This design comes from an exercise in tuning for small area and a short achievable clock period on the open sky130 flow, not from production work.
Only simulation tests tie the RTL to the original design; equivalence was not proved.
Not every run is shown, and edits may drop behaviour that the tests do not exercise.
Power figures rest on the tool's default switching activity, not on a simulated workload.

**config.mk**
```make
export PLATFORM = sky130hd
export DESIGN_NAME = pipeline_processor
export DESIGN_NICKNAME = pipeline_processor
export VERILOG_FILES = /design/flow/design.v
export SDC_FILE = /design/flow/constraint.sdc
export NUM_CORES = 4
export LEC_CHECK = 0
export CAP_MARGIN = 20
export CORE_MARGIN = 2
export CORE_UTILIZATION = 35
export SLEW_MARGIN = 20
```
**constraint.sdc**
```tcl
create_clock -name core_clock -period 18.0 [get_ports {clk}]
set_input_delay 3.6000 -clock core_clock [delete_from_list [all_inputs] [get_ports {clk}]]
set_output_delay 3.6000 -clock core_clock [all_outputs]
set_load 0.01 [all_outputs]
```
**design.v**
```verilog
module fa(a, b, cin, sum, cout);
    input a, b, cin;
    output sum, cout;
    assign sum = a ^ b ^ cin;
    assign cout = (a&b)^(cin&(a^b));
endmodule  
module fa_nbit(A, B, cin, Sum, cout, of);
    parameter WIDTH=32;
    input [0:(WIDTH-1)] A, B;
    input cin;
    output [0:(WIDTH-1)] Sum;
    output cout;
    output of;
    wire [0:(WIDTH)] carry;
    genvar i;
    generate
        for (i=0; i<WIDTH; i=i+1) begin: FA_NBIT
            fa FA (
                .a(A[i]),
                .b(B[i]),
                .cin(carry[i+1]),
                .sum(Sum[i]),
                .cout(carry[i]));
        end
    endgenerate
    assign cout = carry[0];
    assign carry[WIDTH] = cin;
    assign of = carry[0] ^ carry[1];
endmodule
module and_1(x, y, z);
    input x, y;
    output z;
    assign z = x & y;
endmodule  
module and_32(X, Y, Z);
    parameter WIDTH = 32;
    input [0:(WIDTH-1)] X, Y;
    output [0:(WIDTH-1)] Z;
    genvar i;
    generate
        for (i=0;i<WIDTH;i=i+1) begin: AND_32BIT
            and_1 AND_1 (
                .x(X[i]),
                .y(Y[i]),
                .z(Z[i]));
        end
    endgenerate
endmodule
module or_1(x, y, z);
    input x, y;
    output z;
    assign z = x | y;
endmodule  
module or_32(X, Y, Z);
    parameter WIDTH = 32;
    input [0:(WIDTH-1)] X, Y;
    output [0:(WIDTH-1)] Z;
    genvar i;
    generate
        for (i=0;i<WIDTH;i=i+1) begin: OR_32BIT
            or_1 OR_1 (
                .x(X[i]),
                .y(Y[i]),
                .z(Z[i]));
        end
    endgenerate
endmodule
module not_1(x, z);
    input x;
    output z;
    assign z = ~x;
endmodule  
module not_32(X, Z);
    parameter WIDTH = 32;
    input [0:(WIDTH-1)] X;
    output [0:(WIDTH-1)] Z;
    genvar i;
    generate
        for (i=0;i<WIDTH;i=i+1) begin: NOT_32BIT
            not_1 NOT_1 (
                .x(X[i]),
                .z(Z[i]));
        end
    endgenerate
endmodule
module xor_1(x, y, z);
    input x, y;
    output z;
    assign z = x ^ y;
endmodule  
module xor_32(X, Y, Z);
    parameter WIDTH = 32;
    input [0:(WIDTH-1)] X, Y;
    output [0:(WIDTH-1)] Z;
    genvar i;
    generate
        for (i=0;i<WIDTH;i=i+1) begin: XOR_32BIT
            xor_1 XOR_1 (
                .x(X[i]),
                .y(Y[i]),
                .z(Z[i]));
        end
    endgenerate
endmodule
module xor_5(X, Y, Z);
    parameter WIDTH = 5;
    input [0:(WIDTH-1)] X, Y;
    output [0:(WIDTH-1)] Z;
    genvar i;
    generate
        for (i=0;i<WIDTH;i=i+1) begin: XOR_5BIT
            xor_1 XOR_1 (
                .x(X[i]),
                .y(Y[i]),
                .z(Z[i]));
        end
    endgenerate
endmodule
module zero(X,z);
    parameter WIDTH=32;
    input [0:(WIDTH-1)] X;
    output z;
    wire [0:WIDTH] cascade;
    assign z = (X==32'b0);
endmodule
module zero_5bit(X,z);
    parameter WIDTH=5;
    input [0:(WIDTH-1)] X;
    output z;
    wire [0:WIDTH] cascade;
    assign z = (X==5'b0);
endmodule
module mux_1(x,y,sel,z);
    input x,y,sel;
    output z;
    assign z = x&(~sel) | y&sel;
endmodule
module mux2to1_nbit #(parameter WIDTH=32) (X,Y,sel,Z);
    input [0:(WIDTH-1)] X, Y;
    input sel;
    output [0:(WIDTH-1)] Z;
    genvar i;
    generate
        for (i=0; i<WIDTH; i=i+1) begin: MUX2TO1_NBIT
            mux_1 MUX (
                .x(X[i]),
                .y(Y[i]),
                .sel(sel),
                .z(Z[i]));
        end
    endgenerate
endmodule
module mux2to1_277bit (X,Y,sel,Z);
    parameter WIDTH=277;
    input [0:(WIDTH-1)] X, Y;
    input sel;
    output [0:(WIDTH-1)] Z;
    genvar i;
    generate
        for (i=0; i<WIDTH; i=i+1) begin: MUX2TO1_NBIT
            mux_1 MUX (
                .x(X[i]),
                .y(Y[i]),
                .sel(sel),
                .z(Z[i]));
        end
    endgenerate
endmodule
module mux2to1_251bit  (X,Y,sel,Z);
    parameter WIDTH=251;
    input [0:(WIDTH-1)] X, Y;
    input sel;
    output [0:(WIDTH-1)] Z;
    genvar i;
    generate
        for (i=0; i<WIDTH; i=i+1) begin: MUX2TO1_NBIT
            mux_1 MUX (
                .x(X[i]),
                .y(Y[i]),
                .sel(sel),
                .z(Z[i]));
        end
    endgenerate
endmodule
module mux2to1_179bit (X,Y,sel,Z);
    parameter WIDTH=179;
    input [0:(WIDTH-1)] X, Y;
    input sel;
    output [0:(WIDTH-1)] Z;
    genvar i;
    generate
        for (i=0; i<WIDTH; i=i+1) begin: MUX2TO1_NBIT
            mux_1 MUX (
                .x(X[i]),
                .y(Y[i]),
                .sel(sel),
                .z(Z[i]));
        end
    endgenerate
endmodule
module mux2to1_64bit (X,Y,sel,Z);
    parameter WIDTH=64;
    input [0:(WIDTH-1)] X, Y;
    input sel;
    output [0:(WIDTH-1)] Z;
    genvar i;
    generate
        for (i=0; i<WIDTH; i=i+1) begin: MUX2TO1_NBIT
            mux_1 MUX (
                .x(X[i]),
                .y(Y[i]),
                .sel(sel),
                .z(Z[i]));
        end
    endgenerate
endmodule
module mux2to1_5bit(X,Y,sel,Z);
    parameter WIDTH=5;
    input [0:(WIDTH-1)] X, Y;
    input sel;
    output [0:(WIDTH-1)] Z;
    genvar i;
    generate
        for (i=0; i<WIDTH; i=i+1) begin: MUX2TO1_32BIT
            mux_1 MUX (
                .x(X[i]),
                .y(Y[i]),
                .sel(sel),
                .z(Z[i]));
        end
    endgenerate
endmodule
module mux2to1_32bit(X,Y,sel,Z);
    parameter WIDTH=32;
    input [0:(WIDTH-1)] X, Y;
    input sel;
    output [0:(WIDTH-1)] Z;
    genvar i;
    generate
        for (i=0; i<WIDTH; i=i+1) begin: MUX2TO1_32BIT
            mux_1 MUX (
                .x(X[i]),
                .y(Y[i]),
                .sel(sel),
                .z(Z[i]));
        end
    endgenerate
endmodule
module mux4to1_32bit(in0,in1,in2,in3,sel,Z);
    parameter WIDTH=32;
    parameter SEL=2;
    input [0:(WIDTH-1)] in0,in1,in2,in3;
    input [0:(SEL-1)] sel;
    output [0:(WIDTH-1)] Z;
    wire [0:(WIDTH-1)] bus1;
    wire [0:(WIDTH-1)] bus2;
    mux2to1_32bit MUX_BUS1 (
        .X(in0),
        .Y(in1),
        .sel(sel[1]),
        .Z(bus1)
    );
    mux2to1_32bit MUX_BUS2 (
        .X(in2),
        .Y(in3),
        .sel(sel[1]),
        .Z(bus2)
    );
    mux2to1_32bit MUX_OUT (
        .X(bus1),
        .Y(bus2),
        .sel(sel[0]),
        .Z(Z)
    );
endmodule
module mux8to1_32bit(in0,in1,in2,in3,in4,in5,in6,in7,sel,Z);
    parameter WIDTH=32;
    parameter SEL=3;
    input [0:(WIDTH-1)] in0,in1,in2,in3,in4,in5,in6,in7;
    input [0:(SEL-1)] sel;
    output [0:(WIDTH-1)] Z;
    wire [0:(WIDTH-1)] bus1;
    wire [0:(WIDTH-1)] bus2;
    mux4to1_32bit MUX_BUS1 (
        .in0(in0),
        .in1(in1),
        .in2(in2),
        .in3(in3),
        .sel(sel[1:2]),
        .Z(bus1)
    );
    mux4to1_32bit MUX_BUS2 (
        .in0(in4),
        .in1(in5),
        .in2(in6),
        .in3(in7),
        .sel(sel[1:2]),
        .Z(bus2)
    );
    mux2to1_32bit MUX_OUT (
        .X(bus1),
        .Y(bus2),
        .sel(sel[0]),
        .Z(Z)
    );
endmodule
module mux16to1_32bit(in0,in1,in2,in3,in4,in5,in6,in7,in8,in9,in10,in11,in12,in13,in14,in15,sel,Z);
    parameter WIDTH=32;
    parameter SEL=4;
    input [0:(WIDTH-1)] in0,in1,in2,in3,in4,in5,in6,in7,in8,in9,in10,in11,in12,in13,in14,in15;
    input [0:(SEL-1)] sel;
    output [0:(WIDTH-1)] Z;
    wire [0:(WIDTH-1)] bus1;
    wire [0:(WIDTH-1)] bus2;
    mux8to1_32bit MUX_BUS1 (
        .in0(in0),
        .in1(in1),
        .in2(in2),
        .in3(in3),
        .in4(in4),
        .in5(in5),
        .in6(in6),
        .in7(in7),
        .sel(sel[1:3]),
        .Z(bus1)
    );
    mux8to1_32bit MUX_BUS2 (
        .in0(in8),
        .in1(in9),
        .in2(in10),
        .in3(in11),
        .in4(in12),
        .in5(in13),
        .in6(in14),
        .in7(in15),
        .sel(sel[1:3]),
        .Z(bus2)
    );
    mux2to1_32bit MUX_OUT (
        .X(bus1),
        .Y(bus2),
        .sel(sel[0]),
        .Z(Z)
    );
endmodule
module mux32to1_32bit(in0,in1,in2,in3,in4,in5,in6,in7,in8,
                    in9,in10,in11,in12,in13,in14,in15,
                    in16,in17,in18,in19,in20,in21,in22,in23,in24,
                    in25,in26,in27,in28,in29,in30,in31,
                    sel,Z);
    parameter WIDTH=32;
    parameter SEL=5;
    input [0:(WIDTH-1)] in0,in1,in2,in3,in4,in5,in6,in7,in8,in9,in10,in11,in12,in13,in14,in15,in16,in17,in18,in19,in20,in21,in22,in23,in24,in25,in26,in27,in28,in29,in30,in31;
    input [0:(SEL-1)] sel;
    output [0:(WIDTH-1)] Z;
    wire [0:(WIDTH-1)] bus1;
    wire [0:(WIDTH-1)] bus2;
    mux16to1_32bit MUX_BUS1 (
        .in0(in0),
        .in1(in1),
        .in2(in2),
        .in3(in3),
        .in4(in4),
        .in5(in5),
        .in6(in6),
        .in7(in7),
        .in8(in8),
        .in9(in9),
        .in10(in10),
        .in11(in11),
        .in12(in12),
        .in13(in13),
        .in14(in14),
        .in15(in15),
        .sel(sel[1:4]),
        .Z(bus1)
    );
    mux16to1_32bit MUX_BUS2 (
        .in0(in16),
        .in1(in17),
        .in2(in18),
        .in3(in19),
        .in4(in20),
        .in5(in21),
        .in6(in22),
        .in7(in23),
        .in8(in24),
        .in9(in25),
        .in10(in26),
        .in11(in27),
        .in12(in28),
        .in13(in29),
        .in14(in30),
        .in15(in31),
        .sel(sel[1:4]),
        .Z(bus2)
    );
    mux2to1_32bit MUX_OUT (
        .X(bus1),
        .Y(bus2),
        .sel(sel[0]),
        .Z(Z)
    );
endmodule
module decoder_2to4(x, en, z);
    input [0:1] x;  
    input en;
    output [0:3] z;  
    assign z[0] = (en & ~x[1] & ~x[0]);
    assign z[1] = (en &  x[1] & ~x[0]);
    assign z[2] = (en & ~x[1] &  x[0]);
    assign z[3] = (en &  x[1] &  x[0]);
endmodule
module decoder_3to8(x, en, z);
    input [0:2] x;  
    input en;
    output [0:7] z;  
    wire not_x0;
    wire x0;
    assign not_x0 = ~ x[0] & en;
    assign x0 = x[0] & en;
    decoder_2to4 DECODER_1(x[1:2], not_x0, z[0:3]);
    decoder_2to4 DECODER_2(x[1:2], x0, z[4:7]);
endmodule
module decoder_5to32(x, en, z);
    input [0:4] x;  
    input en;
    output [0:31] z;  
    wire [0:3] enable;  
    decoder_2to4 GENERATE_ENABLE(x[0:1], en, enable[0:3]);
    decoder_3to8 DECODE_BYTE_0(x[2:4], enable[0], z[0:7]);
    decoder_3to8 DECODE_BYTE_1(x[2:4], enable[1], z[8:15]);
    decoder_3to8 DECODE_BYTE_2(x[2:4], enable[2], z[16:23]);
    decoder_3to8 DECODE_BYTE_3(x[2:4], enable[3], z[24:31]);
endmodule
module decoder_4to16(x, en, z);
    input [0:3] x;  
    input en;
    output [0:15] z;  
    wire enable_low;
    assign enable_low = en & (~x[0]);
    wire enable_high;
    assign enable_high = en & x[0];
    decoder_3to8 DECODE_BYTE_0(x[1:3], enable_low, z[0:7]);
    decoder_3to8 DECODE_BYTE_1(x[1:3], enable_high, z[8:15]);
endmodule
module dff(data, clk, reset, q);
    input data, clk, reset;
    output q;
    reg q;
    always @ (posedge clk)
    if (~reset) begin
        q <= 1'b0;
    end
    else begin
        q <= data;
    end
endmodule
module register1(inData, clk, writeEnable, reset, outData);
    input inData, clk, writeEnable,reset;
    output outData;
    wire ffOut;
    wire muxOut;
    mux_1 CHECK_WRITE(ffOut, inData, writeEnable, muxOut);
    dff STORE_DATA(muxOut, clk, reset, ffOut);
    assign outData = ffOut;
endmodule
module register32(inData,clk,writeEnable,reset,outData);
    input clk,writeEnable,reset;
    input [0:31] inData;
    output [0:31] outData;
    parameter WIDTH=32;
    genvar i;
    generate
        for (i=0; i<32; i=i+1) begin: REG_32BIT  
            register1 REGISTER1 (
                .inData(inData[i]),
                .clk(clk),
                .writeEnable(writeEnable),
                .reset(reset),
                .outData(outData[i]));
        end
    endgenerate
endmodule
module PipeCtlRegN #(parameter WIDTH=32) (out, in, ctl, clk, reset);  
   parameter init = 0;
   output [0:WIDTH-1] out;
   reg [0:WIDTH-1]    out;
   input [0:WIDTH-1]  in;
   input     	      ctl;
   input 	      clk, reset;
   always @ (posedge clk or negedge reset)
     if (~reset)
       out <= init;
     else begin
        if (ctl == 1'b0)
	        out <= in;
        else if (ctl == 1'b1)
	        out <= init;
     end
endmodule  
module PipeCtlRegN1 #(parameter WIDTH=32) (out, in, ctl, clk, reset,we);  
   parameter init = 0;
   output [0:WIDTH-1] out;
   reg [0:WIDTH-1]    out;
   input [0:WIDTH-1]  in;
   input            ctl;
   input        clk, reset;
   input we;
   always @ (posedge clk or negedge reset)
     if (~reset)
       out <= init;
     else begin
      if (we == 1'b0)
        out <= out;
      else begin
        if (ctl == 1'b0)
          out <= in;
        else if (ctl == 1'b1)
          out <= init;
      end
    end
endmodule  
module extend_1to32(x, sign, Z);
    input x, sign;
    output [0:31] Z;
    wire bit_to_extend;
    mux_1 SELECT_EXTEND(1'b0, x, sign, bit_to_extend);
    assign Z = {bit_to_extend,bit_to_extend,bit_to_extend,bit_to_extend,bit_to_extend,bit_to_extend,bit_to_extend,bit_to_extend,bit_to_extend,bit_to_extend,bit_to_extend,bit_to_extend,bit_to_extend,bit_to_extend,bit_to_extend,bit_to_extend,bit_to_extend,bit_to_extend,bit_to_extend,bit_to_extend,bit_to_extend,bit_to_extend,bit_to_extend,bit_to_extend,bit_to_extend,bit_to_extend,bit_to_extend,bit_to_extend,bit_to_extend,bit_to_extend,bit_to_extend,x};
endmodule
module extend_8to32(x, sign, Z);
    input [0:7] x;
    input sign;
    output [0:31] Z;
    wire bit_to_extend;
    mux_1 SELECT_EXTEND(1'b0, x[0], sign, bit_to_extend);
    assign Z = {
                bit_to_extend,bit_to_extend,bit_to_extend,bit_to_extend,
    			bit_to_extend,bit_to_extend,bit_to_extend,bit_to_extend,
    			bit_to_extend,bit_to_extend,bit_to_extend,bit_to_extend,
    			bit_to_extend,bit_to_extend,bit_to_extend,bit_to_extend,
    			bit_to_extend,bit_to_extend,bit_to_extend,bit_to_extend,
    			bit_to_extend,bit_to_extend,bit_to_extend,bit_to_extend,
    			bit_to_extend,bit_to_extend,bit_to_extend,bit_to_extend,
    			bit_to_extend,bit_to_extend,bit_to_extend,bit_to_extend,
    			x};
endmodule
module extend_16to32(x, sign, Z);
    input [0:15] x;
    input sign;
    output [0:31] Z;
    wire bit_to_extend;
    mux_1 SELECT_EXTEND(1'b0, x[0], sign, bit_to_extend);
    assign Z = {bit_to_extend,bit_to_extend,bit_to_extend,bit_to_extend,
    			bit_to_extend,bit_to_extend,bit_to_extend,bit_to_extend,
    			bit_to_extend,bit_to_extend,bit_to_extend,bit_to_extend,
    			bit_to_extend,bit_to_extend,bit_to_extend,bit_to_extend,
    			x};
endmodule
module extend_26to32(x, sign, Z);
    input [0:25] x; 
    input sign;
    output [0:31] Z;
    wire bit_to_extend;
    mux_1 SELECT_EXTEND(1'b0, x[0], sign, bit_to_extend);
    assign Z = {bit_to_extend,bit_to_extend,bit_to_extend,bit_to_extend,
    			bit_to_extend,bit_to_extend,x};
endmodule
module shift(X, shamt, arith, right, Z);
    input [0:31] X;
    input [0:4] shamt; 
    input arith, right;
    output [0:31] Z;
    wire [0:31] lmask0, lmask1, lmask2, lmask3, lmask4;
    wire [0:31] ltemp0, ltemp1, ltemp2, ltemp3, ltemp4;
    wire [0:31] rmask0, rmask1, rmask2, rmask3, rmask4;
    wire [0:31] rtemp0, rtemp1, rtemp2, rtemp3, rtemp4;
    wire extend;
    wire [0:15] extend16;
    assign lmask0 = {X[16:31], 16'h0000};
    mux2to1_32bit SHIFTLEFT16(X, lmask0, shamt[0], ltemp0);
    assign lmask1 = {ltemp0[8:31], 8'h00};
    mux2to1_32bit SHIFTLEFT8(ltemp0, lmask1, shamt[1], ltemp1);
    assign lmask2 = {ltemp1[4:31], 4'h0};
    mux2to1_32bit SHIFTLEFT4(ltemp1, lmask2, shamt[2], ltemp2);
    assign lmask3 = {ltemp2[2:31], 2'b00};
    mux2to1_32bit SHIFTLEFT2(ltemp2, lmask3, shamt[3], ltemp3);
    assign lmask4 = {ltemp3[1:31], 1'b0};
    mux2to1_32bit SHIFTLEFT1(ltemp3, lmask4, shamt[4], ltemp4);
    assign rmask0 = {extend16, X[0:15]};
    mux2to1_32bit SHIFTRIGHT16(X, rmask0, shamt[0], rtemp0);
    assign rmask1 = {extend16[0:7], rtemp0[0:23]};
    mux2to1_32bit SHIFTRIGHT8(rtemp0, rmask1, shamt[1], rtemp1);
    assign rmask2 = {extend16[0:3], rtemp1[0:27]};
    mux2to1_32bit SHIFTRIGHT4(rtemp1, rmask2, shamt[2], rtemp2);
    assign rmask3 = {extend16[0:1], rtemp2[0:29]};
    mux2to1_32bit SHIFTRIGHT2(rtemp2, rmask3, shamt[3], rtemp3);
    assign rmask4 = {extend, rtemp3[0:30]};
    mux2to1_32bit SHIFTRIGHT1(rtemp3, rmask4, shamt[4], rtemp4);
    assign extend = X[0] & arith;
    assign extend16 = {extend, extend, extend, extend, extend, extend, extend, extend, extend, extend, extend, extend, extend, extend, extend, extend};
    mux2to1_32bit LEFTORRIGHT(ltemp4, rtemp4, right, Z);
endmodule
module setter(A, B, seq, sne, sle, slt, sge, sgt);
    input [0:31] A, B;
    output seq, sne, sle, slt, sge, sgt;
    wire [0:31] b_not;
    wire [0:31] difference;
    wire sub_cout;
    wire seq_temp, slt_temp, sge_temp, sle_temp;
    wire sub_of;
    not_32 NEGATE_B(B, b_not);
    fa_nbit FULL_ADDER(A, b_not, 1'b1, difference, sub_cout, sub_of);
    zero CHECK_EQ(difference, seq_temp);
    assign slt_temp = difference[0] ^ sub_of;
    assign sge_temp = ~slt_temp;
    assign sle_temp = seq_temp | slt_temp;
    assign sgt = ~sle_temp;
    assign sne = ~seq_temp;
    assign seq = seq_temp;
    assign slt = slt_temp;
    assign sge = sge_temp;
    assign sle = sle_temp;
endmodule
module alu(A, B, ctrl, ALUout, zero,of);
    input [0:31] A, B;
    input [0:3] ctrl;
    output [0:31] ALUout;
    output zero;
    output of;
    wire [0:31] and_out, or_out, xor_out;
    wire [0:31] b_not, add_sub_in, add_sub_out;
    wire [0:31] shift_out;
    wire seq_1bit, sne_1bit, sle_1bit, sgt_1bit, sge_1bit, slt_1bit;
    wire [0:31] seq_out, sne_out, sle_out, sgt_out, sge_out, slt_out;
    wire [0:4] shift_amount;
    wire add_sub_cout;
    wire add_of;
    assign of = add_of;
    and_32 AND_32(A, B, and_out);
    or_32 OR_32(A, B, or_out);
    xor_32 XOR_32(A, B, xor_out);
    not_32 NEGATE_B(B, b_not);
    mux2to1_32bit ADD_OR_SUB(B, b_not, ctrl[3], add_sub_in);
    fa_nbit FULL_ADDER(A, add_sub_in, ctrl[3], add_sub_out, add_sub_cout,add_of);
    assign shift_amount = {B[27:31]};
    shift SHIFTER(A, shift_amount, ctrl[1], ctrl[2], shift_out);
    setter SET_FLAGS(A, B, seq_1bit, sne_1bit, sle_1bit, slt_1bit, sge_1bit, sgt_1bit);
    assign zero = seq_1bit;
    extend_1to32 EXTEND_SEQ(seq_1bit, 1'b0, seq_out);
    extend_1to32 EXTEND_SNE(sne_1bit, 1'b0, sne_out);
    extend_1to32 EXTEND_SLE(sle_1bit, 1'b0, sle_out);
    extend_1to32 EXTEND_SLT(slt_1bit, 1'b0, slt_out);
    extend_1to32 EXTEND_SGE(sge_1bit, 1'b0, sge_out);
    extend_1to32 EXTEND_SGT(sgt_1bit, 1'b0, sgt_out);
    mux16to1_32bit FINAL_MUX
                (
                add_sub_out,  
                add_sub_out,  
                slt_out,  
                sle_out,  
                sgt_out,  
                sge_out,  
                and_out, 
                shift_out,  
                and_out, 
                shift_out,  
                shift_out,  
                seq_out, 
                sne_out,  
                and_out,  
                or_out, 
                xor_out,  
                ctrl,
                ALUout
                );
endmodule
module check_branch(busA,aluZero,branchZero,branch,jump,leap);
    input [0:31] busA;
    input branchZero,branch,jump,aluZero;
    output leap;
    wire zeroBit;
    wire andZeroBEQZ,andNotZeroBNEQZ,andNotZeroNotBNEQZ;
    wire branchConditionTrue;
    wire branchTrue;
    zero ZERO_A (.X(busA),.z(zeroBit));
    assign andZeroBEQZ = zeroBit & branchZero;
    assign andNotZeroNotBNEQZ = (~zeroBit)&(~branchZero);
    assign branchConditionTrue = andZeroBEQZ | andNotZeroNotBNEQZ;
    assign branchTrue = branchConditionTrue & branch;
    assign leap = branchTrue | jump;
endmodule
module control(
    instruction,  
    PCtoReg, 
    regToPC, 
    jump, 
    branch,
    branchZero, 
    RType,  
    RegWrite,  
    DSize,
    MemToReg,  
    MemWrite,  
    loadSign,  
    ALUCtrl,
    mul_out,
    extOp,  
    LHIOp,  
    jumpNonReg,
    FPRType_out,  
    FPRegWrite_out,
    movfp2i_out,
    movi2fp_out  
);
    input [0:31] instruction;
    output PCtoReg, regToPC, jump, branch, branchZero, RType, RegWrite, MemToReg, MemWrite, mul_out, extOp, LHIOp,loadSign,jumpNonReg;
    output [0:1] DSize;
    output [0:3] ALUCtrl;
    output FPRType_out,FPRegWrite_out;
    output movi2fp_out,movfp2i_out;
    wire FPRType;
    assign FPRType_out = FPRType;
    wire movi2fp;
    wire movfp2i;
    wire [0:5] opcode, func;
    wire [0:4] fpfunc;
    wire [0:4] rs1, rs2, rd;
    wire [0:15] imm16;
    wire [0:25] imm26;
    wire jumpNotLink;
    wire mul;
    wire sub;  
    wire slt, sle, sgt, sge, seq, sne;
    wire sra, srl, sll;
    wire andwire, orwire, xorwire;
    wire iz;
    assign opcode = instruction[0:5];
    assign func = instruction[26:31];
    assign fpfunc = instruction[27:31];
    assign rs1 = instruction[6:10];
    assign rs2 = instruction[11:15];
    assign rd = instruction[16:20];
    assign imm16 = instruction[16:31];
    assign imm26 = instruction[6:31];
    assign mul_out = mul;
    zero INSTRUCTION_ZERO(
        .X(instruction),
        .z(iz)
    );
    assign jumpNonReg = ~(opcode[0] | opcode[1] | opcode[2] | opcode[3] ) & opcode[4]& ~iz;
    assign PCtoReg = (~opcode[0]) & (~opcode[2]) & (~opcode[3]) & opcode[4] & opcode[5]& ~iz;
    assign regToPC = (~opcode[0]) & opcode[1] & (~opcode[2]) & (~opcode[3]) & opcode[4]&~iz;
    assign jump = (~opcode[0]) & (~opcode[2]) & (~opcode[3]) & opcode[4]&~iz;
    assign branch = (~opcode[0]) & (~opcode[1]) & (~opcode[2]) & opcode[3] & (~opcode[4])&~iz;
    assign branchZero = branch & (~opcode[5])&~iz;
    assign jumpNotLink = jump & (~PCtoReg)&~iz;
    assign RType = ((~opcode[0]) & (~opcode[1]) & (~opcode[2]) & (~opcode[3]) & (~opcode[4]) & (~opcode[5]))&~iz;
    assign FPRType = (~opcode[0]) & (~opcode[1]) & (~opcode[2]) & (~opcode[3]) & (~opcode[4]) & opcode[5]&~iz;  
    assign RegWrite = (movfp2i | ((~MemWrite) & (~jumpNotLink) & (~branch)) ) & (~movi2fp) &(~iz);
    assign MemToReg = opcode[0] & (~opcode[1]) & (~opcode[2]) & ((~opcode[4]) | ((~opcode[3]) & opcode[4] & opcode[5]))&~iz;
    assign MemWrite = opcode[0] & (~opcode[1]) & opcode[2] & (~opcode[3]) & ((~opcode[4]) | (opcode[4] & opcode[5]))&~iz;
    assign loadSign = opcode[0] & (~opcode[1]) & (~opcode[2]) & (~opcode[3]) & (~opcode[4])&~iz;
    assign mul = FPRType & fpfunc[2] & fpfunc[3] & (~fpfunc[4]) & (fpfunc[0] ^ fpfunc[1])&~iz;  
    assign extOp = opcode[0] | opcode[1] | (~opcode[2]) | opcode[3] | (~opcode[5])&~iz;  
    assign LHIOp = (~opcode[0]) & (~opcode[1]) & opcode[2] & opcode[3] & opcode[4] & opcode[5]&~iz;
    assign DSize[0] = opcode[0] & (~opcode[1]) & (~opcode[3]) & opcode[4] & opcode[5]&~iz;
    assign DSize[1] = (opcode[0] & (~opcode[1]) & (~opcode[3]) & opcode[5]) | (opcode[0] & (~opcode[1]) & (~opcode[2]) & opcode[3] & (~opcode[4]) & opcode[5])&~iz;
    assign sub = ((~opcode[0]) & (~opcode[1]) & opcode[2] & (~opcode[3]) & opcode[4]) | (RType & func[0] & (~func[1]) & (~func[2]) & (~func[3]) & func[4])&~iz;
    assign slt = ((~opcode[0]) & opcode[1] & opcode[2] & (~opcode[3]) & opcode[4] & (~opcode[5])) | (RType & func[0] & (~func[1]) & func[2] & (~func[3]) & func[4] & (~func[5]))&~iz;
    assign sle = ((~opcode[0]) & opcode[1] & opcode[2] & opcode[3] & (~opcode[4]) & (~opcode[5])) | (RType & func[0] & (~func[1]) & func[2] & func[3] & (~func[4]) & (~func[5]))&~iz;
    assign sgt = ((~opcode[0]) & opcode[1] & opcode[2] & (~opcode[3]) & opcode[4] & opcode[5]) | (RType & func[0] & (~func[1]) & func[2] & (~func[3]) & func[4] & func[5])&~iz;
    assign sge = ((~opcode[0]) & opcode[1] & opcode[2] & opcode[3] & (~opcode[4]) & opcode[5]) | (RType & func[0] & (~func[1]) & func[2] & func[3] & (~func[4]) & func[5])&~iz;
    assign seq = ((~opcode[0]) & opcode[1] & opcode[2] & (~opcode[3]) & (~opcode[4]) & (~opcode[5])) | (RType & func[0] & (~func[1]) & func[2] & (~func[3]) & (~func[4]) & (~func[5]))&~iz;
    assign sne = ((~opcode[0]) & opcode[1] & opcode[2] & (~opcode[3]) & (~opcode[4]) & opcode[5]) | (RType & func[0] & (~func[1]) & func[2] & (~func[3]) & (~func[4]) & func[5])&~iz;
    assign sra = ((~opcode[0]) & opcode[1] & (~opcode[2]) & opcode[3] & opcode[4] & opcode[5]) | (RType & (~func[0]) & (~func[1]) & (~func[2]) & func[3] & func[4] & func[5])&~iz;
    assign srl = ((~opcode[0]) & opcode[1] & (~opcode[2]) & opcode[3] & opcode[4] & (~opcode[5])) | (RType & (~func[0]) & (~func[1]) & (~func[2]) & func[3] & func[4] & (~func[5]))&~iz;
    assign sll = ((~opcode[0]) & (~opcode[1]) & opcode[2] & opcode[3] & opcode[4] & opcode[5]) | ((~opcode[0]) & opcode[1] & (~opcode[2]) & opcode[3] & (~opcode[4]) & (~opcode[5])) | (RType & (~func[0]) & (~func[1]) & (~func[2]) & func[3] & (~func[4]) & (~func[5]))&~iz;
    assign andwire = ((~opcode[0]) & (~opcode[1]) & opcode[2] & opcode[3] & (~opcode[4]) & (~opcode[5])) | (RType & func[0] & (~func[1]) & (~func[2]) & func[3] & (~func[4]) & (~func[5]))&~iz;
    assign orwire = ((~opcode[0]) & (~opcode[1]) & opcode[2] & opcode[3] & (~opcode[4]) & opcode[5]) | (RType & func[0] & (~func[1]) & (~func[2]) & func[3] & (~func[4]) & func[5])&~iz;
    assign xorwire = ((~opcode[0]) & (~opcode[1]) & opcode[2] & opcode[3] & opcode[4] & (~opcode[5])) | (RType & func[0] & (~func[1]) & (~func[2]) & func[3] & func[4] & (~func[5]))&~iz;
    assign ALUCtrl[0] = (sll | srl | seq | sne | andwire | orwire | xorwire)&~iz;
    assign ALUCtrl[1] = (sgt | sge | sra | sne | andwire | orwire | xorwire)&~iz;
    assign ALUCtrl[2] = (slt | sle | sra | srl | seq | orwire | xorwire)&~iz;
    assign ALUCtrl[3] = (sub | sle | sge | sra | sll | seq | andwire | xorwire)&~iz;
    assign movfp2i = RType & (func[0] & func[1] & (~func[2]) & func[3] & (~func[4]) & (~func[5]));
    assign movi2fp = RType & (func[0] & func[1] & (~func[2]) & func[3] & (~func[4]) & func[5]);
    assign movfp2i_out = movfp2i;
    assign movi2fp_out = movi2fp;
    assign FPRegWrite_out =  mul | movi2fp;
endmodule
module outData(rawMemOut,DSize,loadSign,dataOut);
    input [0:31] rawMemOut;
    input [0:1] DSize;
    input loadSign; 
    output [0:31] dataOut;
    wire [0:7] lsByte;
    wire [0:15] lsHalf;
    wire [0:31] selByte,selHalf,selWord;
    assign selWord = rawMemOut[0:31];
    assign lsByte = rawMemOut[0:7];
    assign lsHalf = rawMemOut[0:15];
    extend_8to32 EXTEND_BYTE (
        .x(lsByte),
        .sign(loadSign),
        .Z(selByte)
    );
    extend_16to32 EXTEND_HALF (
        .x(lsHalf),
        .sign(loadSign),
        .Z(selHalf)
    );
    mux4to1_32bit SEL_SIGNAL (
        .in0(selByte),
        .in1(selHalf),
        .in2(32'h0),
        .in3(selWord),
        .sel(DSize),
        .Z(dataOut)
    );
endmodule
module multiplier(clk,reset,mul,a,b,done,working,result);
	input clk,reset,mul;
	input [0:31] a,b;
	output done,working;
	output [0:63] result;
	wire [0:15] a_h,a_l,b_h,b_l;
	assign a_h = a[0:15];
	assign a_l = a[16:31];
	assign b_h = b[0:15];
	assign b_l = b[16:31];
	localparam STATE_Initial = 3'd0,
				STATE_1 = 3'd1,
				STATE_2 = 3'd2,
				STATE_3 = 3'd3,
				STATE_4 = 3'd4,
				STATE_5 = 3'd5,
				STATE_6 = 3'd6,
				STATE_7 = 3'd7;
	reg [0:2] CurrentState,NextState;
	reg [0:31] H,L,Z,P,P1,P2,H_L; 
	reg working,done;
	always @ (posedge clk) begin
		if (~reset)  
			CurrentState <= STATE_Initial;
		else 
			CurrentState <= NextState;
	end
	always @ (*) begin
		NextState = CurrentState;
		case (CurrentState)
			STATE_Initial: begin 
				if (mul==1'b0) 
					NextState = STATE_Initial;
				else
					NextState = STATE_1;
			end
			STATE_1: begin
				NextState = STATE_2;
			end
			STATE_2: begin
				NextState = STATE_3;
			end
			STATE_3: begin 
				NextState = STATE_4;
			end
			STATE_4: begin
				NextState = STATE_Initial;
			end
			STATE_5: begin
				NextState = STATE_Initial;
			end
			STATE_6: begin
				NextState = STATE_Initial;
			end
			STATE_7: begin
				NextState = STATE_Initial;
			end
		endcase
	end
	always @ (posedge clk) begin 
		case (CurrentState)
			STATE_Initial: begin 
				H <= a_h * b_h;
				P1 <= a_h+a_l;
			end 
			STATE_1: begin 
				P2 <= b_h+b_l;
				L <= a_l * b_l;
			end 
			STATE_2 : begin 
				P <= (P1)*(P2);
				H_L <= H + L;
			end
			STATE_3 : begin 
				Z <= P - H_L;
			end 
			default: begin
			end
		endcase
	end
	always @ (*) begin
		working = (CurrentState == STATE_Initial) ? mul :
		          (CurrentState == STATE_4) ? 1'b0 : 1'b1;
		done = (CurrentState == STATE_4);
	end
	assign result = ({32'd0,H}<<32)+({32'd0,Z}<<16)+{32'd0,L};
endmodule
module register_file(
    rd,  
    ra,  
    rb,  
    busW,  
    clk,  
    writeEnable,  
    reset,  
    busA,  
    busB  
    );
    input [0:4] rd, ra, rb;
    input [0:31] busW;
    input clk, writeEnable, reset;
    output [0:31] busA, busB;
    wire [0:31] reg_out[0:31];
    wire [0:31] reg_we;
    decoder_5to32 DECODE_REG_WRITE (rd, writeEnable, reg_we);
    genvar i;
    generate
        for (i=0; i<32; i=i+1) begin: REGISTER_FILE_32
            register32 REGISTER32 (
                .inData(busW),
                .clk(clk),
                .writeEnable(reg_we[i]),
                .reset(reset),
                .outData(reg_out[i]));
        end
    endgenerate
    mux32to1_32bit MUX_A (
        reg_out[0], reg_out[1], reg_out[2], reg_out[3],
        reg_out[4], reg_out[5], reg_out[6], reg_out[7],
        reg_out[8], reg_out[9], reg_out[10], reg_out[11],
        reg_out[12], reg_out[13], reg_out[14], reg_out[15],
        reg_out[16], reg_out[17], reg_out[18], reg_out[19],
        reg_out[20], reg_out[21], reg_out[22], reg_out[23],
        reg_out[24], reg_out[25], reg_out[26], reg_out[27],
        reg_out[28], reg_out[29], reg_out[30], reg_out[31],
        ra,
        busA
    );
    mux32to1_32bit MUX_B (
        reg_out[0], reg_out[1], reg_out[2], reg_out[3],
        reg_out[4], reg_out[5], reg_out[6], reg_out[7],
        reg_out[8], reg_out[9], reg_out[10], reg_out[11],
        reg_out[12], reg_out[13], reg_out[14], reg_out[15],
        reg_out[16], reg_out[17], reg_out[18], reg_out[19],
        reg_out[20], reg_out[21], reg_out[22], reg_out[23],
        reg_out[24], reg_out[25], reg_out[26], reg_out[27],
        reg_out[28], reg_out[29], reg_out[30], reg_out[31],
        rb,
        busB
    );
endmodule
module register_file_fp(
    rd,  
    ra,  
    rb,  
    busW,  
    bit_64,  
    clk,  
    writeEnable,  
    reset,  
    busA,  
    busB  
    );
    input [0:4] rd, ra, rb;
    input [0:63] busW;
    input bit_64;
    input clk, writeEnable, reset;
    output [0:31] busA, busB;
    wire [0:31] reg_out[0:31];
    wire [0:31] reg32_we, reg_we;
    wire [0:15] reg64_we;
    wire [0:31] busW_even, busW_odd;
    assign busW_odd = busW[32:63];
    mux2to1_32bit CHOOSE_EVEN_BUSW(
    	.X(busW[32:63]),
    	.Y(busW[0:31]),
    	.sel(bit_64),
    	.Z(busW_even)
    );
    decoder_5to32 DECODE_32BIT (rd, writeEnable, reg32_we);
    decoder_4to16 DECODE_64BIT (rd[0:3], writeEnable, reg64_we);
    genvar i;
    genvar j;
    genvar k;
    generate
    	for (i=0;i<32; i=i+1) begin: MUX_WE
    		mux_1 CHOOSE_WRITE_ENABLE (
    			.x(reg32_we[i]),
    			.y(reg64_we[i/2]),
    			.sel(bit_64),
    			.z(reg_we[i])
    		);
    	end
    endgenerate
    generate
        for (j=0; j<32; j=j+2) begin: REGISTER_FILE_EVEN
            register32 REGISTER32_EVEN (
                .inData(busW_even),
                .clk(clk),
                .writeEnable(reg_we[j]),
                .reset(reset),
                .outData(reg_out[j]));
        end
    endgenerate
    generate
        for (k=1; k<32; k=k+2) begin: REGISTER_FILE_ODD
            register32 REGISTER32_ODD (
                .inData(busW_odd),
                .clk(clk),
                .writeEnable(reg_we[k]),
                .reset(reset),
                .outData(reg_out[k]));
        end
    endgenerate
    mux32to1_32bit MUX_A (
        reg_out[0], reg_out[1], reg_out[2], reg_out[3],
        reg_out[4], reg_out[5], reg_out[6], reg_out[7],
        reg_out[8], reg_out[9], reg_out[10], reg_out[11],
        reg_out[12], reg_out[13], reg_out[14], reg_out[15],
        reg_out[16], reg_out[17], reg_out[18], reg_out[19],
        reg_out[20], reg_out[21], reg_out[22], reg_out[23],
        reg_out[24], reg_out[25], reg_out[26], reg_out[27],
        reg_out[28], reg_out[29], reg_out[30], reg_out[31],
        ra,
        busA
    );
    mux32to1_32bit MUX_B (
        reg_out[0], reg_out[1], reg_out[2], reg_out[3],
        reg_out[4], reg_out[5], reg_out[6], reg_out[7],
        reg_out[8], reg_out[9], reg_out[10], reg_out[11],
        reg_out[12], reg_out[13], reg_out[14], reg_out[15],
        reg_out[16], reg_out[17], reg_out[18], reg_out[19],
        reg_out[20], reg_out[21], reg_out[22], reg_out[23],
        reg_out[24], reg_out[25], reg_out[26], reg_out[27],
        reg_out[28], reg_out[29], reg_out[30], reg_out[31],
        rb,
        busB
    );
endmodule
module instruction_fetch(leap_addr, leap, pc_we, clk, reset, pcplus4, pc_out_);
    input [0:31] leap_addr;
    input leap, pc_we, clk, reset;
    output [0:31] pcplus4,pc_out_;
    wire [0:31] pc_out;
    wire [0:31] pc_new;
    register32 PC_REG(
        .inData(pc_new),
        .clk(clk),
        .writeEnable(pc_we),
        .reset(reset),
        .outData(pc_out)
    );
    assign pc_out_ = pc_out;
    fa_nbit ADD_FOUR(
        .A(pc_out),
        .B(32'd4),
        .cin(1'b0),
        .Sum(pcplus4)
    );
    mux2to1_32bit ADD_FOUR_OR_JUMP(
        .X(pcplus4),
        .Y(leap_addr),
        .sel(leap),
        .Z(pc_new)
    );
endmodule
module if_id_reg(in, flush, out, clk, reset,we);
    parameter width = 64;
    input [0:width-1] in;
    input flush;
    input clk,reset,we;
    output [0:width-1] out;
    wire [0:31] nextPC = in[0:31];
    wire [0:31] instruction = in[32:63];
    PipeCtlRegN1 #(width) IF_ID_REG (
        .in(in),
        .ctl(flush),
        .we(~we),
        .clk(clk),
        .reset(reset),
        .out(out)
    );
endmodule
module instruction_decode(
    nextPC_in, instruction_in,clk,reset,busA_in,busB_in,
    nextPC_out, PCtoReg_out,RegToPC_out,jump_out,branch_out,branchZero_out,
    RType_out,RegWrite_out,MemToReg_out,MemWrite_out,loadSign_out,mul_out,
    extOp_out,LHIOp_out,DSize_out,ALUCtrl_out,
    imm16_out,imm26_out,busA_out,busB_out,destReg,
    memVal_out,
    jumpNonReg_out,
    r1_out, r2_out,trap_out,
    FPRType_out,FPRegWrite_out,
    movi2fp_out,movfp2i_out
    );
    parameter SIZE = 32;
    input [0:SIZE-1] nextPC_in,instruction_in,busA_in,busB_in;
    input clk,reset;
    output [0:SIZE-1] nextPC_out;
    output PCtoReg_out,RegToPC_out,jump_out,branch_out,branchZero_out;
    output RType_out,RegWrite_out,MemToReg_out,MemWrite_out;
    output loadSign_out,mul_out,extOp_out,LHIOp_out;
    output [0:1] DSize_out;
    output [0:3] ALUCtrl_out;
    output [0:SIZE-1] busA_out,busB_out;
    output [0:15] imm16_out;
    output [0:25] imm26_out;
    output [0:4] destReg;
    output [0:31] memVal_out;
    output jumpNonReg_out;
    output [0:4] r1_out,r2_out;
    output trap_out;
    output FPRType_out;
    output FPRegWrite_out;
    output movi2fp_out;
    output movfp2i_out;
    wire [0:31] trap_xor;
    wire [0:4] rd,r1,r2;
    wire [0:4] r2OrRd,rw;
    wire extOp;
    wire LHIOp;
    wire RType;
    wire PCtoReg;
    wire [0:31] opA;
    wire [0:31] opB;
    wire [0:15] imm16;
    wire [0:25] imm26;
    wire [0:25] imm26_32;
    wire [0:SIZE-1] imm16Extended;
    wire [0:SIZE-1] busBImmediate;
    xor_32 XOR_TRAP(
        .X(instruction_in),
        .Y(32'h44000300),
        .Z(trap_xor)
    );
    zero CHECK_TRAP_INSTRUCTION(
        .X(trap_xor),
        .z(trap_out)
    );
    assign nextPC_out = nextPC_in;
    control CONTROL_ID_STAGE(
        .instruction(instruction_in),
        .PCtoReg(PCtoReg),
        .regToPC(RegToPC_out),
        .jump(jump_out),
        .branch(branch_out),
        .branchZero(branchZero_out),
        .RType(RType),
        .RegWrite(RegWrite_out),
        .DSize(DSize_out),
        .MemToReg(MemToReg_out),
        .MemWrite(MemWrite_out),
        .loadSign(loadSign_out),
        .ALUCtrl(ALUCtrl_out),
        .mul_out(mul_out),
        .extOp(extOp),
        .LHIOp(LHIOp),
        .jumpNonReg(jumpNonReg_out),
        .FPRType_out(FPRType_out),
        .FPRegWrite_out(FPRegWrite_out),
        .movfp2i_out(movfp2i_out),
        .movi2fp_out(movi2fp_out)
    );
    assign PCtoReg_out = PCtoReg;
    assign opA = busA_in;
    assign opB = busB_in;
    assign imm16 = instruction_in[16:31];
    assign imm16_out = imm16;
    assign imm26 = instruction_in[6:31];
    assign imm26_out = imm26;
    assign destReg = rw;
    assign memVal_out = busB_in;
    assign extOp_out = extOp;
    assign LHIOp_out = LHIOp;
    assign RType_out = RType;
    extend_16to32 EXTEND_IMM(
        .x(imm16),
        .sign(extOp),
        .Z(imm16Extended)
    );
    mux2to1_32bit EXTEND_16(
        .X(imm16Extended),
        .Y(32'h00000010),  
        .sel(LHIOp),
        .Z(busBImmediate)
    );
    mux2to1_32bit WIRE_ALU_B(
        .X(busBImmediate),
        .Y(busB_in),
        .sel(RType),
        .Z(busB_out)
    );
    wire [0:31] imm16_aluA;
    extend_16to32 EXTEND_IMM_A(
        .x(imm16),
        .sign(1'b0),
        .Z(imm16_aluA)
    );
    mux2to1_32bit WIRE_ALU_A(
        .X(opA),
        .Y(imm16_aluA),
        .sel(LHIOp),
        .Z(busA_out)
    );
    assign r1 = instruction_in[6:10];
    assign r2 = instruction_in[11:15];
    assign rd = instruction_in[16:20];     
    assign r1_out = r1;
    assign r2_out = r2;
    mux2to1_5bit R2_OR_RD(
        .X(r2),
        .Y(rd),
        .sel(RType),
        .Z(r2OrRd)
    );
    mux2to1_5bit SAVE_TO_PC(
        .X(r2OrRd),
        .Y(5'd31),
        .sel(PCtoReg),
        .Z(rw)
    );
endmodule
module id_ex_reg (in, flush, out, clk, reset,we);
    parameter width=277;
    input [0:width-1] in;
    input flush;
    input clk,reset,we;
    output [0:width-1] out;
    wire [0:31] nextPC = in[0:31];
    wire [0:31] opA = in[32:63];
    wire [0:31] opB = in[64:95];
    wire [0:25] offset_26 = in[96:121]; 
    wire [0:15] offset_16 = in[122:137];
    wire [0:4] destReg = in[138:142];
    wire PCtoReg = in[143];
    wire RegToPC = in[144];
    wire jump = in[145];
    wire branch = in[146];
    wire branchZero = in[147];
    wire RType = in[148];
    wire RegWrite = in[149];
    wire MemToReg = in[150];
    wire MemWrite = in[151];
    wire loadSign = in[152];
    wire mul = in[153];
    wire [0:1] DSize = in[154:155];
    wire [0:3] ALUCtrl = in[156:159];
    wire [0:31] memVal = in[160:191];
    wire jumpNonReg = in[192];
    wire [0:4] r1 = in[193:197];
    wire [0:4] r2 = in[198:202];
    wire trap = in[203];
    wire [0:31] f1 = in[204:235];
    wire [0:31] f2 = in[236:267];
    wire [0:4] fDestReg = in[268:272];
    wire fprtype = in[273];
    wire fpregwrite = in[274];
    wire movfp2i = in[275];
    wire movi2fp = in[276];
    PipeCtlRegN1 #(width) ID_EX_REG (
        .in(in),
        .ctl(flush),
        .we(~we),
        .clk(clk),
        .reset(reset),
        .out(out)
    );
endmodule
module execute (
    nextPC_in,opA_in,opB_in,offset26_in,offset16_in,destReg_in,PCtoReg_in,
    RegToPC_in,jump_in,branch_in,branchZero_in,RType_in,RegWrite_in,MemToReg_in,
    MemWrite_in,loadSign_in,mul_in,DSize_in,ALUCtrl_in, memVal_in, f1_in, f2_in, fDestReg_in,
    FPRType_in, FPRegWrite_in, movfp2i_in, movi2fp_in,
    clk,reset,
    nextPC_out, aluResult_out, leapAddr_out, destReg_out, leap_out,
    PCtoReg_out, RegToPC_out, 
    RegWrite_out, MemToReg_out, MemWrite_out, loadSign_out, DSize_out, memVal_out,
    stall_out, fDestReg_out, fbusW, FPRegWrite_out, mul_out
    );
    input [0:31] nextPC_in;
    input [0:31] opA_in;
    input [0:31] opB_in;
    input [0:25] offset26_in;
    input [0:15] offset16_in;
    input [0:4] destReg_in;
    input PCtoReg_in;
    input RegToPC_in;
    input jump_in;
    input branch_in;
    input branchZero_in;
    input RType_in;
    input RegWrite_in;
    input MemToReg_in;
    input MemWrite_in;
    input loadSign_in;
    input mul_in;
    input [0:1] DSize_in;
    input [0:3] ALUCtrl_in;
    input [0:31] memVal_in;
    input [0:31] f1_in, f2_in;
    input [0:4] fDestReg_in;
    input FPRType_in, FPRegWrite_in, movfp2i_in, movi2fp_in;
    input clk,reset;
    output [0:31] nextPC_out;
    output [0:31] aluResult_out;
    output [0:31] leapAddr_out;
    output [0:4] destReg_out;
    output leap_out;
    output PCtoReg_out;
    output RegToPC_out;
    output RegWrite_out;
    output MemToReg_out;
    output MemWrite_out;
    output loadSign_out;
    output [0:1] DSize_out;
    output [0:31] memVal_out;
    output stall_out;
    output [0:4] fDestReg_out;
    output [0:63] fbusW;
    output FPRegWrite_out, mul_out;
    wire [0:31] imm16_32, imm26_32, imm_final;
    wire sum_cout, sum_of;
    wire zero, of;
    wire [0:31] not_mul_result;
    wire [0:31] mul_result_short;
    wire [0:63] mul_result_long;
    wire [0:31] pc_nonreg;
    wire [0:63] opA_long;
    assign PCtoReg_out = PCtoReg_in;
    assign RegToPC_out = RegToPC_in;  
    assign RegWrite_out = RegWrite_in;
    assign MemToReg_out = MemToReg_in;
    assign MemWrite_out = MemWrite_in;
    assign loadSign_out = loadSign_in;
    assign DSize_out = DSize_in;
    assign nextPC_out = nextPC_in;
    assign destReg_out = destReg_in;
    assign memVal_out = memVal_in;
    assign fDestReg_out = fDestReg_in;
    assign mul_out = mul_in;
    assign FPRegWrite_out = FPRegWrite_in;
    alu alu_ex(
       .A(opA_in),
       .B(opB_in),
       .ctrl(ALUCtrl_in),
       .ALUout(not_mul_result),
       .zero(zero),
       .of(of)
    );
    mux2to1_32bit CHOOSE_FP_OR_NOTMUL(
        .X(not_mul_result),
        .Y(f1_in),
        .sel(movfp2i_in),
        .Z(aluResult_out)
    );
    multiplier mul_ex(
        .clk(clk),
        .reset(reset),
        .mul(mul_in),
        .a(f1_in),
        .b(f2_in),
        .done(mul_done),
        .result(mul_result_long)
    );
    assign opA_long = {32'd0,opA_in};
    mux2to1_64bit CHOOSE_MULT_OR_INT(
        .X(mul_result_long),
        .Y(opA_long),
        .sel(movi2fp_in),
        .Z(fbusW)
    );
    assign stall_out = mul_in & (~mul_done);
    check_branch decide_if_leap(
        .busA(opA_in),
        .aluZero(zero),
        .branchZero(branchZero_in),
        .branch(branch_in),
        .jump(jump_in),
        .leap(leap_out)
    );
    extend_16to32 EXTEND_IMM16(offset16_in, 1'b1, imm16_32);
    extend_26to32 EXTEND_IMM26(offset26_in, 1'b1, imm26_32);
    mux2to1_32bit CHOOSE_IMMEDIATE(imm26_32, imm16_32, branch_in, imm_final);
    assign leapAddr_out = imm_final;
endmodule
module ex_mem_reg (in, flush, out,clk, reset,we);
    parameter width=283;
    input [0:(width-1)] in;
    input flush;
    input clk,reset,we;
    output [0:(width-1)] out;
    wire [0:31] nextPC = in[0:31];
    wire [0:31] opB = in[32:63];
    wire [0:4] destReg = in[64:68];
    wire [0:31] aluResult = in[69:100];
    wire PCtoReg = in[101];
    wire RegToPC = in[102];  
    wire RegWrite = in[103];
    wire MemToReg = in[104];
    wire MemWrite = in[105];
    wire loadSign = in[106];
    wire [0:1] DSize = in[107:108];
    wire [0:31] leapAddr = in[109:140];
    wire leap = in[141];
    wire [0:31] memVal = in[142:173];
    wire [0:4] rs2 = in[174:178];
    wire trap = in[179];
    wire [0:4] fDestReg = in[180:184];
    wire [0:63] fbusW = in[185:248];
    wire FPRegWrite = in[249];
    wire mul = in[250];
    wire opA = in[251:282];
    PipeCtlRegN1 #(width) EX_MEM_REG(
        .in(in),
        .ctl(flush),
        .we(~we),
        .clk(clk),
        .reset(reset),
        .out(out)
    );
endmodule
module memory_stage(
    nextPC_in, opB_in, destReg_in, aluResult_in,
    PCtoReg_in,
    RegToPC_in,  
    RegWrite_in, MemToReg_in, MemWrite_in, loadSign_in,
    DSize_in, fDestReg_in, fbusW_in, FPRegWrite_in, mul_in,
    clk, reset,
    dMemValue_in,
    nextPC_out, destReg_out, aluResult_out, dataOut_out,
    PCtoReg_out, RegWrite_out, MemToReg_out, loadSign_out,
    DSize_out, fDestReg_out, fbusW_out, FPRegWrite_out, mul_out
    );
    input [0:31] nextPC_in;
    input [0:4] destReg_in;
    input [0:31] aluResult_in;
    input [0:31] opB_in;
    input PCtoReg_in;
    input RegToPC_in;
    input RegWrite_in;
    input MemToReg_in;
    input MemWrite_in;
    input loadSign_in;
    input [0:1] DSize_in;
    input [0:4] fDestReg_in;
    input [0:63] fbusW_in;
    input FPRegWrite_in, mul_in;
    input clk, reset;
    input [0:31] dMemValue_in;
    output [0:31] nextPC_out;
    output [0:4] destReg_out;
    output [0:31] aluResult_out;
    output [0:31] dataOut_out;
    output PCtoReg_out;
    output RegWrite_out;
    output MemToReg_out;
    output loadSign_out;
    output [0:1] DSize_out;
    output [0:4] fDestReg_out;
    output [0:63] fbusW_out;
    output FPRegWrite_out, mul_out;
    assign nextPC_out = nextPC_in;
    assign destReg_out = destReg_in;
    assign aluResult_out = aluResult_in;
    assign PCtoReg_out = PCtoReg_in;
    assign RegWrite_out = RegWrite_in;
    assign MemToReg_out = MemToReg_in;
    assign loadSign_out = loadSign_in;
    assign DSize_out = DSize_in;
    assign fDestReg_out = fDestReg_in;
    assign fbusW_out = fbusW_in;
    assign FPRegWrite_out = FPRegWrite_in;
    assign mul_out = mul_in;
    assign dataOut_out = dMemValue_in;
endmodule
module mem_wb_reg (in, flush, out,clk,reset,we);
    parameter width=179;
    input [0:width-1] in;
    input flush;
    input clk, reset,we;
    output [0:width-1] out;
    wire [0:31] nextPC = in[0:31];
    wire [0:4] destReg = in[32:36];
    wire [0:31] aluResult = in[37:68];
    wire [0:31] dataOut = in[69:100];
    wire PCtoReg = in[101];
    wire RegWrite = in[102];
    wire MemToReg = in[103];
    wire loadSign = in[104];
    wire [0:1] DSize = in[105:106];
    wire trap = in[107];
    wire [0:4] fDestReg = in[108:112];
    wire [0:63] fbusW = in[113:176];
    wire FPRegWrite = in[177];
    wire mul = in[178];
    PipeCtlRegN1 #(width) MEM_WB_REG(
        .in(in),
        .ctl(1'b0),
        .we(~we),
        .clk(clk),
        .reset(reset),
        .out(out)
    );
endmodule
module write_back(
    nextPC_in, destReg_in, aluResult_in, dataOut_in,
    PCtoReg_in, RegWrite_in, MemToReg_in, loadSign_in,
    DSize_in, fDestReg_in, fbusW_in, FPRegWrite_in, mul_in,
    destReg_out, RegWrite_out, RegWriteVal_out,
    fDestReg_out, fbusW_out, FPRegWrite_out, mul_out
    );
    input [0:31] nextPC_in;
    input [0:4] destReg_in;
    input [0:31] aluResult_in;
    input [0:31] dataOut_in;
    input PCtoReg_in;
    input RegWrite_in;
    input MemToReg_in;
    input loadSign_in;
    input [0:1] DSize_in;
    input [0:4] fDestReg_in;
    input [0:63] fbusW_in;
    input FPRegWrite_in, mul_in;
    output [0:4] destReg_out;
    output RegWrite_out;
    output [0:31] RegWriteVal_out;
    output [0:4] fDestReg_out;
    output [0:63] fbusW_out;
    output FPRegWrite_out, mul_out;
    wire [0:31] dataOutSized;
    wire [0:31] regWriteNonJump;
    assign RegWrite_out = RegWrite_in;
    assign fDestReg_out = fDestReg_in;
    assign fbusW_out = fbusW_in;
    assign FPRegWrite_out = FPRegWrite_in;
    assign mul_out = mul_in;
    assign destReg_out = destReg_in;
    outData SET_LOAD_SIZE(
        .rawMemOut(dataOut_in),
        .DSize(DSize_in),
        .loadSign(loadSign_in),
        .dataOut(dataOutSized)
    );
    mux2to1_32bit MEM_OR_ALU(
        .X(aluResult_in),
        .Y(dataOutSized),
        .sel(MemToReg_in),
        .Z(regWriteNonJump)
    );
    mux2to1_32bit JUMP_OR_NOT(
        .X(regWriteNonJump),
        .Y(nextPC_in),
        .sel(PCtoReg_in),
        .Z(RegWriteVal_out)
    );
endmodule
module load_stall(
	MemToReg_id, rd_id,
	instruction_if,
	stall
);
	input MemToReg_id;
	input [0:4] rd_id;
	input [0:31] instruction_if;
	output stall;
	wire [0:4] rs1, rs2, rs1_xor, rs2_xor;
	wire [0:5] opcode;
	wire rs1_equal, rs2_equal;
	wire jumpNonReg_if, RType_if, store_if;
	assign opcode = instruction_if[0:5];
	assign rs1 = instruction_if[6:10];
	assign rs2 = instruction_if[11:15];
	assign jumpNonReg_if =  ~(opcode[0] | opcode[1] | opcode[2] | opcode[3] ) & opcode[4];
	assign RType_if = (~opcode[0]) & (~opcode[1]) & (~opcode[2]) & (~opcode[3]) & (~opcode[4]) & (~opcode[5]);
	assign store_if = opcode[0] & (~opcode[1]) & opcode[2] & (~opcode[3]) & ((~opcode[4]) | (opcode[4] & opcode[5]));
	xor_5 XOR_RS1(
		.X(rd_id),
		.Y(rs1),
		.Z(rs1_xor)
	);
	xor_5 XOR_RS2(
		.X(rd_id),
		.Y(rs2),
		.Z(rs2_xor)
	);
	zero_5bit RS1_CHECK_RS1_EQUAL(
		.X(rs1_xor),
		.z(rs1_equal)
	);
	zero_5bit RS2_CHECK_RS2_EQUAL(
		.X(rs2_xor),
		.z(rs2_equal)
	);
	assign stall = (rs1_equal & MemToReg_id & (~jumpNonReg_if) & (~store_if)) | (rs2_equal & MemToReg_id & (~jumpNonReg_if) & (RType_if | store_if));
endmodule
module mem_ex_hazard(
	regWrite_mem, rd_mem, load_mem,
	jumpNonReg_ex, RType_ex, store_ex, rs1_ex, rs2_ex,
	rs1_hazard, rs2_hazard,store_hazard
);
	input regWrite_mem;
	input [0:4] rd_mem;
	input load_mem;
	input jumpNonReg_ex;
	input RType_ex;
	input store_ex;
	input [0:4] rs1_ex;
	input [0:4] rs2_ex;
	output rs1_hazard;
	output rs2_hazard;
	output store_hazard;
	wire [0:4] rs1_xor, rs2_xor;
	wire rs1_equal, rs2_equal;
	xor_5 XOR_RS1(
		.X(rd_mem),
		.Y(rs1_ex),
		.Z(rs1_xor)
	);
	xor_5 XOR_RS2(
		.X(rd_mem),
		.Y(rs2_ex),
		.Z(rs2_xor)
	);
	zero_5bit RS1_CHECK_EQUAL(
		.X(rs1_xor),
		.z(rs1_equal)
	);
	zero_5bit RS2_CHECK_EQUAL(
		.X(rs2_xor),
		.z(rs2_equal)
	);
	assign rs1_hazard = rs1_equal & regWrite_mem & (~load_mem) & (~jumpNonReg_ex) & (~store_ex);
	assign rs2_hazard = rs2_equal & regWrite_mem & (~load_mem) & (~jumpNonReg_ex) & (RType_ex);
	assign store_hazard = rs2_equal & regWrite_mem & store_ex;
endmodule
module wb_ex_hazard(
	regWrite_wb, rd_wb,
	jumpNonReg_ex, RType_ex, store_ex, rs1_ex, rs2_ex,
	rs1_hazard, rs2_hazard,store_hazard
);
	input regWrite_wb;
	input [0:4] rd_wb;
	input jumpNonReg_ex;
	input RType_ex;
	input store_ex;
	input [0:4] rs1_ex;
	input [0:4] rs2_ex;
	output rs1_hazard;
	output rs2_hazard;
	output store_hazard;
	wire [0:4] rs1_xor, rs2_xor;
	wire rs1_equal, rs2_equal;
	xor_5 XOR_RS1(
		.X(rd_wb),
		.Y(rs1_ex),
		.Z(rs1_xor)
	);
	xor_5 XOR_RS2(
		.X(rd_wb),
		.Y(rs2_ex),
		.Z(rs2_xor)
	);
	zero_5bit RS1_CHECK_EQUAL(
		.X(rs1_xor),
		.z(rs1_equal)
	);
	zero_5bit RS2_CHECK_EQUAL(
		.X(rs2_xor),
		.z(rs2_equal)
	);
	assign rs1_hazard = rs1_equal & regWrite_wb & (~jumpNonReg_ex); 
	assign rs2_hazard = rs2_equal & regWrite_wb & (~jumpNonReg_ex) & (RType_ex );
	assign store_hazard = rs2_equal & regWrite_wb & store_ex;
endmodule
module wb_id_hazard(
	rs1_id,rs2_id,rd_wb,we_wb,
	wb_id_hazard_rs1,wb_id_hazard_rs2
);
	input [0:4] rs1_id,rs2_id,rd_wb;
	input we_wb;
	output wb_id_hazard_rs1,wb_id_hazard_rs2;
	wire [0:4] rs1_xor, rs2_xor;
	wire rs1_equal, rs2_equal;
	xor_5 XOR_S1(
		.X(rd_wb),
		.Y(rs1_id),
		.Z(rs1_xor)
	);
	xor_5 XOR_S2(
		.X(rd_wb),
		.Y(rs2_id),
		.Z(rs2_xor)
	);
	zero_5bit CHECK_RS1_EQUAL(
		.X(rs1_xor),
		.z(rs1_equal)
	);
	zero_5bit CHECK_RS2_EQUAL(
		.X(rs2_xor),
		.z(rs2_equal)
	);
	assign wb_id_hazard_rs1 = rs1_equal & we_wb;
	assign wb_id_hazard_rs2 = rs2_equal & we_wb;
endmodule
module pipeline_processor(clk,reset,DMEM_BUS_OUT,DMEM_BUS_IN,IMEM_BUS_OUT,IMEM_BUS_IN);
    parameter DMEM_BUS_OUT_SIZE = 67;  
    parameter DMEM_BUS_IN_SIZE = 32;
    parameter IMEM_BUS_OUT_SIZE = 32;
    parameter IMEM_BUS_IN_SIZE = 32;
    parameter ID_EXEC_WIDTH = 277;
    parameter EXEC_MEM_WIDTH = 283;
    parameter MEM_WB_WIDTH = 179;
    input clk,reset;
    input [0:DMEM_BUS_IN_SIZE-1] DMEM_BUS_IN;  
    input [0:IMEM_BUS_IN_SIZE-1] IMEM_BUS_IN;  
    output [0:DMEM_BUS_OUT_SIZE-1] DMEM_BUS_OUT;  
    output [0:IMEM_BUS_OUT_SIZE-1] IMEM_BUS_OUT;  
    wire rs1_mem_ex_hazard,rs2_mem_ex_hazard;
    wire store_mem_ex_hazard,store_wb_ex_hazard;
    wire rs1_wb_ex_hazard,rs2_wb_ex_hazard;
    wire [0:31] aluResult_mem_in,aluResult_wb_in;  
    wire [0:31] RegWriteVal_wb_out;
    wire load_stall_id_if;
    wire wb_mem_hazard;
    wire [0:31] leapAddr_ex_out;
    wire [0:31] leapAddr_mem_in;
    wire leap_ex_out;
    wire leap_mem_in;
    wire trap_id;
    wire trap_ex;
    wire trap_mem;
    wire trap_wb;
    wire stall_ex_out;
    wire [0:31] pcplus4_if_out, instruction_if_out;
    wire [0:31] pc_out;
    wire pc_we;
    assign pc_we = ~load_stall_id_if & ~stall_ex_out;
    assign IMEM_BUS_OUT = pc_out;
    instruction_fetch IF_STAGE(
        .leap_addr(leapAddr_mem_in),
        .leap(leap_mem_in),
        .pc_we(pc_we),
        .clk(clk),
        .reset(reset),
        .pcplus4(pcplus4_if_out),
        .pc_out_(pc_out)
    );
    assign instruction_if_out = IMEM_BUS_IN;
    wire [0:63] IF_ID_IN,IF_ID_OUT;
    assign IF_ID_IN = {pcplus4_if_out,instruction_if_out};
    wire if_id_flush;
    assign if_id_flush = leap_mem_in | load_stall_id_if;
    if_id_reg IF_ID_REG(
        .in(IF_ID_IN),
        .flush(if_id_flush),
        .out(IF_ID_OUT),
        .clk(clk),
        .we(stall_ex_out),
        .reset(reset)
    );
    wire [0:31] nextPC_id_in, instruction_id_in;
    wire [0:4] r1_id,r2_id; 
    wire [0:31] reg1_id,reg2_id; 
    wire [0:31] nextPC_id_out;
    wire [0:31] opA_id;
    wire [0:31] opB_id;
    wire [0:25] offset_26_id;
    wire [0:15] offset_16_id;
    wire [0:4] destReg_id;
    wire PCtoReg_id;
    wire RegToPC_id;
    wire jump_id;
    wire branch_id;
    wire branchZero_id;
    wire RType_id;
    wire RegWrite_id;
    wire MemToReg_id;
    wire MemWrite_id;
    wire loadSign_id;
    wire mul_id;
    wire extOp_id;
    wire LHIOp_id;
    wire [0:1] DSize_id;
    wire [0:3] ALUCtrl_id;
    wire [0:25] imm26_id;
    wire [0:15] imm16_id;
    wire [0:31] memVal_id;
    wire jumpNonReg_id;
    wire FPRType_id;
    wire FPRegWrite_id;
    wire movfp2i_id,movi2fp_id;
    assign nextPC_id_in = IF_ID_OUT[0:31];
    assign instruction_id_in = IF_ID_OUT[32:63];
    assign r1_id = instruction_id_in[6:10];
    assign r2_id = instruction_id_in[11:15];
    wire [0:4] fDestReg_id;
    assign fDestReg_id = instruction_id_in[16:20];
    instruction_decode ID_STAGE(
        .nextPC_in(nextPC_id_in),
        .instruction_in(instruction_id_in),
        .clk(clk),
        .reset(reset),
        .busA_in(reg1_id),
        .busB_in(reg2_id),
        .nextPC_out(nextPC_id_out),
        .PCtoReg_out(PCtoReg_id),
        .RegToPC_out(RegToPC_id),
        .jump_out(jump_id),
        .branch_out(branch_id),
        .branchZero_out(branchZero_id),
        .RType_out(RType_id),
        .RegWrite_out(RegWrite_id),
        .MemToReg_out(MemToReg_id),
        .MemWrite_out(MemWrite_id),
        .loadSign_out(loadSign_id),
        .mul_out(mul_id),
        .extOp_out(extOp_id),
        .LHIOp_out(LHIOp_id),
        .DSize_out(DSize_id),
        .ALUCtrl_out(ALUCtrl_id),
        .busA_out(opA_id),
        .busB_out(opB_id),
        .imm16_out(offset_16_id),
        .imm26_out(offset_26_id),
        .destReg(destReg_id),
        .memVal_out(memVal_id),
        .jumpNonReg_out(jumpNonReg_id),
        .trap_out(trap_id),
        .FPRType_out(FPRType_id),
        .FPRegWrite_out(FPRegWrite_id),
        .movfp2i_out(movfp2i_id),
        .movi2fp_out(movi2fp_id)
    );
    wire [0:31] f1_id, f2_id;
    wire [0:ID_EXEC_WIDTH-1] ID_EXEC_IN,ID_EXEC_OUT;
    assign ID_EXEC_IN = 
    {
            nextPC_id_in,
            opA_id,opB_id, offset_26_id, offset_16_id,
            destReg_id,
            PCtoReg_id, RegToPC_id,
            jump_id, branch_id,
            branchZero_id, RType_id, 
            RegWrite_id, MemToReg_id, 
            MemWrite_id, loadSign_id, 
            mul_id, DSize_id, ALUCtrl_id,
            memVal_id,
            jumpNonReg_id,
            r1_id,r2_id,
            trap_id,
            f1_id,f2_id,fDestReg_id,
            FPRType_id,FPRegWrite_id,
            movfp2i_id,movi2fp_id
    };
    wire id_ex_flush;
    assign id_ex_flush = leap_mem_in;
    id_ex_reg ID_EX_REG(
        .in(ID_EXEC_IN),
        .clk(clk),
        .reset(reset),
        .we(stall_ex_out),
        .out(ID_EXEC_OUT),
        .flush(id_ex_flush)
    );
    wire [0:31] nextPC_ex_in,nextPC_ex_out;
    wire [0:31] opA_ex_in;
    wire [0:31] opB_ex_in;
    wire [0:25] offset_26_ex_in;
    wire [0:15] offset_16_ex_in;
    wire [0:4] destReg_ex_in;
    wire PCtoReg_ex_in;
    wire RegToPC_ex_in;
    wire jump_ex_in;
    wire branch_ex_in;
    wire branchZero_ex_in;
    wire RType_ex_in;
    wire RegWrite_ex_in;
    wire MemToReg_ex_in;
    wire MemWrite_ex_in;
    wire loadSign_ex_in;
    wire mul_ex_in;
    wire [0:1] DSize_ex_in;
    wire [0:3] ALUCtrl_ex_in;
    wire [0:31] memVal_ex_in;
    wire jumpNonReg_ex_in;
    wire [0:4] r1_ex_in,r2_ex_in;
    wire [0:31] f1_ex_in,f2_ex_in;
    wire [0:4] fDestReg_ex_in;
    wire FPRType_ex_in,FPRegWrite_ex_in,movfp2i_ex_in,movi2fp_ex_in;
    wire [0:31] aluResult_ex_out;
    wire [0:4] destReg_ex_out;
    wire PCtoReg_ex_out;
    wire RegToPC_ex_out;
    wire RegWrite_ex_out;
    wire MemToReg_ex_out;
    wire MemWrite_ex_out;
    wire loadSign_ex_out;
    wire [0:1] DSize_ex_out;
    wire [0:31] memVal_ex_out;
    wire [0:4] fDestReg_ex_out;
    wire [0:63] fbusW_ex_out;
    wire FPRegWrite_ex_out; 
    wire mul_ex_out;  
    wire [0:31] opA_id_ex_out,opB_id_ex_out;
    assign nextPC_ex_in = ID_EXEC_OUT[0:31];
    assign opA_id_ex_out = ID_EXEC_OUT[32:63];
    assign opB_id_ex_out = ID_EXEC_OUT[64:95];
    assign offset_26_ex_in = ID_EXEC_OUT[96:121];
    assign offset_16_ex_in = ID_EXEC_OUT[122:137];
    assign destReg_ex_in = ID_EXEC_OUT[138:142];
    assign PCtoReg_ex_in = ID_EXEC_OUT[143];
    assign RegToPC_ex_in = ID_EXEC_OUT[144];
    assign jump_ex_in = ID_EXEC_OUT[145];
    assign branch_ex_in = ID_EXEC_OUT[146];
    assign branchZero_ex_in = ID_EXEC_OUT[147];
    assign RType_ex_in = ID_EXEC_OUT[148];
    assign RegWrite_ex_in = ID_EXEC_OUT[149];
    assign MemToReg_ex_in = ID_EXEC_OUT[150];
    assign MemWrite_ex_in = ID_EXEC_OUT[151];
    assign loadSign_ex_in = ID_EXEC_OUT[152];
    assign mul_ex_in = ID_EXEC_OUT[153];
    assign DSize_ex_in = ID_EXEC_OUT[154:155];
    assign ALUCtrl_ex_in = ID_EXEC_OUT[156:159];
    assign memVal_ex_in = ID_EXEC_OUT[160:191];
    assign jumpNonReg_ex_in = ID_EXEC_OUT[192];
    assign r1_ex_in = ID_EXEC_OUT[193:197];
    assign r2_ex_in = ID_EXEC_OUT[198:202];
    assign trap_ex = ID_EXEC_OUT[203];
    assign f1_ex_in = ID_EXEC_OUT[204:235];
    assign f2_ex_in = ID_EXEC_OUT[236:267];
    assign fDestReg_ex_in = ID_EXEC_OUT[268:272];
    assign FPRType_ex_in = ID_EXEC_OUT[273];
    assign FPRegWrite_ex_in = ID_EXEC_OUT[274];
    assign movfp2i_ex_in = ID_EXEC_OUT[275];
    assign movi2fp_ex_in = ID_EXEC_OUT[276];
    wire [0:31] opA_ex_mem_hzd,opB_ex_mem_hzd;
    wire [0:31] opA_wb_ex_hzd, opB_wb_ex_hzd;
    mux2to1_32bit OPA_WB_EX_HAZARD(
        .X(opA_id_ex_out),
        .Y(RegWriteVal_wb_out),
        .sel(rs1_wb_ex_hazard),
        .Z(opA_wb_ex_hzd)
    );
    mux2to1_32bit OPB_WB_EX_HAZARD(
        .X(opB_id_ex_out),
        .Y(RegWriteVal_wb_out),
        .sel(rs2_wb_ex_hazard),
        .Z(opB_wb_ex_hzd)
    );
    mux2to1_32bit OPA_MEM_EX_HAZARD(
        .X(opA_wb_ex_hzd),
        .Y(aluResult_mem_in),
        .sel(rs1_mem_ex_hazard),
        .Z(opA_ex_in)
    );
    mux2to1_32bit OPB_MEM_EX_HAZARD(
        .X(opB_wb_ex_hzd),
        .Y(aluResult_mem_in),
        .sel(rs2_mem_ex_hazard),
        .Z(opB_ex_in)
    );
    wire [0:31] memVal_partial_ex_in;
    wire [0:31] memVal_correct_ex_in;
    mux2to1_32bit WB_EX_STORE_HAZARD(
        .X(memVal_ex_in),
        .Y(aluResult_wb_in),
        .sel(store_wb_ex_hazard),
        .Z(memVal_partial_ex_in)
    );
    mux2to1_32bit MEM_EX_STORE_HAZARD(
        .X(memVal_partial_ex_in),
        .Y(aluResult_mem_in),
        .sel(store_mem_ex_hazard),
        .Z(memVal_correct_ex_in)
    );
    execute EXEC_STAGE(
        .clk(clk),
        .reset(reset),
        .nextPC_in(nextPC_ex_in),
        .opA_in(opA_ex_in),
        .opB_in(opB_ex_in),
        .offset26_in(offset_26_ex_in),
        .offset16_in(offset_16_ex_in),
        .destReg_in(destReg_ex_in),
        .PCtoReg_in(PCtoReg_ex_in),
        .RegToPC_in(RegToPC_ex_in),
        .jump_in(jump_ex_in),
        .branch_in(branch_ex_in),
        .branchZero_in(branchZero_ex_in),
        .RType_in(RType_ex_in),
        .RegWrite_in(RegWrite_ex_in),
        .MemToReg_in(MemToReg_ex_in),
        .MemWrite_in(MemWrite_ex_in),
        .loadSign_in(loadSign_ex_in),
        .mul_in(mul_ex_in),
        .DSize_in(DSize_ex_in),
        .ALUCtrl_in(ALUCtrl_ex_in),
        .memVal_in(memVal_correct_ex_in),
        .f1_in(f1_ex_in),  
        .f2_in(f2_ex_in),  
        .fDestReg_in(fDestReg_ex_in),  
        .FPRType_in(FPRType_ex_in),  
        .FPRegWrite_in(FPRegWrite_ex_in),  
        .movfp2i_in(movfp2i_ex_in),  
        .movi2fp_in(movi2fp_ex_in),  
        .nextPC_out(nextPC_ex_out),
        .aluResult_out(aluResult_ex_out),
        .leapAddr_out(leapAddr_ex_out),
        .destReg_out(destReg_ex_out),
        .PCtoReg_out(PCtoReg_ex_out),
        .RegToPC_out(RegToPC_ex_out),
        .RegWrite_out(RegWrite_ex_out),
        .MemToReg_out(MemToReg_ex_out),
        .MemWrite_out(MemWrite_ex_out),
        .loadSign_out(loadSign_ex_out),
        .DSize_out(DSize_ex_out),
        .leap_out(leap_ex_out),
        .memVal_out(memVal_ex_out),
        .stall_out(stall_ex_out),
        .fDestReg_out(fDestReg_ex_out),
        .fbusW(fbusW_ex_out),
        .FPRegWrite_out(FPRegWrite_ex_out),
        .mul_out(mul_ex_out)        
    );
    wire [0:31] opB_ex_out,opA_ex_out;
    assign opB_ex_out = opB_ex_in;
    assign opA_ex_out = opA_ex_in;
    wire [0:4] rs2_ex_out;
    assign rs2_ex_out = r2_ex_in;
    wire [0:EXEC_MEM_WIDTH-1] EXEC_MEM_IN,EXEC_MEM_OUT;
    assign EXEC_MEM_IN = 
    {
           nextPC_ex_out,opB_ex_out,
           destReg_ex_out,aluResult_ex_out,
           PCtoReg_ex_out,RegToPC_ex_out,
           RegWrite_ex_out,MemToReg_ex_out,
           MemWrite_ex_out,loadSign_ex_out,
           DSize_ex_out,
           leapAddr_ex_out, leap_ex_out,
           memVal_ex_out,
           rs2_ex_out,
           trap_ex,
           fDestReg_ex_out,fbusW_ex_out,
           FPRegWrite_ex_out,mul_ex_out,
           opA_ex_out
    };
    wire ex_mem_flush;
    assign ex_mem_flush = leap_mem_in;
    ex_mem_reg EX_MEM_REGISTER(
        .in(EXEC_MEM_IN),
        .clk(clk),
        .reset(reset),
        .we(stall_ex_out),
        .out(EXEC_MEM_OUT),
        .flush(ex_mem_flush)
    );
    wire [0:31] nextPC_mem_in;
    wire [0:31] opB_mem_in;
    wire [0:4] destReg_mem_in;
    wire PCtoReg_mem_in;
    wire RegToPC_mem_in;
    wire RegWrite_mem_in;
    wire MemToReg_mem_in;
    wire MemWrite_mem_in;
    wire loadSign_mem_in;
    wire [0:1] DSize_mem_in;
    wire [0:31] memVal_mem_in;
    wire [0:4] fDestReg_mem_in,fDestReg_mem_out;
    wire [0:63] fbusW_mem_in,fbusW_mem_out;
    wire FPRegWrite_mem_in, FPRegWrite_mem_out;
    wire mul_mem_in,mul_mem_out;
    wire [0:31] nextPC_mem_out;
    wire [0:4] destReg_mem_out;
    wire [0:31] aluResult_mem_out;
    wire [0:31] dataOut_mem_out;
    wire PCtoReg_mem_out, RegToPC_mem_out, RegWrite_mem_out, MemToReg_mem_out;
    wire loadSign_mem_out;
    wire [0:1] DSize_mem_out;
    wire [0:4] rs2_mem_in;
    assign nextPC_mem_in = EXEC_MEM_OUT[0:31];
    assign opB_mem_in = EXEC_MEM_OUT[32:63];
    assign destReg_mem_in = EXEC_MEM_OUT[64:68];
    assign aluResult_mem_in = EXEC_MEM_OUT[69:100];
    assign PCtoReg_mem_in = EXEC_MEM_OUT[101];
    assign RegToPC_mem_in = EXEC_MEM_OUT[102];
    assign RegWrite_mem_in = EXEC_MEM_OUT[103];
    assign MemToReg_mem_in = EXEC_MEM_OUT[104];
    assign MemWrite_mem_in = EXEC_MEM_OUT[105];
    assign loadSign_mem_in = EXEC_MEM_OUT[106];
    assign DSize_mem_in = EXEC_MEM_OUT[107:108];
    wire [0:31] leapAddr_mem_temp;
    assign leapAddr_mem_temp = EXEC_MEM_OUT[109:140];
    assign leap_mem_in = EXEC_MEM_OUT[141];
    assign memVal_mem_in = EXEC_MEM_OUT[142:173];
    assign rs2_mem_in = EXEC_MEM_OUT[174:178];
    assign trap_mem = EXEC_MEM_OUT[179];
    assign fDestReg_mem_in = EXEC_MEM_OUT[180:184];
    assign fbusW_mem_in = EXEC_MEM_OUT[185:248];
    assign FPRegWrite_mem_in = EXEC_MEM_OUT[249];
    assign mul_mem_in = EXEC_MEM_OUT[250];
    wire[0:31] OpA_mem_in;
    assign OpA_mem_in = EXEC_MEM_OUT[251:282];
    wire [0:31] pc_nonreg_mem;
    wire sum_cout,sum_of;
    fa_nbit ADD_IMM(leapAddr_mem_temp,nextPC_mem_in, 1'b0,pc_nonreg_mem,sum_cout,sum_of);
    mux2to1_32bit IMM_OR_REG(pc_nonreg_mem, OpA_mem_in, RegToPC_mem_in, leapAddr_mem_in);
    assign DMEM_BUS_OUT = {aluResult_mem_in,memVal_mem_in,MemWrite_mem_in,DSize_mem_in};
    wire [0:31] dataOut;
    assign dataOut = DMEM_BUS_IN;
    memory_stage MEM_STAGE(
        .clk(clk),
        .reset(reset),
        .nextPC_in(nextPC_mem_in),
        .opB_in(opB_mem_in),
        .destReg_in(destReg_mem_in),
        .aluResult_in(aluResult_mem_in),
        .PCtoReg_in(PCtoReg_mem_in),
        .RegWrite_in(RegWrite_mem_in),
        .MemToReg_in(MemToReg_mem_in),
        .loadSign_in(loadSign_mem_in),
        .DSize_in(DSize_mem_in),
        .dMemValue_in(dataOut),
        .fDestReg_in(fDestReg_mem_in),
        .fbusW_in(fbusW_mem_in),
        .FPRegWrite_in(FPRegWrite_mem_in),
        .mul_in(mul_mem_in),
        .nextPC_out(nextPC_mem_out),
        .destReg_out(destReg_mem_out),
        .aluResult_out(aluResult_mem_out),
        .dataOut_out(dataOut_mem_out),
        .PCtoReg_out(PCtoReg_mem_out),
        .RegWrite_out(RegWrite_mem_out),
        .MemToReg_out(MemToReg_mem_out),
        .loadSign_out(loadSign_mem_out),
        .DSize_out(DSize_mem_out),
        .fDestReg_out(fDestReg_mem_out),
        .fbusW_out(fbusW_mem_out),
        .FPRegWrite_out(FPRegWrite_mem_out),
        .mul_out(mul_mem_out)
    );
    wire[0:MEM_WB_WIDTH-1] MEM_WB_IN, MEM_WB_OUT;
    assign MEM_WB_IN = {
        nextPC_mem_out,destReg_mem_out,
        aluResult_mem_out,dataOut_mem_out,
        PCtoReg_mem_out, RegWrite_mem_out,
        MemToReg_mem_out, loadSign_mem_out,
        DSize_mem_out,
        trap_mem,
        fDestReg_mem_out,fbusW_mem_out,
        FPRegWrite_mem_out,mul_mem_out
    };
    mem_wb_reg MEM_WB_REG(
        .in(MEM_WB_IN),
        .clk(clk),
        .reset(reset),
        .we(stall_ex_out),
        .out(MEM_WB_OUT)
    );
    wire [0:31] nextPC_wb_in; 
    wire [0:4] destReg_wb_in; 
    wire [0:31] dataOut_wb_in; 
    wire PCtoReg_wb_in; 
    wire RegWrite_wb_in;
    wire MemToReg_wb_in;
    wire loadSign_wb_in;
    wire [0:1] DSize_wb_in;
    wire [0:4] destReg_wb_out;
    wire RegWrite_wb_out;
    wire [0:4] fDestReg_wb_in,fDestReg_wb_out;
    wire [0:63] fbusW_wb_in,fbusW_wb_out;
    wire FPRegWrite_wb_in,FPRegWrite_wb_out;
    wire mul_wb_in,mul_wb_out;
    assign nextPC_wb_in = MEM_WB_OUT[0:31];
    assign destReg_wb_in = MEM_WB_OUT[32:36];
    assign aluResult_wb_in = MEM_WB_OUT[37:68];
    assign dataOut_wb_in = MEM_WB_OUT[69:100];
    assign PCtoReg_wb_in = MEM_WB_OUT[101];
    assign RegWrite_wb_in = MEM_WB_OUT[102];
    assign MemToReg_wb_in = MEM_WB_OUT[103];
    assign loadSign_wb_in = MEM_WB_OUT[104];
    assign DSize_wb_in = MEM_WB_OUT[105:106];
    assign trap_wb = MEM_WB_OUT[107];
    assign fDestReg_wb_in = MEM_WB_OUT[108:112];
    assign fbusW_wb_in = MEM_WB_OUT[113:176];
    assign FPRegWrite_wb_in = MEM_WB_OUT[177];
    assign mul_wb_in = MEM_WB_OUT[178];
    assign fDestReg_wb_out = fDestReg_wb_in;
    assign fbusW_wb_out = fbusW_wb_in;
    assign FPRegWrite_wb_out = FPRegWrite_wb_in;
    assign mul_wb_out = mul_wb_in;
    write_back WRITE_BACK_STAGE(
        .nextPC_in(nextPC_wb_in),
        .destReg_in(destReg_wb_in),
        .aluResult_in(aluResult_wb_in),
        .dataOut_in(dataOut_wb_in),
        .PCtoReg_in(PCtoReg_wb_in),
        .RegWrite_in(RegWrite_wb_in),
        .MemToReg_in(MemToReg_wb_in),
        .loadSign_in(loadSign_wb_in),
        .DSize_in(DSize_wb_in),
        .destReg_out(destReg_wb_out),
        .RegWrite_out(RegWrite_wb_out),
        .RegWriteVal_out(RegWriteVal_wb_out)
    );
    wire [0:31] r1_reg_file,r2_reg_file;
    register_file REG_FILE(
            .rd(destReg_wb_out),  
            .ra(r1_id),  
            .rb(r2_id),  
            .busW(RegWriteVal_wb_out),  
            .clk(clk),  
            .writeEnable(RegWrite_wb_out),  
            .reset(reset),  
            .busA(r1_reg_file),  
            .busB(r2_reg_file)  
    );
    register_file_fp FP_REG_FILE(
        .rd(fDestReg_wb_out),
        .ra(r1_id),
        .rb(r2_id),
        .busW(fbusW_wb_out),
        .bit_64(mul_wb_out),
        .clk(clk),
        .reset(reset),
        .writeEnable(FPRegWrite_wb_out),
        .busA(f1_id),
        .busB(f2_id)
    );
    wire wb_id_hazard_rs1, wb_id_hazard_rs2;
    wire [0:31] busW;
    assign busW = RegWriteVal_wb_out;
    wb_id_hazard WB_ID_HAZARD(
        .rs1_id(r1_id),
        .rs2_id(r2_id),
        .rd_wb(destReg_wb_out),
        .we_wb(RegWrite_wb_out),
        .wb_id_hazard_rs1(wb_id_hazard_rs1),
        .wb_id_hazard_rs2(wb_id_hazard_rs2)
    );
    mux2to1_32bit HAZARD_BUS_A_ID(
        .X(r1_reg_file),
        .Y(busW),
        .sel(wb_id_hazard_rs1),
        .Z(reg1_id)
    );
    mux2to1_32bit HAZARD_BUS_B_ID(
        .X(r2_reg_file),
        .Y(busW),
        .sel(wb_id_hazard_rs2),
        .Z(reg2_id)
    );
    mem_ex_hazard MEM_EX_HAZARD(
        .regWrite_mem(RegWrite_mem_in),
        .rd_mem(destReg_mem_in),
        .load_mem(MemToReg_mem_in),
        .jumpNonReg_ex(jumpNonReg_ex_in),
        .RType_ex(RType_ex_in),
        .store_ex(MemWrite_ex_in),
        .rs1_ex(r1_ex_in),
        .rs2_ex(r2_ex_in),
        .rs1_hazard(rs1_mem_ex_hazard),
        .rs2_hazard(rs2_mem_ex_hazard),
        .store_hazard(store_mem_ex_hazard)
    );
    wb_ex_hazard WB_EX_HAZARD(
        .regWrite_wb(RegWrite_wb_in),
        .rd_wb(destReg_wb_in),
        .jumpNonReg_ex(jumpNonReg_ex_in),
        .RType_ex(RType_ex_in),
        .store_ex(MemWrite_ex_in),
        .rs1_ex(r1_ex_in),
        .rs2_ex(r2_ex_in),
        .rs1_hazard(rs1_wb_ex_hazard),
        .rs2_hazard(rs2_wb_ex_hazard),
        .store_hazard(store_wb_ex_hazard)
    );
    load_stall LOAD_STALL(
        .MemToReg_id(MemToReg_id),
        .rd_id(destReg_id),
        .instruction_if(instruction_if_out),
        .stall(load_stall_id_if)
    );
endmodule
```
**run.sh**
```bash
#!/bin/bash
# synth_recipe.tcl (not shown) runs the flow's synth.tcl, then flattens the netlist and writes it again
# the make line also repeats each setting of config.mk as NAME=value (left out here)
make -C /OpenROAD-flow-scripts/flow DESIGN_CONFIG=/design/flow/config.mk WORK_HOME=/design/flow/orfs CLKGATE_MAP_FILE= SYNTH_SCRIPT=/design/flow/synth_recipe.tcl finish
```
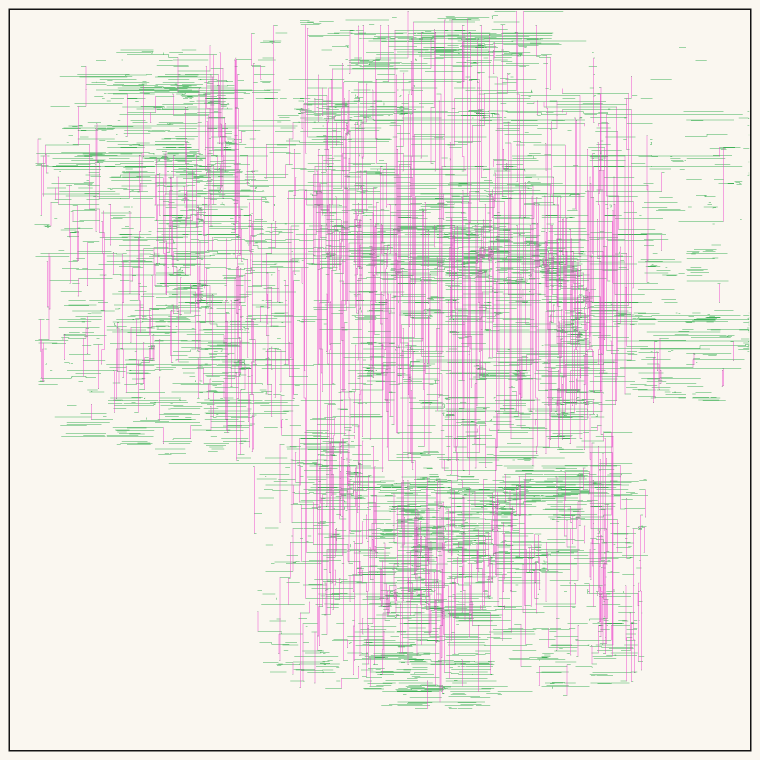
Run 1: wiring by layer
Drawn at 1 px/um. Two of the layers only.
Key: magenta = M4 [wire length 66.3 mm]; green = M3 [wire length 84.1 mm]
number of vias in the routed layout: 157880
routed wire length per instance: 31.6 um
WL final: 842 mm

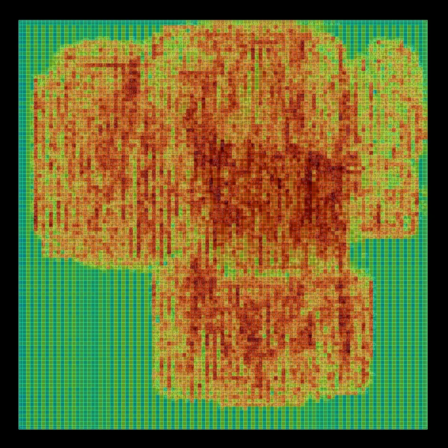
Run 1: track usage over the die
Top Usage Layer GRT: met2
fraction of met3 tracks used by global routing: 6.81%
GR met2 Demand/Resource: 44.8%

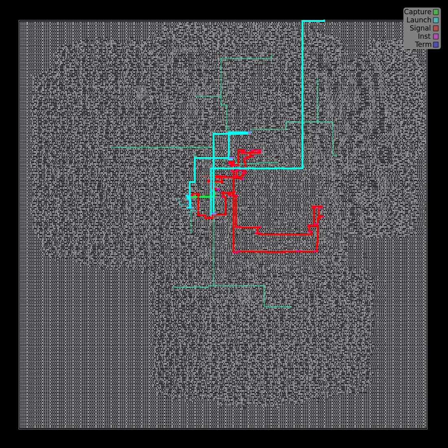
Run 1: worst path highlighted
final critical-path required period: 17.53 ns
Post-Layout Cell Count: 26630
Total Negative Setup Slacks: 0 ns

run 1: worst min path at each step:
stage                                                    startpoint                                    endpoint  slack, ns  cells past startpoint
floorplan                  MEM_WB_REG.MEM_WB_REG.out[0]$_DFFE_PN0N_    MEM_WB_REG.MEM_WB_REG.out[0]$_DFFE_PN0N_       0.43                      2
global placement          MEM_WB_REG.MEM_WB_REG.out[92]$_DFFE_PN0N_   MEM_WB_REG.MEM_WB_REG.out[92]$_DFFE_PN0N_       0.44                      2
detailed placement        MEM_WB_REG.MEM_WB_REG.out[87]$_DFFE_PN0N_   MEM_WB_REG.MEM_WB_REG.out[87]$_DFFE_PN0N_       0.45                      2
CTS                 EX_MEM_REGISTER.EX_MEM_REG.out[235]$_DFFE_PN0N_  MEM_WB_REG.MEM_WB_REG.out[163]$_DFFE_PN0N_       0.43                      2
global route        EX_MEM_REGISTER.EX_MEM_REG.out[243]$_DFFE_PN0N_  MEM_WB_REG.MEM_WB_REG.out[171]$_DFFE_PN0N_       0.46                      2
finish              EX_MEM_REGISTER.EX_MEM_REG.out[235]$_DFFE_PN0N_  MEM_WB_REG.MEM_WB_REG.out[163]$_DFFE_PN0N_       0.41                      2
==> impl_metrics.py, run 1 <==
metrics = {
    "synthesis": {
        "ys.flop_type": "sky130_fd_sc_hd__dfxtp_1",
        "synthArstFlopShare_pct": 24.0,
        "synth.mux.area_fraction_pct": 16.2,
        "synth_enable_flop_cells": 194,
        "synth-simple-area-share_pct": 14.1,
        "synth_sequential_area_ratio_pct": 34.6,
        "yosysUniqueCellTypes": 107,
        "post_synthesis_register_bit_count": 2997,
        "synth_compound_area_share_pct": 16.7,
        "synth_top_cell_by_area": "sky130_fd_sc_hd__dfxtp_1",
        "netlist_top_cells_area": "sky130_fd_sc_hd__dfxtp_1 22%, sky130_fd_sc_hd__mux4_2 13%, sky130_fd_sc_hd__nand2_1 10%",
    },
    "clocking": {
        "clkSlewWorstSetupHoldPaths_ns": 0.06,
        "cts.sinks": 2997,
        "tritoncts": "yes",
        "cts_resized": 0,
        "postcts_setup_bufs": 0,
        "clock_path_buffers": 4,
        "clock_tree.htree_level_count": 5,
    },
    "global_route": {
        "wire_length_of_the_first_global_routing_pass_mm": 1170,
        "antenna_found_initial": 86,
        "grt_pass1_vias": 150827,
        "grt_max_degree": 191,
        "gr-usage-met1_pct": 38.5,
    },
    "critical_path": {
        "cp_common_cell": "sky130_fd_sc_hd__fa_1",
        "timing.critical_path.from_type": "flop",
        "worst_ep_arrival_time_ns": 18.47,
        "setup.worst_path.class": "flop to flop",
        "worstReg2RegStart": "MEM_WB_REG.MEM_WB_REG.out[36]$_DFFE_PN0N_",
        "worst-path-max-fanout": 4,
        "worst_r2r_endpoint": "EX_MEM_REGISTER.EX_MEM_REG.out[100]$_DFFE_PN0N_",
    },
    "placement": {
        "placement.io_buffers": 164,
    },
    "routing": {
        "detailroute.wirelength.met2_mm": 362,
        "top_signal_layer_used": "met5",
        "drc_errors": 0,
        "wl_met1_mm": 329,
    },
    "sta": {
        "timing.fmax_mhz": 57.0,
        "post-route-worst-setup-slack_ns": 0.470,
    },
    "run_status": {
        "outcome": "complete, no violations",
    },
    "pwr": {
        "static-leakage-power_nw": 91.2,
        "peakVddDrop_mv": 0.152,
        "p_total_mw": 32.7,
        "swShare_pct": 47.9,
        "power.density_mw_per_mm2": 155,
        "comb-power_mw": 16.1,
        "combinationalPowerShare_pct": 49.1,
        "p_switching_mw": 15.6,
        "clockNetworkPower_mw": 7.38,
    },
    "final_layout": {
        "final-seq-area_mm2": 0.0656,
        "multi_input_comb_cells": 13986,
        "sh_seq_area_pct": 31.1,
        "area_growth_pct": 11.1,
        "layout-drive-gt1-share_pct": 13.7,
        "final_core_utilization_pct": 39.0,
        "n_antenna_cell": 76,
        "layout.cells.most_common": "sky130_fd_sc_hd__nand2_1",
        "top_area_cell_class": "multi-input gates",
        "buffers_non_clock": 765,
    },
    "floorplanning": {
        "tap-cell-count": 7208,
        "die_area_mm2": 0.548,
    },
}
Run 1, cell classes on the final placement:
Drawn at 1 px/um.
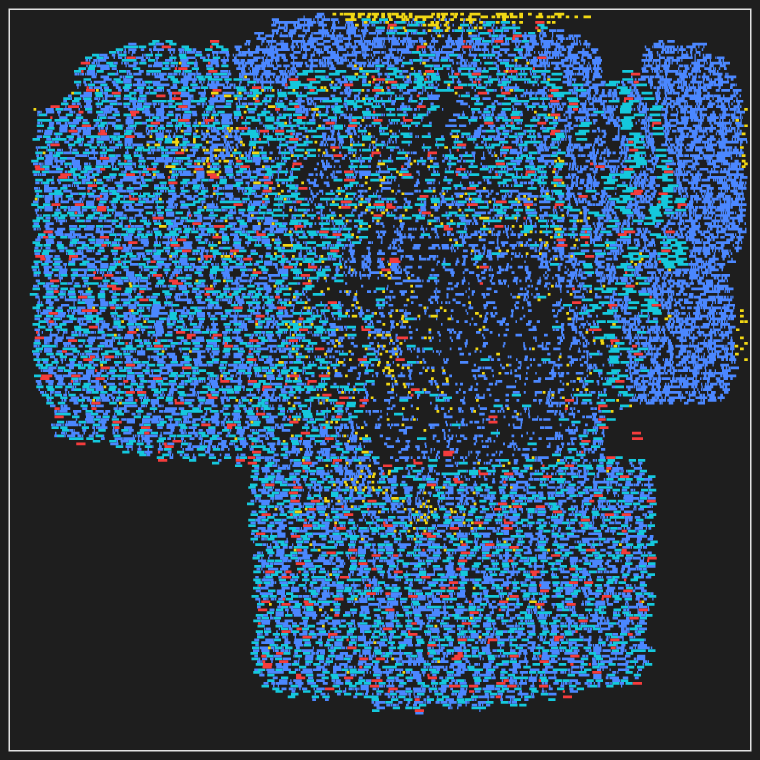

## Run 2: large edit since run 1, in outline
design.v: 2294 -> 421 lines; modules unchanged: 3
  alu: edited, 53 -> 28 lines
  multiplier: edited, 87 -> 35 lines
  register_file: edited, 54 -> 18 lines
  register_file_fp: edited, 88 -> 20 lines
  pipeline_processor: edited, 579 -> 207 lines
  removed: fa, fa_nbit, and_1, and_32, or_1, or_32, not_1, not_32, xor_1, xor_32, xor_5, mux_1, mux2to1_nbit, mux2to1_277bit, mux2to1_251bit, mux2to1_179bit, mux2to1_64bit, mux2to1_5bit, mux2to1_32bit, mux4to1_32bit, mux8to1_32bit, mux16to1_32bit, mux32to1_32bit, decoder_2to4, decoder_3to8, decoder_5to32, decoder_4to16, dff, register1, register32 and 23 more
==> module register_file_fp as of run 2 <==
module register_file_fp(clk, reset, we, w64, wa, wd, ra, rb, qa, qb);
    input clk, reset, we, w64;
    input [0:4] wa, ra, rb;
    input [0:63] wd;
    output [0:31] qa, qb;
    reg [0:31] r [0:31];
    wire [0:31] wlo = wd[32:63] & {32{reset}};
    wire [0:31] whi = (w64 ? wd[0:31] : wd[32:63]) & {32{reset}};
    genvar i;
    generate
        for (i = 0; i < 32; i = i + 1) begin: REGS
            wire hit = w64 ? (wa[0:3] == (i >> 1)) : (wa == i);
            wire wen = (we & hit) | ~reset;
            always @(posedge clk)
                if (wen) r[i] <= (i % 2 == 0) ? whi : wlo;
        end
    endgenerate
    assign qa = r[ra];
    assign qb = r[rb];
endmodule
==> module register_file as of run 2 <==
module register_file(clk, reset, we, wa, wd, ra, rb, qa, qb);
    input clk, reset, we;
    input [0:4] wa, ra, rb;
    input [0:31] wd;
    output [0:31] qa, qb;
    reg [0:31] r [0:31];
    wire [0:31] wdr = wd & {32{reset}};
    genvar i;
    generate
        for (i = 0; i < 32; i = i + 1) begin: REGS
            wire wen = (we & (wa == i)) | ~reset;
            always @(posedge clk)
                if (wen) r[i] <= wdr;
        end
    endgenerate
    assign qa = r[ra];
    assign qb = r[rb];
endmodule
==> module alu as of run 2 <==
module alu(A, B, ctrl, ALUout);
    input [0:31] A, B;
    input [0:3] ctrl;
    output reg [0:31] ALUout;
    wire sub = (ctrl != 4'd0);
    wire [0:31] sum = A + (B ^ {32{sub}}) + {31'd0, sub};
    wire eq = (A == B);
    wire lt = (A[0] ^ B[0]) ? A[0] : sum[0];
    wire [0:31] sl  = A << B[27:31];
    wire [0:63] srx = {{32{ctrl[1] & A[0]}}, A} >> B[27:31];
    wire [0:31] sr  = srx[32:63];
    always @(*) begin
        case (ctrl)
            4'd0, 4'd1: ALUout = sum;
            4'd2:  ALUout = {31'd0, lt};
            4'd3:  ALUout = {31'd0, lt | eq};
            4'd4:  ALUout = {31'd0, ~(lt | eq)};
            4'd5:  ALUout = {31'd0, ~lt};
            4'd7, 4'd10: ALUout = sr;
            4'd9:  ALUout = sl;
            4'd11: ALUout = {31'd0, eq};
            4'd12: ALUout = {31'd0, ~eq};
            4'd14: ALUout = A | B;
            4'd15: ALUout = A ^ B;
            default: ALUout = A & B;
        endcase
    end
endmodule
==> module multiplier as of run 2 <==
module multiplier(clk, reset, mul, a, b, done, result);
    input clk, reset, mul;
    input [0:31] a, b;
    output done;
    output [0:63] result;
    reg [0:2] state;
    always @(posedge clk) begin
        if (~reset)
            state <= 3'd0;
        else case (state)
            3'd0: state <= mul ? 3'd1 : 3'd0;
            3'd1: state <= 3'd2;
            3'd2: state <= 3'd3;
            3'd3: state <= 3'd4;
            default: state <= 3'd0;
        endcase
    end
    assign done = (state == 3'd4);
    reg [0:31] H, L, X;
    wire a_lo = (state == 3'd0) | (state == 3'd3);
    wire b_lo = (state == 3'd0) | (state == 3'd2);
    wire [0:15] ma = a_lo ? a[16:31] : a[0:15];
    wire [0:15] mb = b_lo ? b[16:31] : b[0:15];
    wire [0:31] addend = (state == 3'd3) ? X : 32'd0;
    wire [0:31] p = ma * mb + addend;
    always @(posedge clk) begin
        case (state)
            3'd0: L <= p;
            3'd1: H <= p;
            3'd2, 3'd3: X <= p;
            default: ;
        endcase
    end
    assign result = {H, L} + {16'd0, X, 16'd0};
endmodule
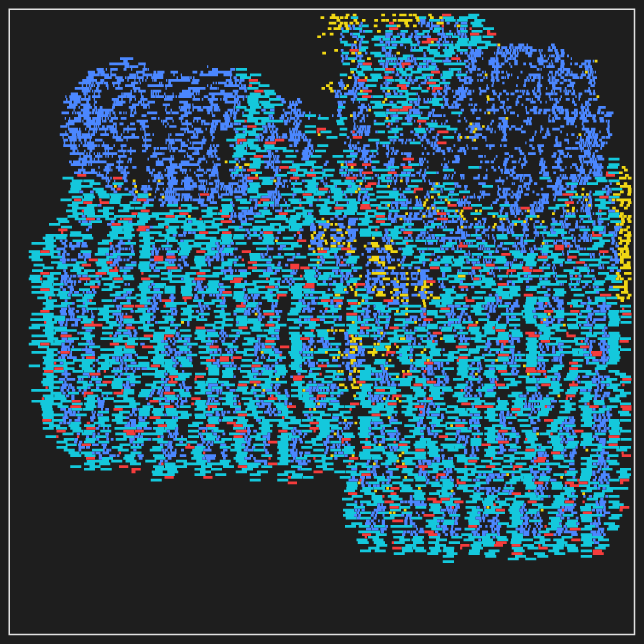
Run 2: cell classes on the final placement
Drawn at 1 px/um.
Key: blue = remaining logic cells [cells 6926, share of their area 34%]; yellow = remaining buffers and delay cells [cells 489, share of their area 2.9%]; cyan = registers [cells 2772, share of their area 56%]; red = clock drivers and dummy loads [cells 530, share of their area 6.8%]
final non-filler cell area: 0.154 mm^2
Final Core Density: 40.3%
floorplan core area: 0.382 mm^2
share of the final layout cell area in sequential cells: 53.6%
number of standard-cell rows in the floorplan: 227

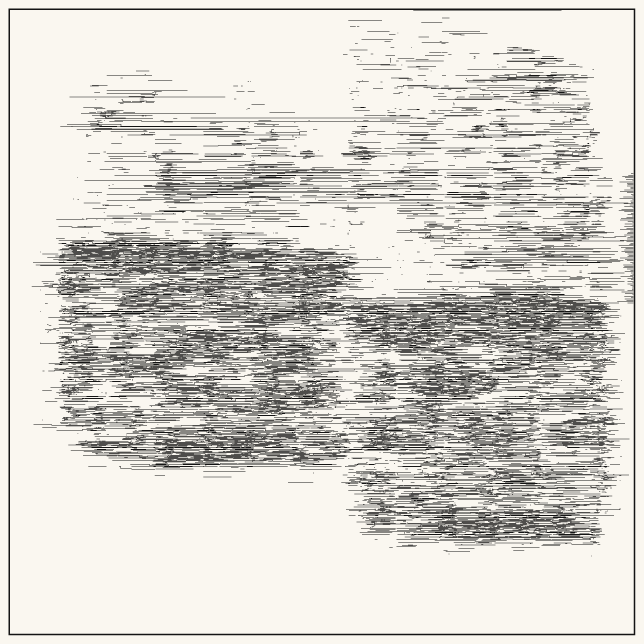
Run 2: M3 wires
Drawn at 1 px/um.
1888 nets have wire on it. The longest straight run is 328 um.
fraction of met3 tracks used by global routing: 14.2%
number of vias in the routed layout: 113584
WL final: 676 mm

==> impl_metrics.py, run 2 <==
metrics = {
    "clocking": {
        "cts.sinks": 2772,
        "clock_path_buffers": 4,
        "clock_tree.htree_level_count": 5,
        "clkSlewWorstSetupHoldPaths_ns": 0.06,
        "tritoncts": "yes",
    },
    "synthesis": {
        "yosysUniqueCellTypes": 94,
        "netlist_top_cells_area": "sky130_fd_sc_hd__edfxtp_1 60%, sky130_fd_sc_hd__a22oi_1 3.7%, sky130_fd_sc_hd__a221oi_1 3.7%",
        "synth_enable_flop_cells": 2692,
    },
    "pwr": {
        "combinationalPowerShare_pct": 37.1,
        "static-leakage-power_nw": 55.1,
        "peakVddDrop_mv": 0.654,
        "power.density_mw_per_mm2": 177,
        "p_switching_mw": 10.8,
        "clockNetworkPower_mw": 6.47,
    },
    "sta": {
        "timing.setup.tns_ns": 0,
        "timing.fmax_mhz": 108,
    },
    "final_layout": {
        "multi_input_comb_cells": 6456,
        "final-seq-area_mm2": 0.0824,
    },
    "routing": {
        "top_signal_layer_used": "met5",
        "wl_met1_mm": 233,
        "avgRoutedWirePerCell_um": 42.8,
    },
    "critical_path": {
        "worstReg2RegStart": "MUL.state[2]$_SDFF_PN0_",
        "worst_ep_arrival_time_ns": 9.87,
        "worst_r2r_endpoint": "MUL.H[0]$_DFFE_PP_",
    },
    "run_status": {
        "outcome": "complete, no violations",
    },
    "global_route": {
        "grt.met2_usage_pct": 45.0,
        "gr-max-usage-layer": "met2",
    },
    "floorplanning": {
        "die_area_mm2": 0.389,
    },
}
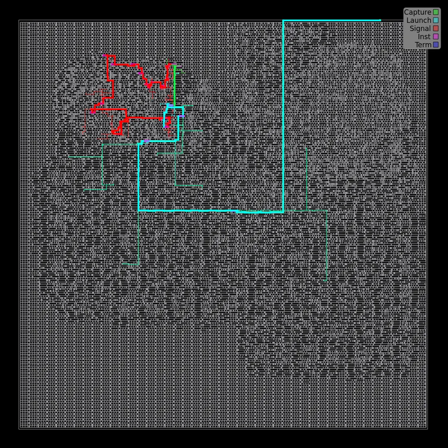
Run 2: worst path highlighted
final critical-path required period: 9.22 ns
min setup slack post-route: 8.78 ns
Post-Layout Cell Count: 15799

-- run 2: changes by cell type after synthesis, sizes merged, moves of 861 or more --
cell    delta
edfxtp  +2498
a21boi  -1265
dfxtp   -2003
mux4    -1124
nand2   -4671
clkbuf   -861
-- run 2: how the worst min path moves through the flow --
stage | cells past startpoint | slack (ns) | startpoint | end
2_1_floorplan | 0 | 0.40 | d_npc[0]$_DFFE_PN_ | e_npc[0]$_DFFE_PN_
3_3_place_gp | 0 | 0.40 | m_fd[0]$_DFFE_PN_ | w_fd[0]$_DFFE_PN_
3_5_place_dp | 0 | 0.40 | m_fbus[22]$_DFFE_PN_ | w_fbus[22]$_DFFE_PN_
4_1_cts | 0 | 0.39 | m_fbus[3]$_DFFE_PN_ | w_fbus[3]$_DFFE_PN_
5_1_grt | 0 | 0.40 | m_fbus[3]$_DFFE_PN_ | w_fbus[3]$_DFFE_PN_
6_report | 0 | 0.40 | m_fbus[11]$_DFFE_PN_ | w_fbus[11]$_DFFE_PN_
Run 2, track usage over the die:
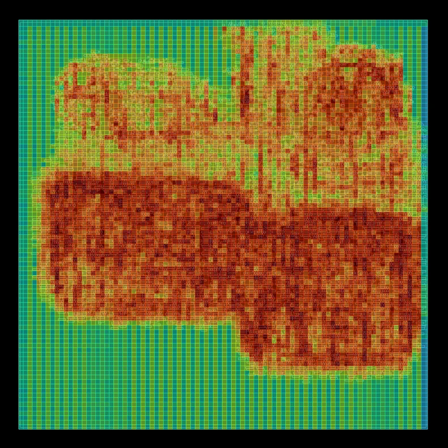

--- run 3 (diff from run 2) ---
--- a/design.v
+++ b/design.v
@@ -159,18 +159,62 @@
     assign done = (state == 3'd4);
-    reg [0:31] H, L, X;
-    wire a_lo = (state == 3'd0) | (state == 3'd3);
-    wire b_lo = (state == 3'd0) | (state == 3'd2);
-    wire [0:15] ma = a_lo ? a[16:31] : a[0:15];
-    wire [0:15] mb = b_lo ? b[16:31] : b[0:15];
-    wire [0:31] addend = (state == 3'd3) ? X : 32'd0;
-    wire [0:31] p = ma * mb + addend;
-    always @(posedge clk) begin
-        case (state)
-            3'd0: L <= p;
-            3'd1: H <= p;
-            3'd2, 3'd3: X <= p;
-            default: ;
-        endcase
+    wire st0 = (state == 3'd0);
+    wire st1 = (state == 3'd1);
+    wire st2 = (state == 3'd2);
+    wire st3 = (state == 3'd3);
+    wire [15:0] al = a[16:31];
+    wire [15:0] ah = a[0:15];
+    wire [15:0] bl = b[16:31];
+    wire [15:0] bh = b[0:15];
+    wire [15:0] ma = (st0 | st3) ? al : ah;
+    wire [15:0] mb = (st0 | st2) ? bl : bh;
+    reg [31:0] S, C, H, L;
+    wire [31:0] r [0:17];
+    genvar j;
+    generate
+        for (j = 0; j < 16; j = j + 1) begin: PP
+            assign r[j] = {16'd0, ma & {16{mb[j]}}} << j;
+        end
+    endgenerate
+    assign r[16] = S & {32{st3}};
+    assign r[17] = C & {32{st3}};
+    wire [31:0] s1 [0:5];
+    wire [31:0] c1 [0:5];
+    generate
+        for (j = 0; j < 6; j = j + 1) begin: L1
+            csa32 A(r[3*j], r[3*j+1], r[3*j+2], s1[j], c1[j]);
+        end
+    endgenerate
+    wire [31:0] s2 [0:3];
+    wire [31:0] c2 [0:3];
+    csa32 L2A(s1[0], c1[0], s1[1], s2[0], c2[0]);
+    csa32 L2B(c1[1], s1[2], c1[2], s2[1], c2[1]);
+    csa32 L2C(s1[3], c1[3], s1[4], s2[2], c2[2]);
+    csa32 L2D(c1[4], s1[5], c1[5], s2[3], c2[3]);
+    wire [31:0] s3 [0:1];
+    wire [31:0] c3 [0:1];
+    csa32 L3A(s2[0], c2[0], s2[1], s3[0], c3[0]);
+    csa32 L3B(c2[1], s2[2], c2[2], s3[1], c3[1]);
+    wire [31:0] s4 [0:1];
+    wire [31:0] c4 [0:1];
+    csa32 L4A(s3[0], c3[0], s3[1], s4[0], c4[0]);
+    csa32 L4B(c3[1], s2[3], c2[3], s4[1], c4[1]);
+    wire [31:0] s5, c5;
+    csa32 L5A(s4[0], c4[0], s4[1], s5, c5);
+    wire [31:0] s6, c6;
+    csa32 L6A(s5, c5, c4[1], s6, c6);
+    wire [31:0] sc = S + C;
+    always @(posedge clk) begin
+        S <= s6;
+        C <= c6;
+        if (st1) L <= sc;
+        if (st2) H <= sc;
     end
-    assign result = {H, L} + {16'd0, X, 16'd0};
+    assign result = {H, L} + {16'd0, sc, 16'd0};
+endmodule
+module csa32(x, y, z, s, c);
+    input [31:0] x, y, z;
+    output [31:0] s, c;
+    assign s = x ^ y ^ z;
+    wire [31:0] m = (x & y) | (x & z) | (y & z);
+    assign c = {m[30:0], 1'b0};
 endmodule
@@ -223,17 +267,22 @@
     reg  [0:31] pc;
-    reg  [0:31] d_npc, d_ir;
-    reg  [0:31] e_npc, e_ra, e_rb, e_f1, e_f2;
+    reg  [0:31] d_ir;            
+    reg         d_kill;          
+    reg  [0:31] e_ra, e_rb, e_f1;
     reg  [0:25] e_imm;
-    reg  [0:3]  e_aluc;
+    reg  [0:4]  e_dest;
     reg  [0:1]  e_dsize;
     reg         e_regwrite, e_memtoreg, e_memwrite, e_jump, e_branch, e_mul, e_fpregwrite;
-    reg         e_loadsign, e_rtype, e_jnr, e_pctoreg, e_regtopc, e_bz;
-    reg         e_movfp2i, e_movi2fp, e_lhi, e_extop;
+    reg         e_loadsign, e_bz, e_movi2fp, e_lhi, e_extop;
+    reg         e_a_m, e_a_w, e_a_r, e_a_i;         
+    reg         e_b_m, e_b_w, e_b_r, e_b_i;         
+    reg         e_s_m, e_s_r;                       
+    reg         e_r_sum, e_r_and, e_r_or, e_r_xor, e_r_sl, e_r_sr, e_r_npc, e_r_f1;
+    reg         e_r_lt, e_r_le, e_r_gt, e_r_ge, e_r_eq, e_r_ne;
+    reg         e_sub, e_arith;
     reg  [0:31] m_alu, m_memval, m_la;
-    reg  [0:63] m_fbus;
     reg  [0:4]  m_rd, m_fd;
     reg  [0:1]  m_dsize;
-    reg         m_regwrite, m_memtoreg, m_memwrite, m_leap, m_fpregwrite;
-    reg         m_loadsign, m_mul;
-    reg  [0:31] w_val, w_alu;
+    reg         m_regwrite, m_memwrite, m_leap, m_fpregwrite, m_mul;
+    reg         m_v_alu, m_v_w, m_v_h, m_v_b, m_v_hx, m_v_bx;    
+    reg  [0:31] w_val;
     reg  [0:63] w_fbus;
@@ -250,12 +299,13 @@
     always @(posedge clk) begin
-        if (~reset) begin
-            d_ir  <= 32'd0;
-        end else if (~stall) begin
-            d_ir  <= (m_leap | ls) ? 32'd0 : IMEM_BUS_IN;
-        end
+        if (~reset)
+            d_kill <= 1'b1;
+        else if (~stall)
+            d_kill <= m_leap | ls;
     end
     always @(posedge clk) begin
-        if (~stall)
-            d_npc <= pc4;
+        if (~stall) begin
+            d_ir  <= IMEM_BUS_IN;
+        end
     end
+    wire [0:31] d_ins = d_ir & {32{~d_kill}};
     wire [0:4] d_rs1 = d_ir[6:10];
@@ -269,3 +319,3 @@
     control CTRL(
-        .instruction(d_ir),
+        .instruction(d_ins),
         .PCtoReg(c_pctoreg), .regToPC(c_regtopc), .jump(c_jump), .branch(c_branch),
@@ -299,2 +349,15 @@
                 (((f_rs1 == d_dest) & ~f_store) | ((f_rs2 == d_dest) & (f_rtype | f_store)));
+    wire x1m = (d_rs1 == e_dest) & e_regwrite;
+    wire x2m = (d_rs2 == e_dest) & e_regwrite;
+    wire x1w = (d_rs1 == m_rd) & m_regwrite;
+    wire x2w = (d_rs2 == m_rd) & m_regwrite;
+    wire h1m = x1m & ~e_memtoreg & ~c_jnr & ~c_memwrite;
+    wire h2m = x2m & ~e_memtoreg & ~c_jnr & c_rtype;
+    wire hsm = x2m & c_memwrite;
+    wire h1w = x1w & ~c_jnr;
+    wire h2w = x2w & ~c_jnr & c_rtype;
+    wire hsw = x2w & c_memwrite;
+    wire [0:31] d_off = c_branch ? {{16{d_ir[16]}}, d_ir[16:31]} : {{6{d_ir[6]}}, d_ir[6:31]};
+    wire [0:31] d_target = pc + d_off;
+    wire [0:31] d_rbx = c_branch ? d_target : (c_pctoreg ? pc : (c_mul ? fp_b : (hsw ? m_alu : d_rb)));
     always @(posedge clk) begin
@@ -313,19 +376,13 @@
     end
+    wire d_alu = ~c_pctoreg & ~c_movfp2i;
     always @(posedge clk) begin
         if (~stall) begin
-            e_npc <= d_npc;
-            e_ra <= d_ra;
-            e_rb <= d_rb;
+            e_ra <= c_jnr ? d_target : d_ra;
+            e_rb <= d_rbx;
             e_f1 <= fp_a;
-            e_f2 <= fp_b;
             e_imm <= d_ir[6:31];
-            e_aluc <= c_aluc;
+            e_dest <= d_dest;
             e_dsize <= c_dsize;
             e_loadsign <= c_loadsign;
-            e_rtype <= c_rtype;
-            e_jnr <= c_jnr;
-            e_pctoreg <= c_pctoreg;
-            e_regtopc <= c_regtopc;
             e_bz <= c_bz;
-            e_movfp2i <= c_movfp2i;
             e_movi2fp <= c_movi2fp;
@@ -333,32 +390,53 @@
             e_extop <= c_extop;
+            e_a_m <= h1m;
+            e_a_w <= ~h1m & h1w;
+            e_a_r <= ~h1m & ~h1w & ~c_lhi;
+            e_a_i <= ~h1m & ~h1w & c_lhi;
+            e_b_i <= ~c_rtype;
+            e_b_m <= h2m;
+            e_b_w <= ~h2m & h2w;
+            e_b_r <= c_rtype & ~h2m & ~h2w;
+            e_s_m <= hsm;
+            e_s_r <= ~hsm;
+            e_r_npc <= c_pctoreg;
+            e_r_f1  <= c_movfp2i;
+            e_r_sum <= d_alu & (c_aluc == 4'd0 || c_aluc == 4'd1);
+            e_r_lt  <= d_alu & (c_aluc == 4'd2);
+            e_r_le  <= d_alu & (c_aluc == 4'd3);
+            e_r_gt  <= d_alu & (c_aluc == 4'd4);
+            e_r_ge  <= d_alu & (c_aluc == 4'd5);
+            e_r_and <= d_alu & (c_aluc == 4'd6 || c_aluc == 4'd8 || c_aluc == 4'd13);
+            e_r_sr  <= d_alu & (c_aluc == 4'd7 || c_aluc == 4'd10);
+            e_r_sl  <= d_alu & (c_aluc == 4'd9);
+            e_r_eq  <= d_alu & (c_aluc == 4'd11);
+            e_r_ne  <= d_alu & (c_aluc == 4'd12);
+            e_r_or  <= d_alu & (c_aluc == 4'd14);
+            e_r_xor <= d_alu & (c_aluc == 4'd15);
+            e_sub   <= (c_aluc != 4'd0);
+            e_arith <= c_aluc[1];
         end
     end
-    wire [0:4]  e_rs1 = e_imm[0:4];
-    wire [0:4]  e_rs2 = e_imm[5:9];
-    wire [0:4]  e_rdf = e_imm[10:14];
     wire [0:15] e_i16 = e_imm[10:25];
-    wire [0:4]  e_dest = e_pctoreg ? 5'd31 : (e_rtype ? e_rdf : e_rs2);
-    wire m_eq1 = (m_rd == e_rs1) & m_regwrite;
-    wire m_eq2 = (m_rd == e_rs2) & m_regwrite;
-    wire w_eq1 = (w_rd == e_rs1) & w_regwrite;
-    wire w_eq2 = (w_rd == e_rs2) & w_regwrite;
-    wire hz1_m = m_eq1 & ~m_memtoreg & ~e_jnr & ~e_memwrite;
-    wire hz2_m = m_eq2 & ~m_memtoreg & ~e_jnr & e_rtype;
-    wire hzs_m = m_eq2 & e_memwrite;
-    wire hz1_w = w_eq1 & ~e_jnr;
-    wire hz2_w = w_eq2 & ~e_jnr & e_rtype;
-    wire hzs_w = w_eq2 & e_memwrite;
-    wire [0:31] e_a0 = e_lhi ? {16'd0, e_i16} : e_ra;
-    wire [0:31] opA  = hz1_m ? m_alu : (hz1_w ? w_val : e_a0);
+    wire [0:4]  e_rdf = e_imm[10:14];
     wire [0:31] e_immb = e_lhi ? 32'd16 : {{16{e_extop & e_i16[0]}}, e_i16};
-    wire [0:31] opB  = ~e_rtype ? e_immb : (hz2_m ? m_alu : (hz2_w ? w_val : e_rb));
-    wire [0:31] e_memval = hzs_m ? m_alu : (hzs_w ? w_alu : e_rb);
-    wire [0:31] alu_out;
-    alu ALU(.A(opA), .B(opB), .ctrl(e_aluc), .ALUout(alu_out));
-    wire [0:31] e_result = e_pctoreg ? e_npc : (e_movfp2i ? e_f1 : alu_out);
+    wire [0:31] opA = ({32{e_a_m}} & m_alu) | ({32{e_a_w}} & w_val) |
+                      ({32{e_a_r}} & e_ra)  | ({32{e_a_i}} & {16'd0, e_i16});
+    wire [0:31] opB = ({32{e_b_m}} & m_alu) | ({32{e_b_w}} & w_val) |
+                      ({32{e_b_r}} & e_rb)  | ({32{e_b_i}} & e_immb);
+    wire [0:31] e_memval = ({32{e_s_m}} & m_alu) | ({32{e_s_r}} & e_rb);
+    wire [0:31] sum = opA + (opB ^ {32{e_sub}}) + {31'd0, e_sub};
+    wire eq = (opA == opB);
+    wire lt = (opA[0] ^ opB[0]) ? opA[0] : sum[0];
+    wire [0:31] sl = opA << opB[27:31];
+    wire [0:63] srx = {{32{e_arith & opA[0]}}, opA} >> opB[27:31];
+    wire setbit = (e_r_lt & lt) | (e_r_le & (lt | eq)) | (e_r_gt & ~(lt | eq)) |
+                  (e_r_ge & ~lt) | (e_r_eq & eq) | (e_r_ne & ~eq);
+    wire [0:31] e_result = ({32{e_r_sum}} & sum) | ({32{e_r_and}} & (opA & opB)) |
+                           ({32{e_r_or}} & (opA | opB)) | ({32{e_r_xor}} & (opA ^ opB)) |
+                           ({32{e_r_sl}} & sl) | ({32{e_r_sr}} & srx[32:63]) |
+                           ({32{e_r_npc}} & e_rb) | ({32{e_r_f1}} & e_f1) |
+                           {31'd0, setbit};
     wire a_zero = (opA == 32'd0);
     wire e_leap = e_jump | (e_branch & (e_bz ? a_zero : ~a_zero));
-    wire [0:31] e_off = e_branch ? {{16{e_i16[0]}}, e_i16} : {{6{e_imm[0]}}, e_imm};
-    wire [0:31] e_target = e_npc + e_off;
-    wire [0:31] e_la = e_regtopc ? opA : e_target;
+    wire [0:31] e_la = e_branch ? e_rb : opA;
     wire        mul_done;
@@ -367,6 +445,7 @@
         .clk(clk), .reset(reset), .mul(e_mul),
-        .a(e_f1), .b(e_f2), .done(mul_done), .result(mul_result)
+        .a(e_f1), .b(e_rb), .done(mul_done), .result(mul_result)
     );
     assign stall = e_mul & ~mul_done;
-    wire [0:63] e_fbus = {mul_result[0:31], e_movi2fp ? opA : mul_result[32:63]};
+    wire [0:31] e_memlo = ~e_fpregwrite ? e_memval : (e_movi2fp ? opA : mul_result[32:63]);
+    wire [0:31] e_lahi  = e_mul ? mul_result[0:31] : e_la;
     always @(posedge clk) begin
@@ -384,13 +463,24 @@
     always @(posedge clk) begin
-        if (~stall) begin
+        if (~reset) begin
+            m_alu <= 32'd0;
+            m_memval <= 32'd0;
+            m_dsize <= 2'd0;
+        end else if (~stall) begin
             m_alu <= e_result;
-            m_memval <= e_memval;
-            m_la <= e_la;
-            m_fbus <= e_fbus;
+            m_memval <= e_memlo;
+            m_dsize <= e_dsize;
+        end
+    end
+    always @(posedge clk) begin
+        if (~stall) begin
+            m_la <= e_lahi;
             m_rd <= e_dest;
             m_fd <= e_rdf;
-            m_dsize <= e_dsize;
-            m_memtoreg <= e_memtoreg;
-            m_loadsign <= e_loadsign;
             m_mul <= e_mul;
+            m_v_alu <= ~e_memtoreg;
+            m_v_w   <= e_memtoreg & (e_dsize == 2'b11);
+            m_v_h   <= e_memtoreg & (e_dsize == 2'b01);
+            m_v_b   <= e_memtoreg & (e_dsize == 2'b00);
+            m_v_hx  <= e_memtoreg & e_loadsign & (e_dsize == 2'b01 || e_dsize == 2'b00);
+            m_v_bx  <= e_memtoreg & e_loadsign & (e_dsize == 2'b00);
         end
@@ -398,7 +488,10 @@
     assign DMEM_BUS_OUT = {m_alu, m_memval, m_memwrite, m_dsize};
-    wire ext_b = m_loadsign & DMEM_BUS_IN[0];
-    wire [0:31] m_load = (m_dsize == 2'b00) ? {{24{ext_b}}, DMEM_BUS_IN[0:7]} :
-                         (m_dsize == 2'b01) ? {{16{ext_b}}, DMEM_BUS_IN[0:15]} :
-                         (m_dsize == 2'b11) ? DMEM_BUS_IN : 32'd0;
-    wire [0:31] m_val = m_memtoreg ? m_load : m_alu;
+    wire [0:31] din = DMEM_BUS_IN;
+    wire [0:31] m_val;
+    assign m_val[0:15]  = ({16{m_v_alu}} & m_alu[0:15]) | ({16{m_v_w}} & din[0:15]) |
+                          {16{m_v_hx & din[0]}};
+    assign m_val[16:23] = ({8{m_v_alu}} & m_alu[16:23]) | ({8{m_v_w}} & din[16:23]) |
+                          ({8{m_v_h}} & din[0:7]) | {8{m_v_bx & din[0]}};
+    assign m_val[24:31] = ({8{m_v_alu}} & m_alu[24:31]) | ({8{m_v_w}} & din[24:31]) |
+                          ({8{m_v_h}} & din[8:15]) | ({8{m_v_b}} & din[0:7]);
     always @(posedge clk) begin
@@ -413,4 +506,3 @@
             w_val <= m_val;
-            w_alu <= m_alu;
-            w_fbus <= m_fbus;
+            w_fbus <= {m_la, m_memval};
             w_rd <= m_rd;
==> flow/run.sh (new file) <==
#!/bin/bash
set -euo pipefail
export SETUP_SLACK_MARGIN=13.0
bash standard.sh > standard_flow.log 2>&1
==> standard.sh (new file) <==
#!/bin/bash
# synth_recipe.tcl (not shown) runs the flow's synth.tcl, then flattens the netlist and writes it again
# the make line also repeats each setting of config.mk as NAME=value (left out here)
make -C /OpenROAD-flow-scripts/flow DESIGN_CONFIG=/design/flow/config.mk WORK_HOME=/design/flow/orfs CLKGATE_MAP_FILE= SYNTH_SCRIPT=/design/flow/synth_recipe.tcl "${@:-finish}"
--- a/config.mk
+++ b/config.mk
@@ -9,3 +9,5 @@
 export CORE_MARGIN = 2
-export CORE_UTILIZATION = 35
+export CORE_UTILIZATION = 50
+export CTS_CLUSTER_DIAMETER = 100
+export CTS_CLUSTER_SIZE = 25
 export SLEW_MARGIN = 20
removed: run.sh
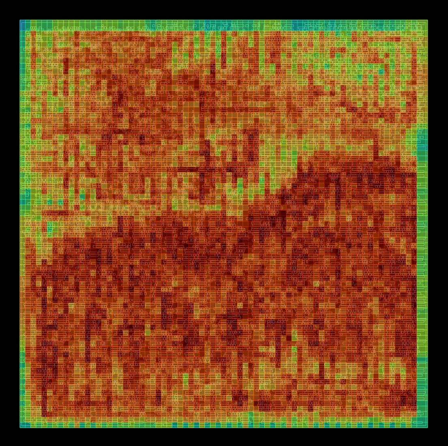
Run 3: track usage over the die
Final Core Density: 56.5%
routed wire length per instance: 49.4 um

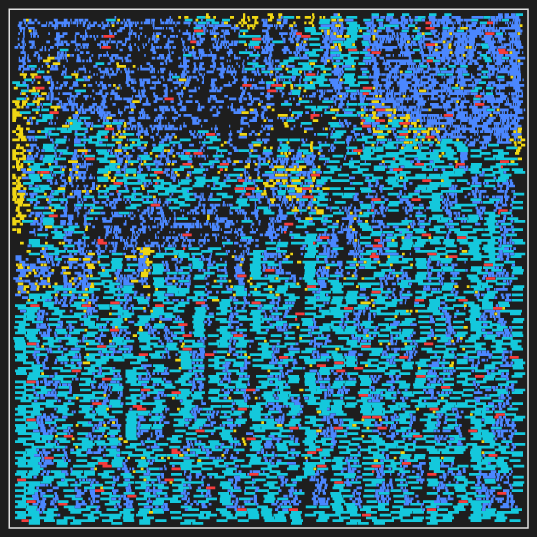
Run 3: cell classes on the final placement
Drawn at 1 px/um.
Key: blue = remaining logic cells [cells 7408, share of their area 38%]; red = clock drivers and dummy loads [cells 190, share of their area 2.9%]; cyan = registers [cells 2627, share of their area 54%]; yellow = remaining buffers and delay cells [cells 773, share of their area 5.1%]
final non-filler cell area: 0.148 mm^2
floorplan core area: 0.262 mm^2

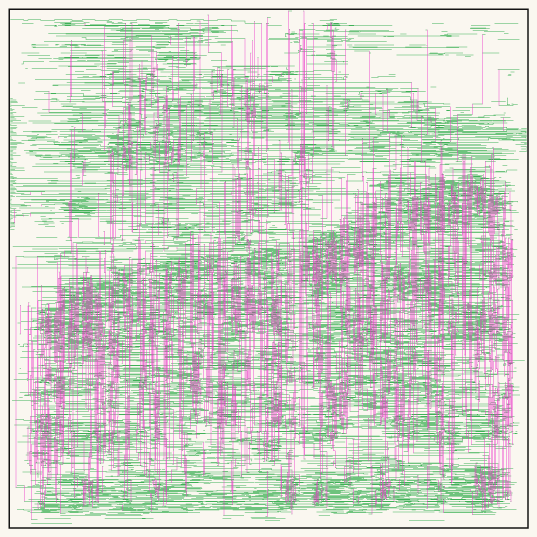
Run 3: wiring by layer
Drawn at 1 px/um. Two of the layers only.
number of vias in the routed layout: 118372
WL final: 721 mm
all-layer global routing usage: 52.3%

==> impl_metrics.py, run 3 <==
metrics = {
    "sta": {
        "timing.setup.tns_ns": 0,
        "timing.fmax_mhz": 189,
    },
    "critical_path": {
        "worst-path-max-fanout": 30,
        "worst_r2r_endpoint": "e_rb[12]$_DFFE_PN_",
        "worstReg2RegStart": "d_ir[11]$_DFFE_PN_",
        "worst_ep_arrival_time_ns": 6.02,
        "timing.critical_path.from_type": "flop",
    },
    "routing": {
        "detailroute.wirelength.met2_mm": 275,
        "drc_errors": 0,
        "wl_met1_mm": 241,
        "top_signal_layer_used": "met5",
    },
    "pwr": {
        "comb-power_mw": 5.56,
        "swShare_pct": 37.7,
        "clockNetworkPower_mw": 3.74,
        "p_switching_mw": 6.78,
        "combinationalPowerShare_pct": 30.9,
        "power.density_mw_per_mm2": 121,
        "peakVddDrop_mv": 0.100,
        "p_total_mw": 18.0,
        "static-leakage-power_nw": 54.2,
    },
    "synthesis": {
        "synth_top_cell_by_area": "sky130_fd_sc_hd__edfxtp_1",
        "area_fraction_of_the_dominant_cell_type_after_synthesis_pct": 55.8,
        "synthArstFlopShare_pct": 0,
        "synth_enable_flop_cells": 2450,
        "yosysUniqueCellTypes": 92,
        "post_synthesis_register_bit_count": 2627,
        "post-synth-top-count-cell": "sky130_fd_sc_hd__edfxtp_1",
        "ys.flop_type": "sky130_fd_sc_hd__edfxtp_1",
        "synth_sequential_area_ratio_pct": 58.5,
    },
    "run_status": {
        "outcome": "complete, no violations",
    },
    "clocking": {
        "clock_path_buffers": 4,
        "cts_resized": 904,
        "clkSlewWorstSetupHoldPaths_ns": 0.10,
        "clock_tree.htree_level_count": 4,
        "postcts_setup_bufs": 131,
        "tritoncts": "yes",
    },
    "hold_path": {
        "hold_path_startpoint": "m_fpregwrite$_SDFFE_PN0N_",
        "hold-path-cell-count": 2,
    },
    "global_route": {
        "antenna_found_initial": 104,
        "gr-usage-met1_pct": 66.8,
        "grt.met2_usage_pct": 68.7,
        "gr-max-usage-layer": "met2",
        "global_route.usage.met3_pct": 26.3,
        "grt_max_degree": 158,
        "wire_length_of_the_first_global_routing_pass_mm": 946,
        "grt_pass1_vias": 108866,
    },
    "placement": {
        "placement.io_buffers": 164,
    },
    "final_layout": {
        "layout-drive-gt1-share_pct": 13.5,
        "final-seq-area_mm2": 0.0774,
        "area_growth_pct": 12.4,
    },
    "floorplanning": {
        "die_area_mm2": 0.268,
        "rows": 188,
    },
}
## run 3: area by class of cell
cell class / instances / area share [%]
antenna: 76 / 0.128
clock buffer: 157 / 2.52
clock inverter: 33 / 0.325
inverter: 432 / 1.10
multi-input combinational: 6976 / 35.8
sequential: 2627 / 52.3
tap: 3515 / 2.97
timing repair buffer: 773 / 4.93
## run 3: worst max-delay path: cells and delay by family, from the launching register on
| kind | cells | cell delay, ns |
|---|---|---|
| flops | 1 | 0.53 |
| compound gates | 3 | 1.46 |
| buf+inv | 3 | 1.54 |
| simple gates | 5 | 1.38 |
## run 3: cells by family after synthesis
| family | share of synthesized area (%) |
|---|---|
| compound gates | 19.8 |
| flops | 58.5 |
| simple gates | 9.00 |
| buf+inv | 3.43 |
| fa+ha+maj | 6.42 |
| mux | 1.64 |
| xor+xnor | 1.24 |
## run 3: stage by stage
stage | hold slack [ns] | std cells | worst slack (ns) | util (%)
finish | 0.429 | 14589 | 12.70 | 56.5
global route | 0.437 | 14532 | 12.82 | 56.4
CTS | 0.429 | 14409 | 12.88 | 55.7
detailed placement | 0.405 | 14081 | 10.87 | 53.2
global placement | 0.403 | 14075 | 10.72 | 53.1
floorplan | 0.400 | 10796 | 12.47 | -

## static timing again, ports no longer ideal
The results above use ideal ports. As a check the final layouts listed here were re-extracted and re-timed, cells and wires unchanged. Step 1: set_driving_cell puts a clkbuf_16 on clk and a buf_2 on each other input, an assumption about the parent block. Step 2 also shifts input and output timing later by t, the mid clock arrival at the registers, as if the neighbouring blocks saw the same clock. Three values: no drivers, after step 1, after step 2; two values: the first two.
run	shift t [ns]	setup slack, ns	clock arrival spread, ns
run 1	1.104	0.470 / 0.470 / 0.470	0.114 / 0.114
run 2	1.041	8.780 / 8.780 / 8.780	0.117 / 0.116
run 3	0.989	12.697 / 12.697 / 11.939	0.123 / 0.123
After both steps setup and hold are still met in every run listed. For run 3, which loses most, drivers alone change the setup slack by 0.000 ns; drivers and shift together by -0.758 ns.
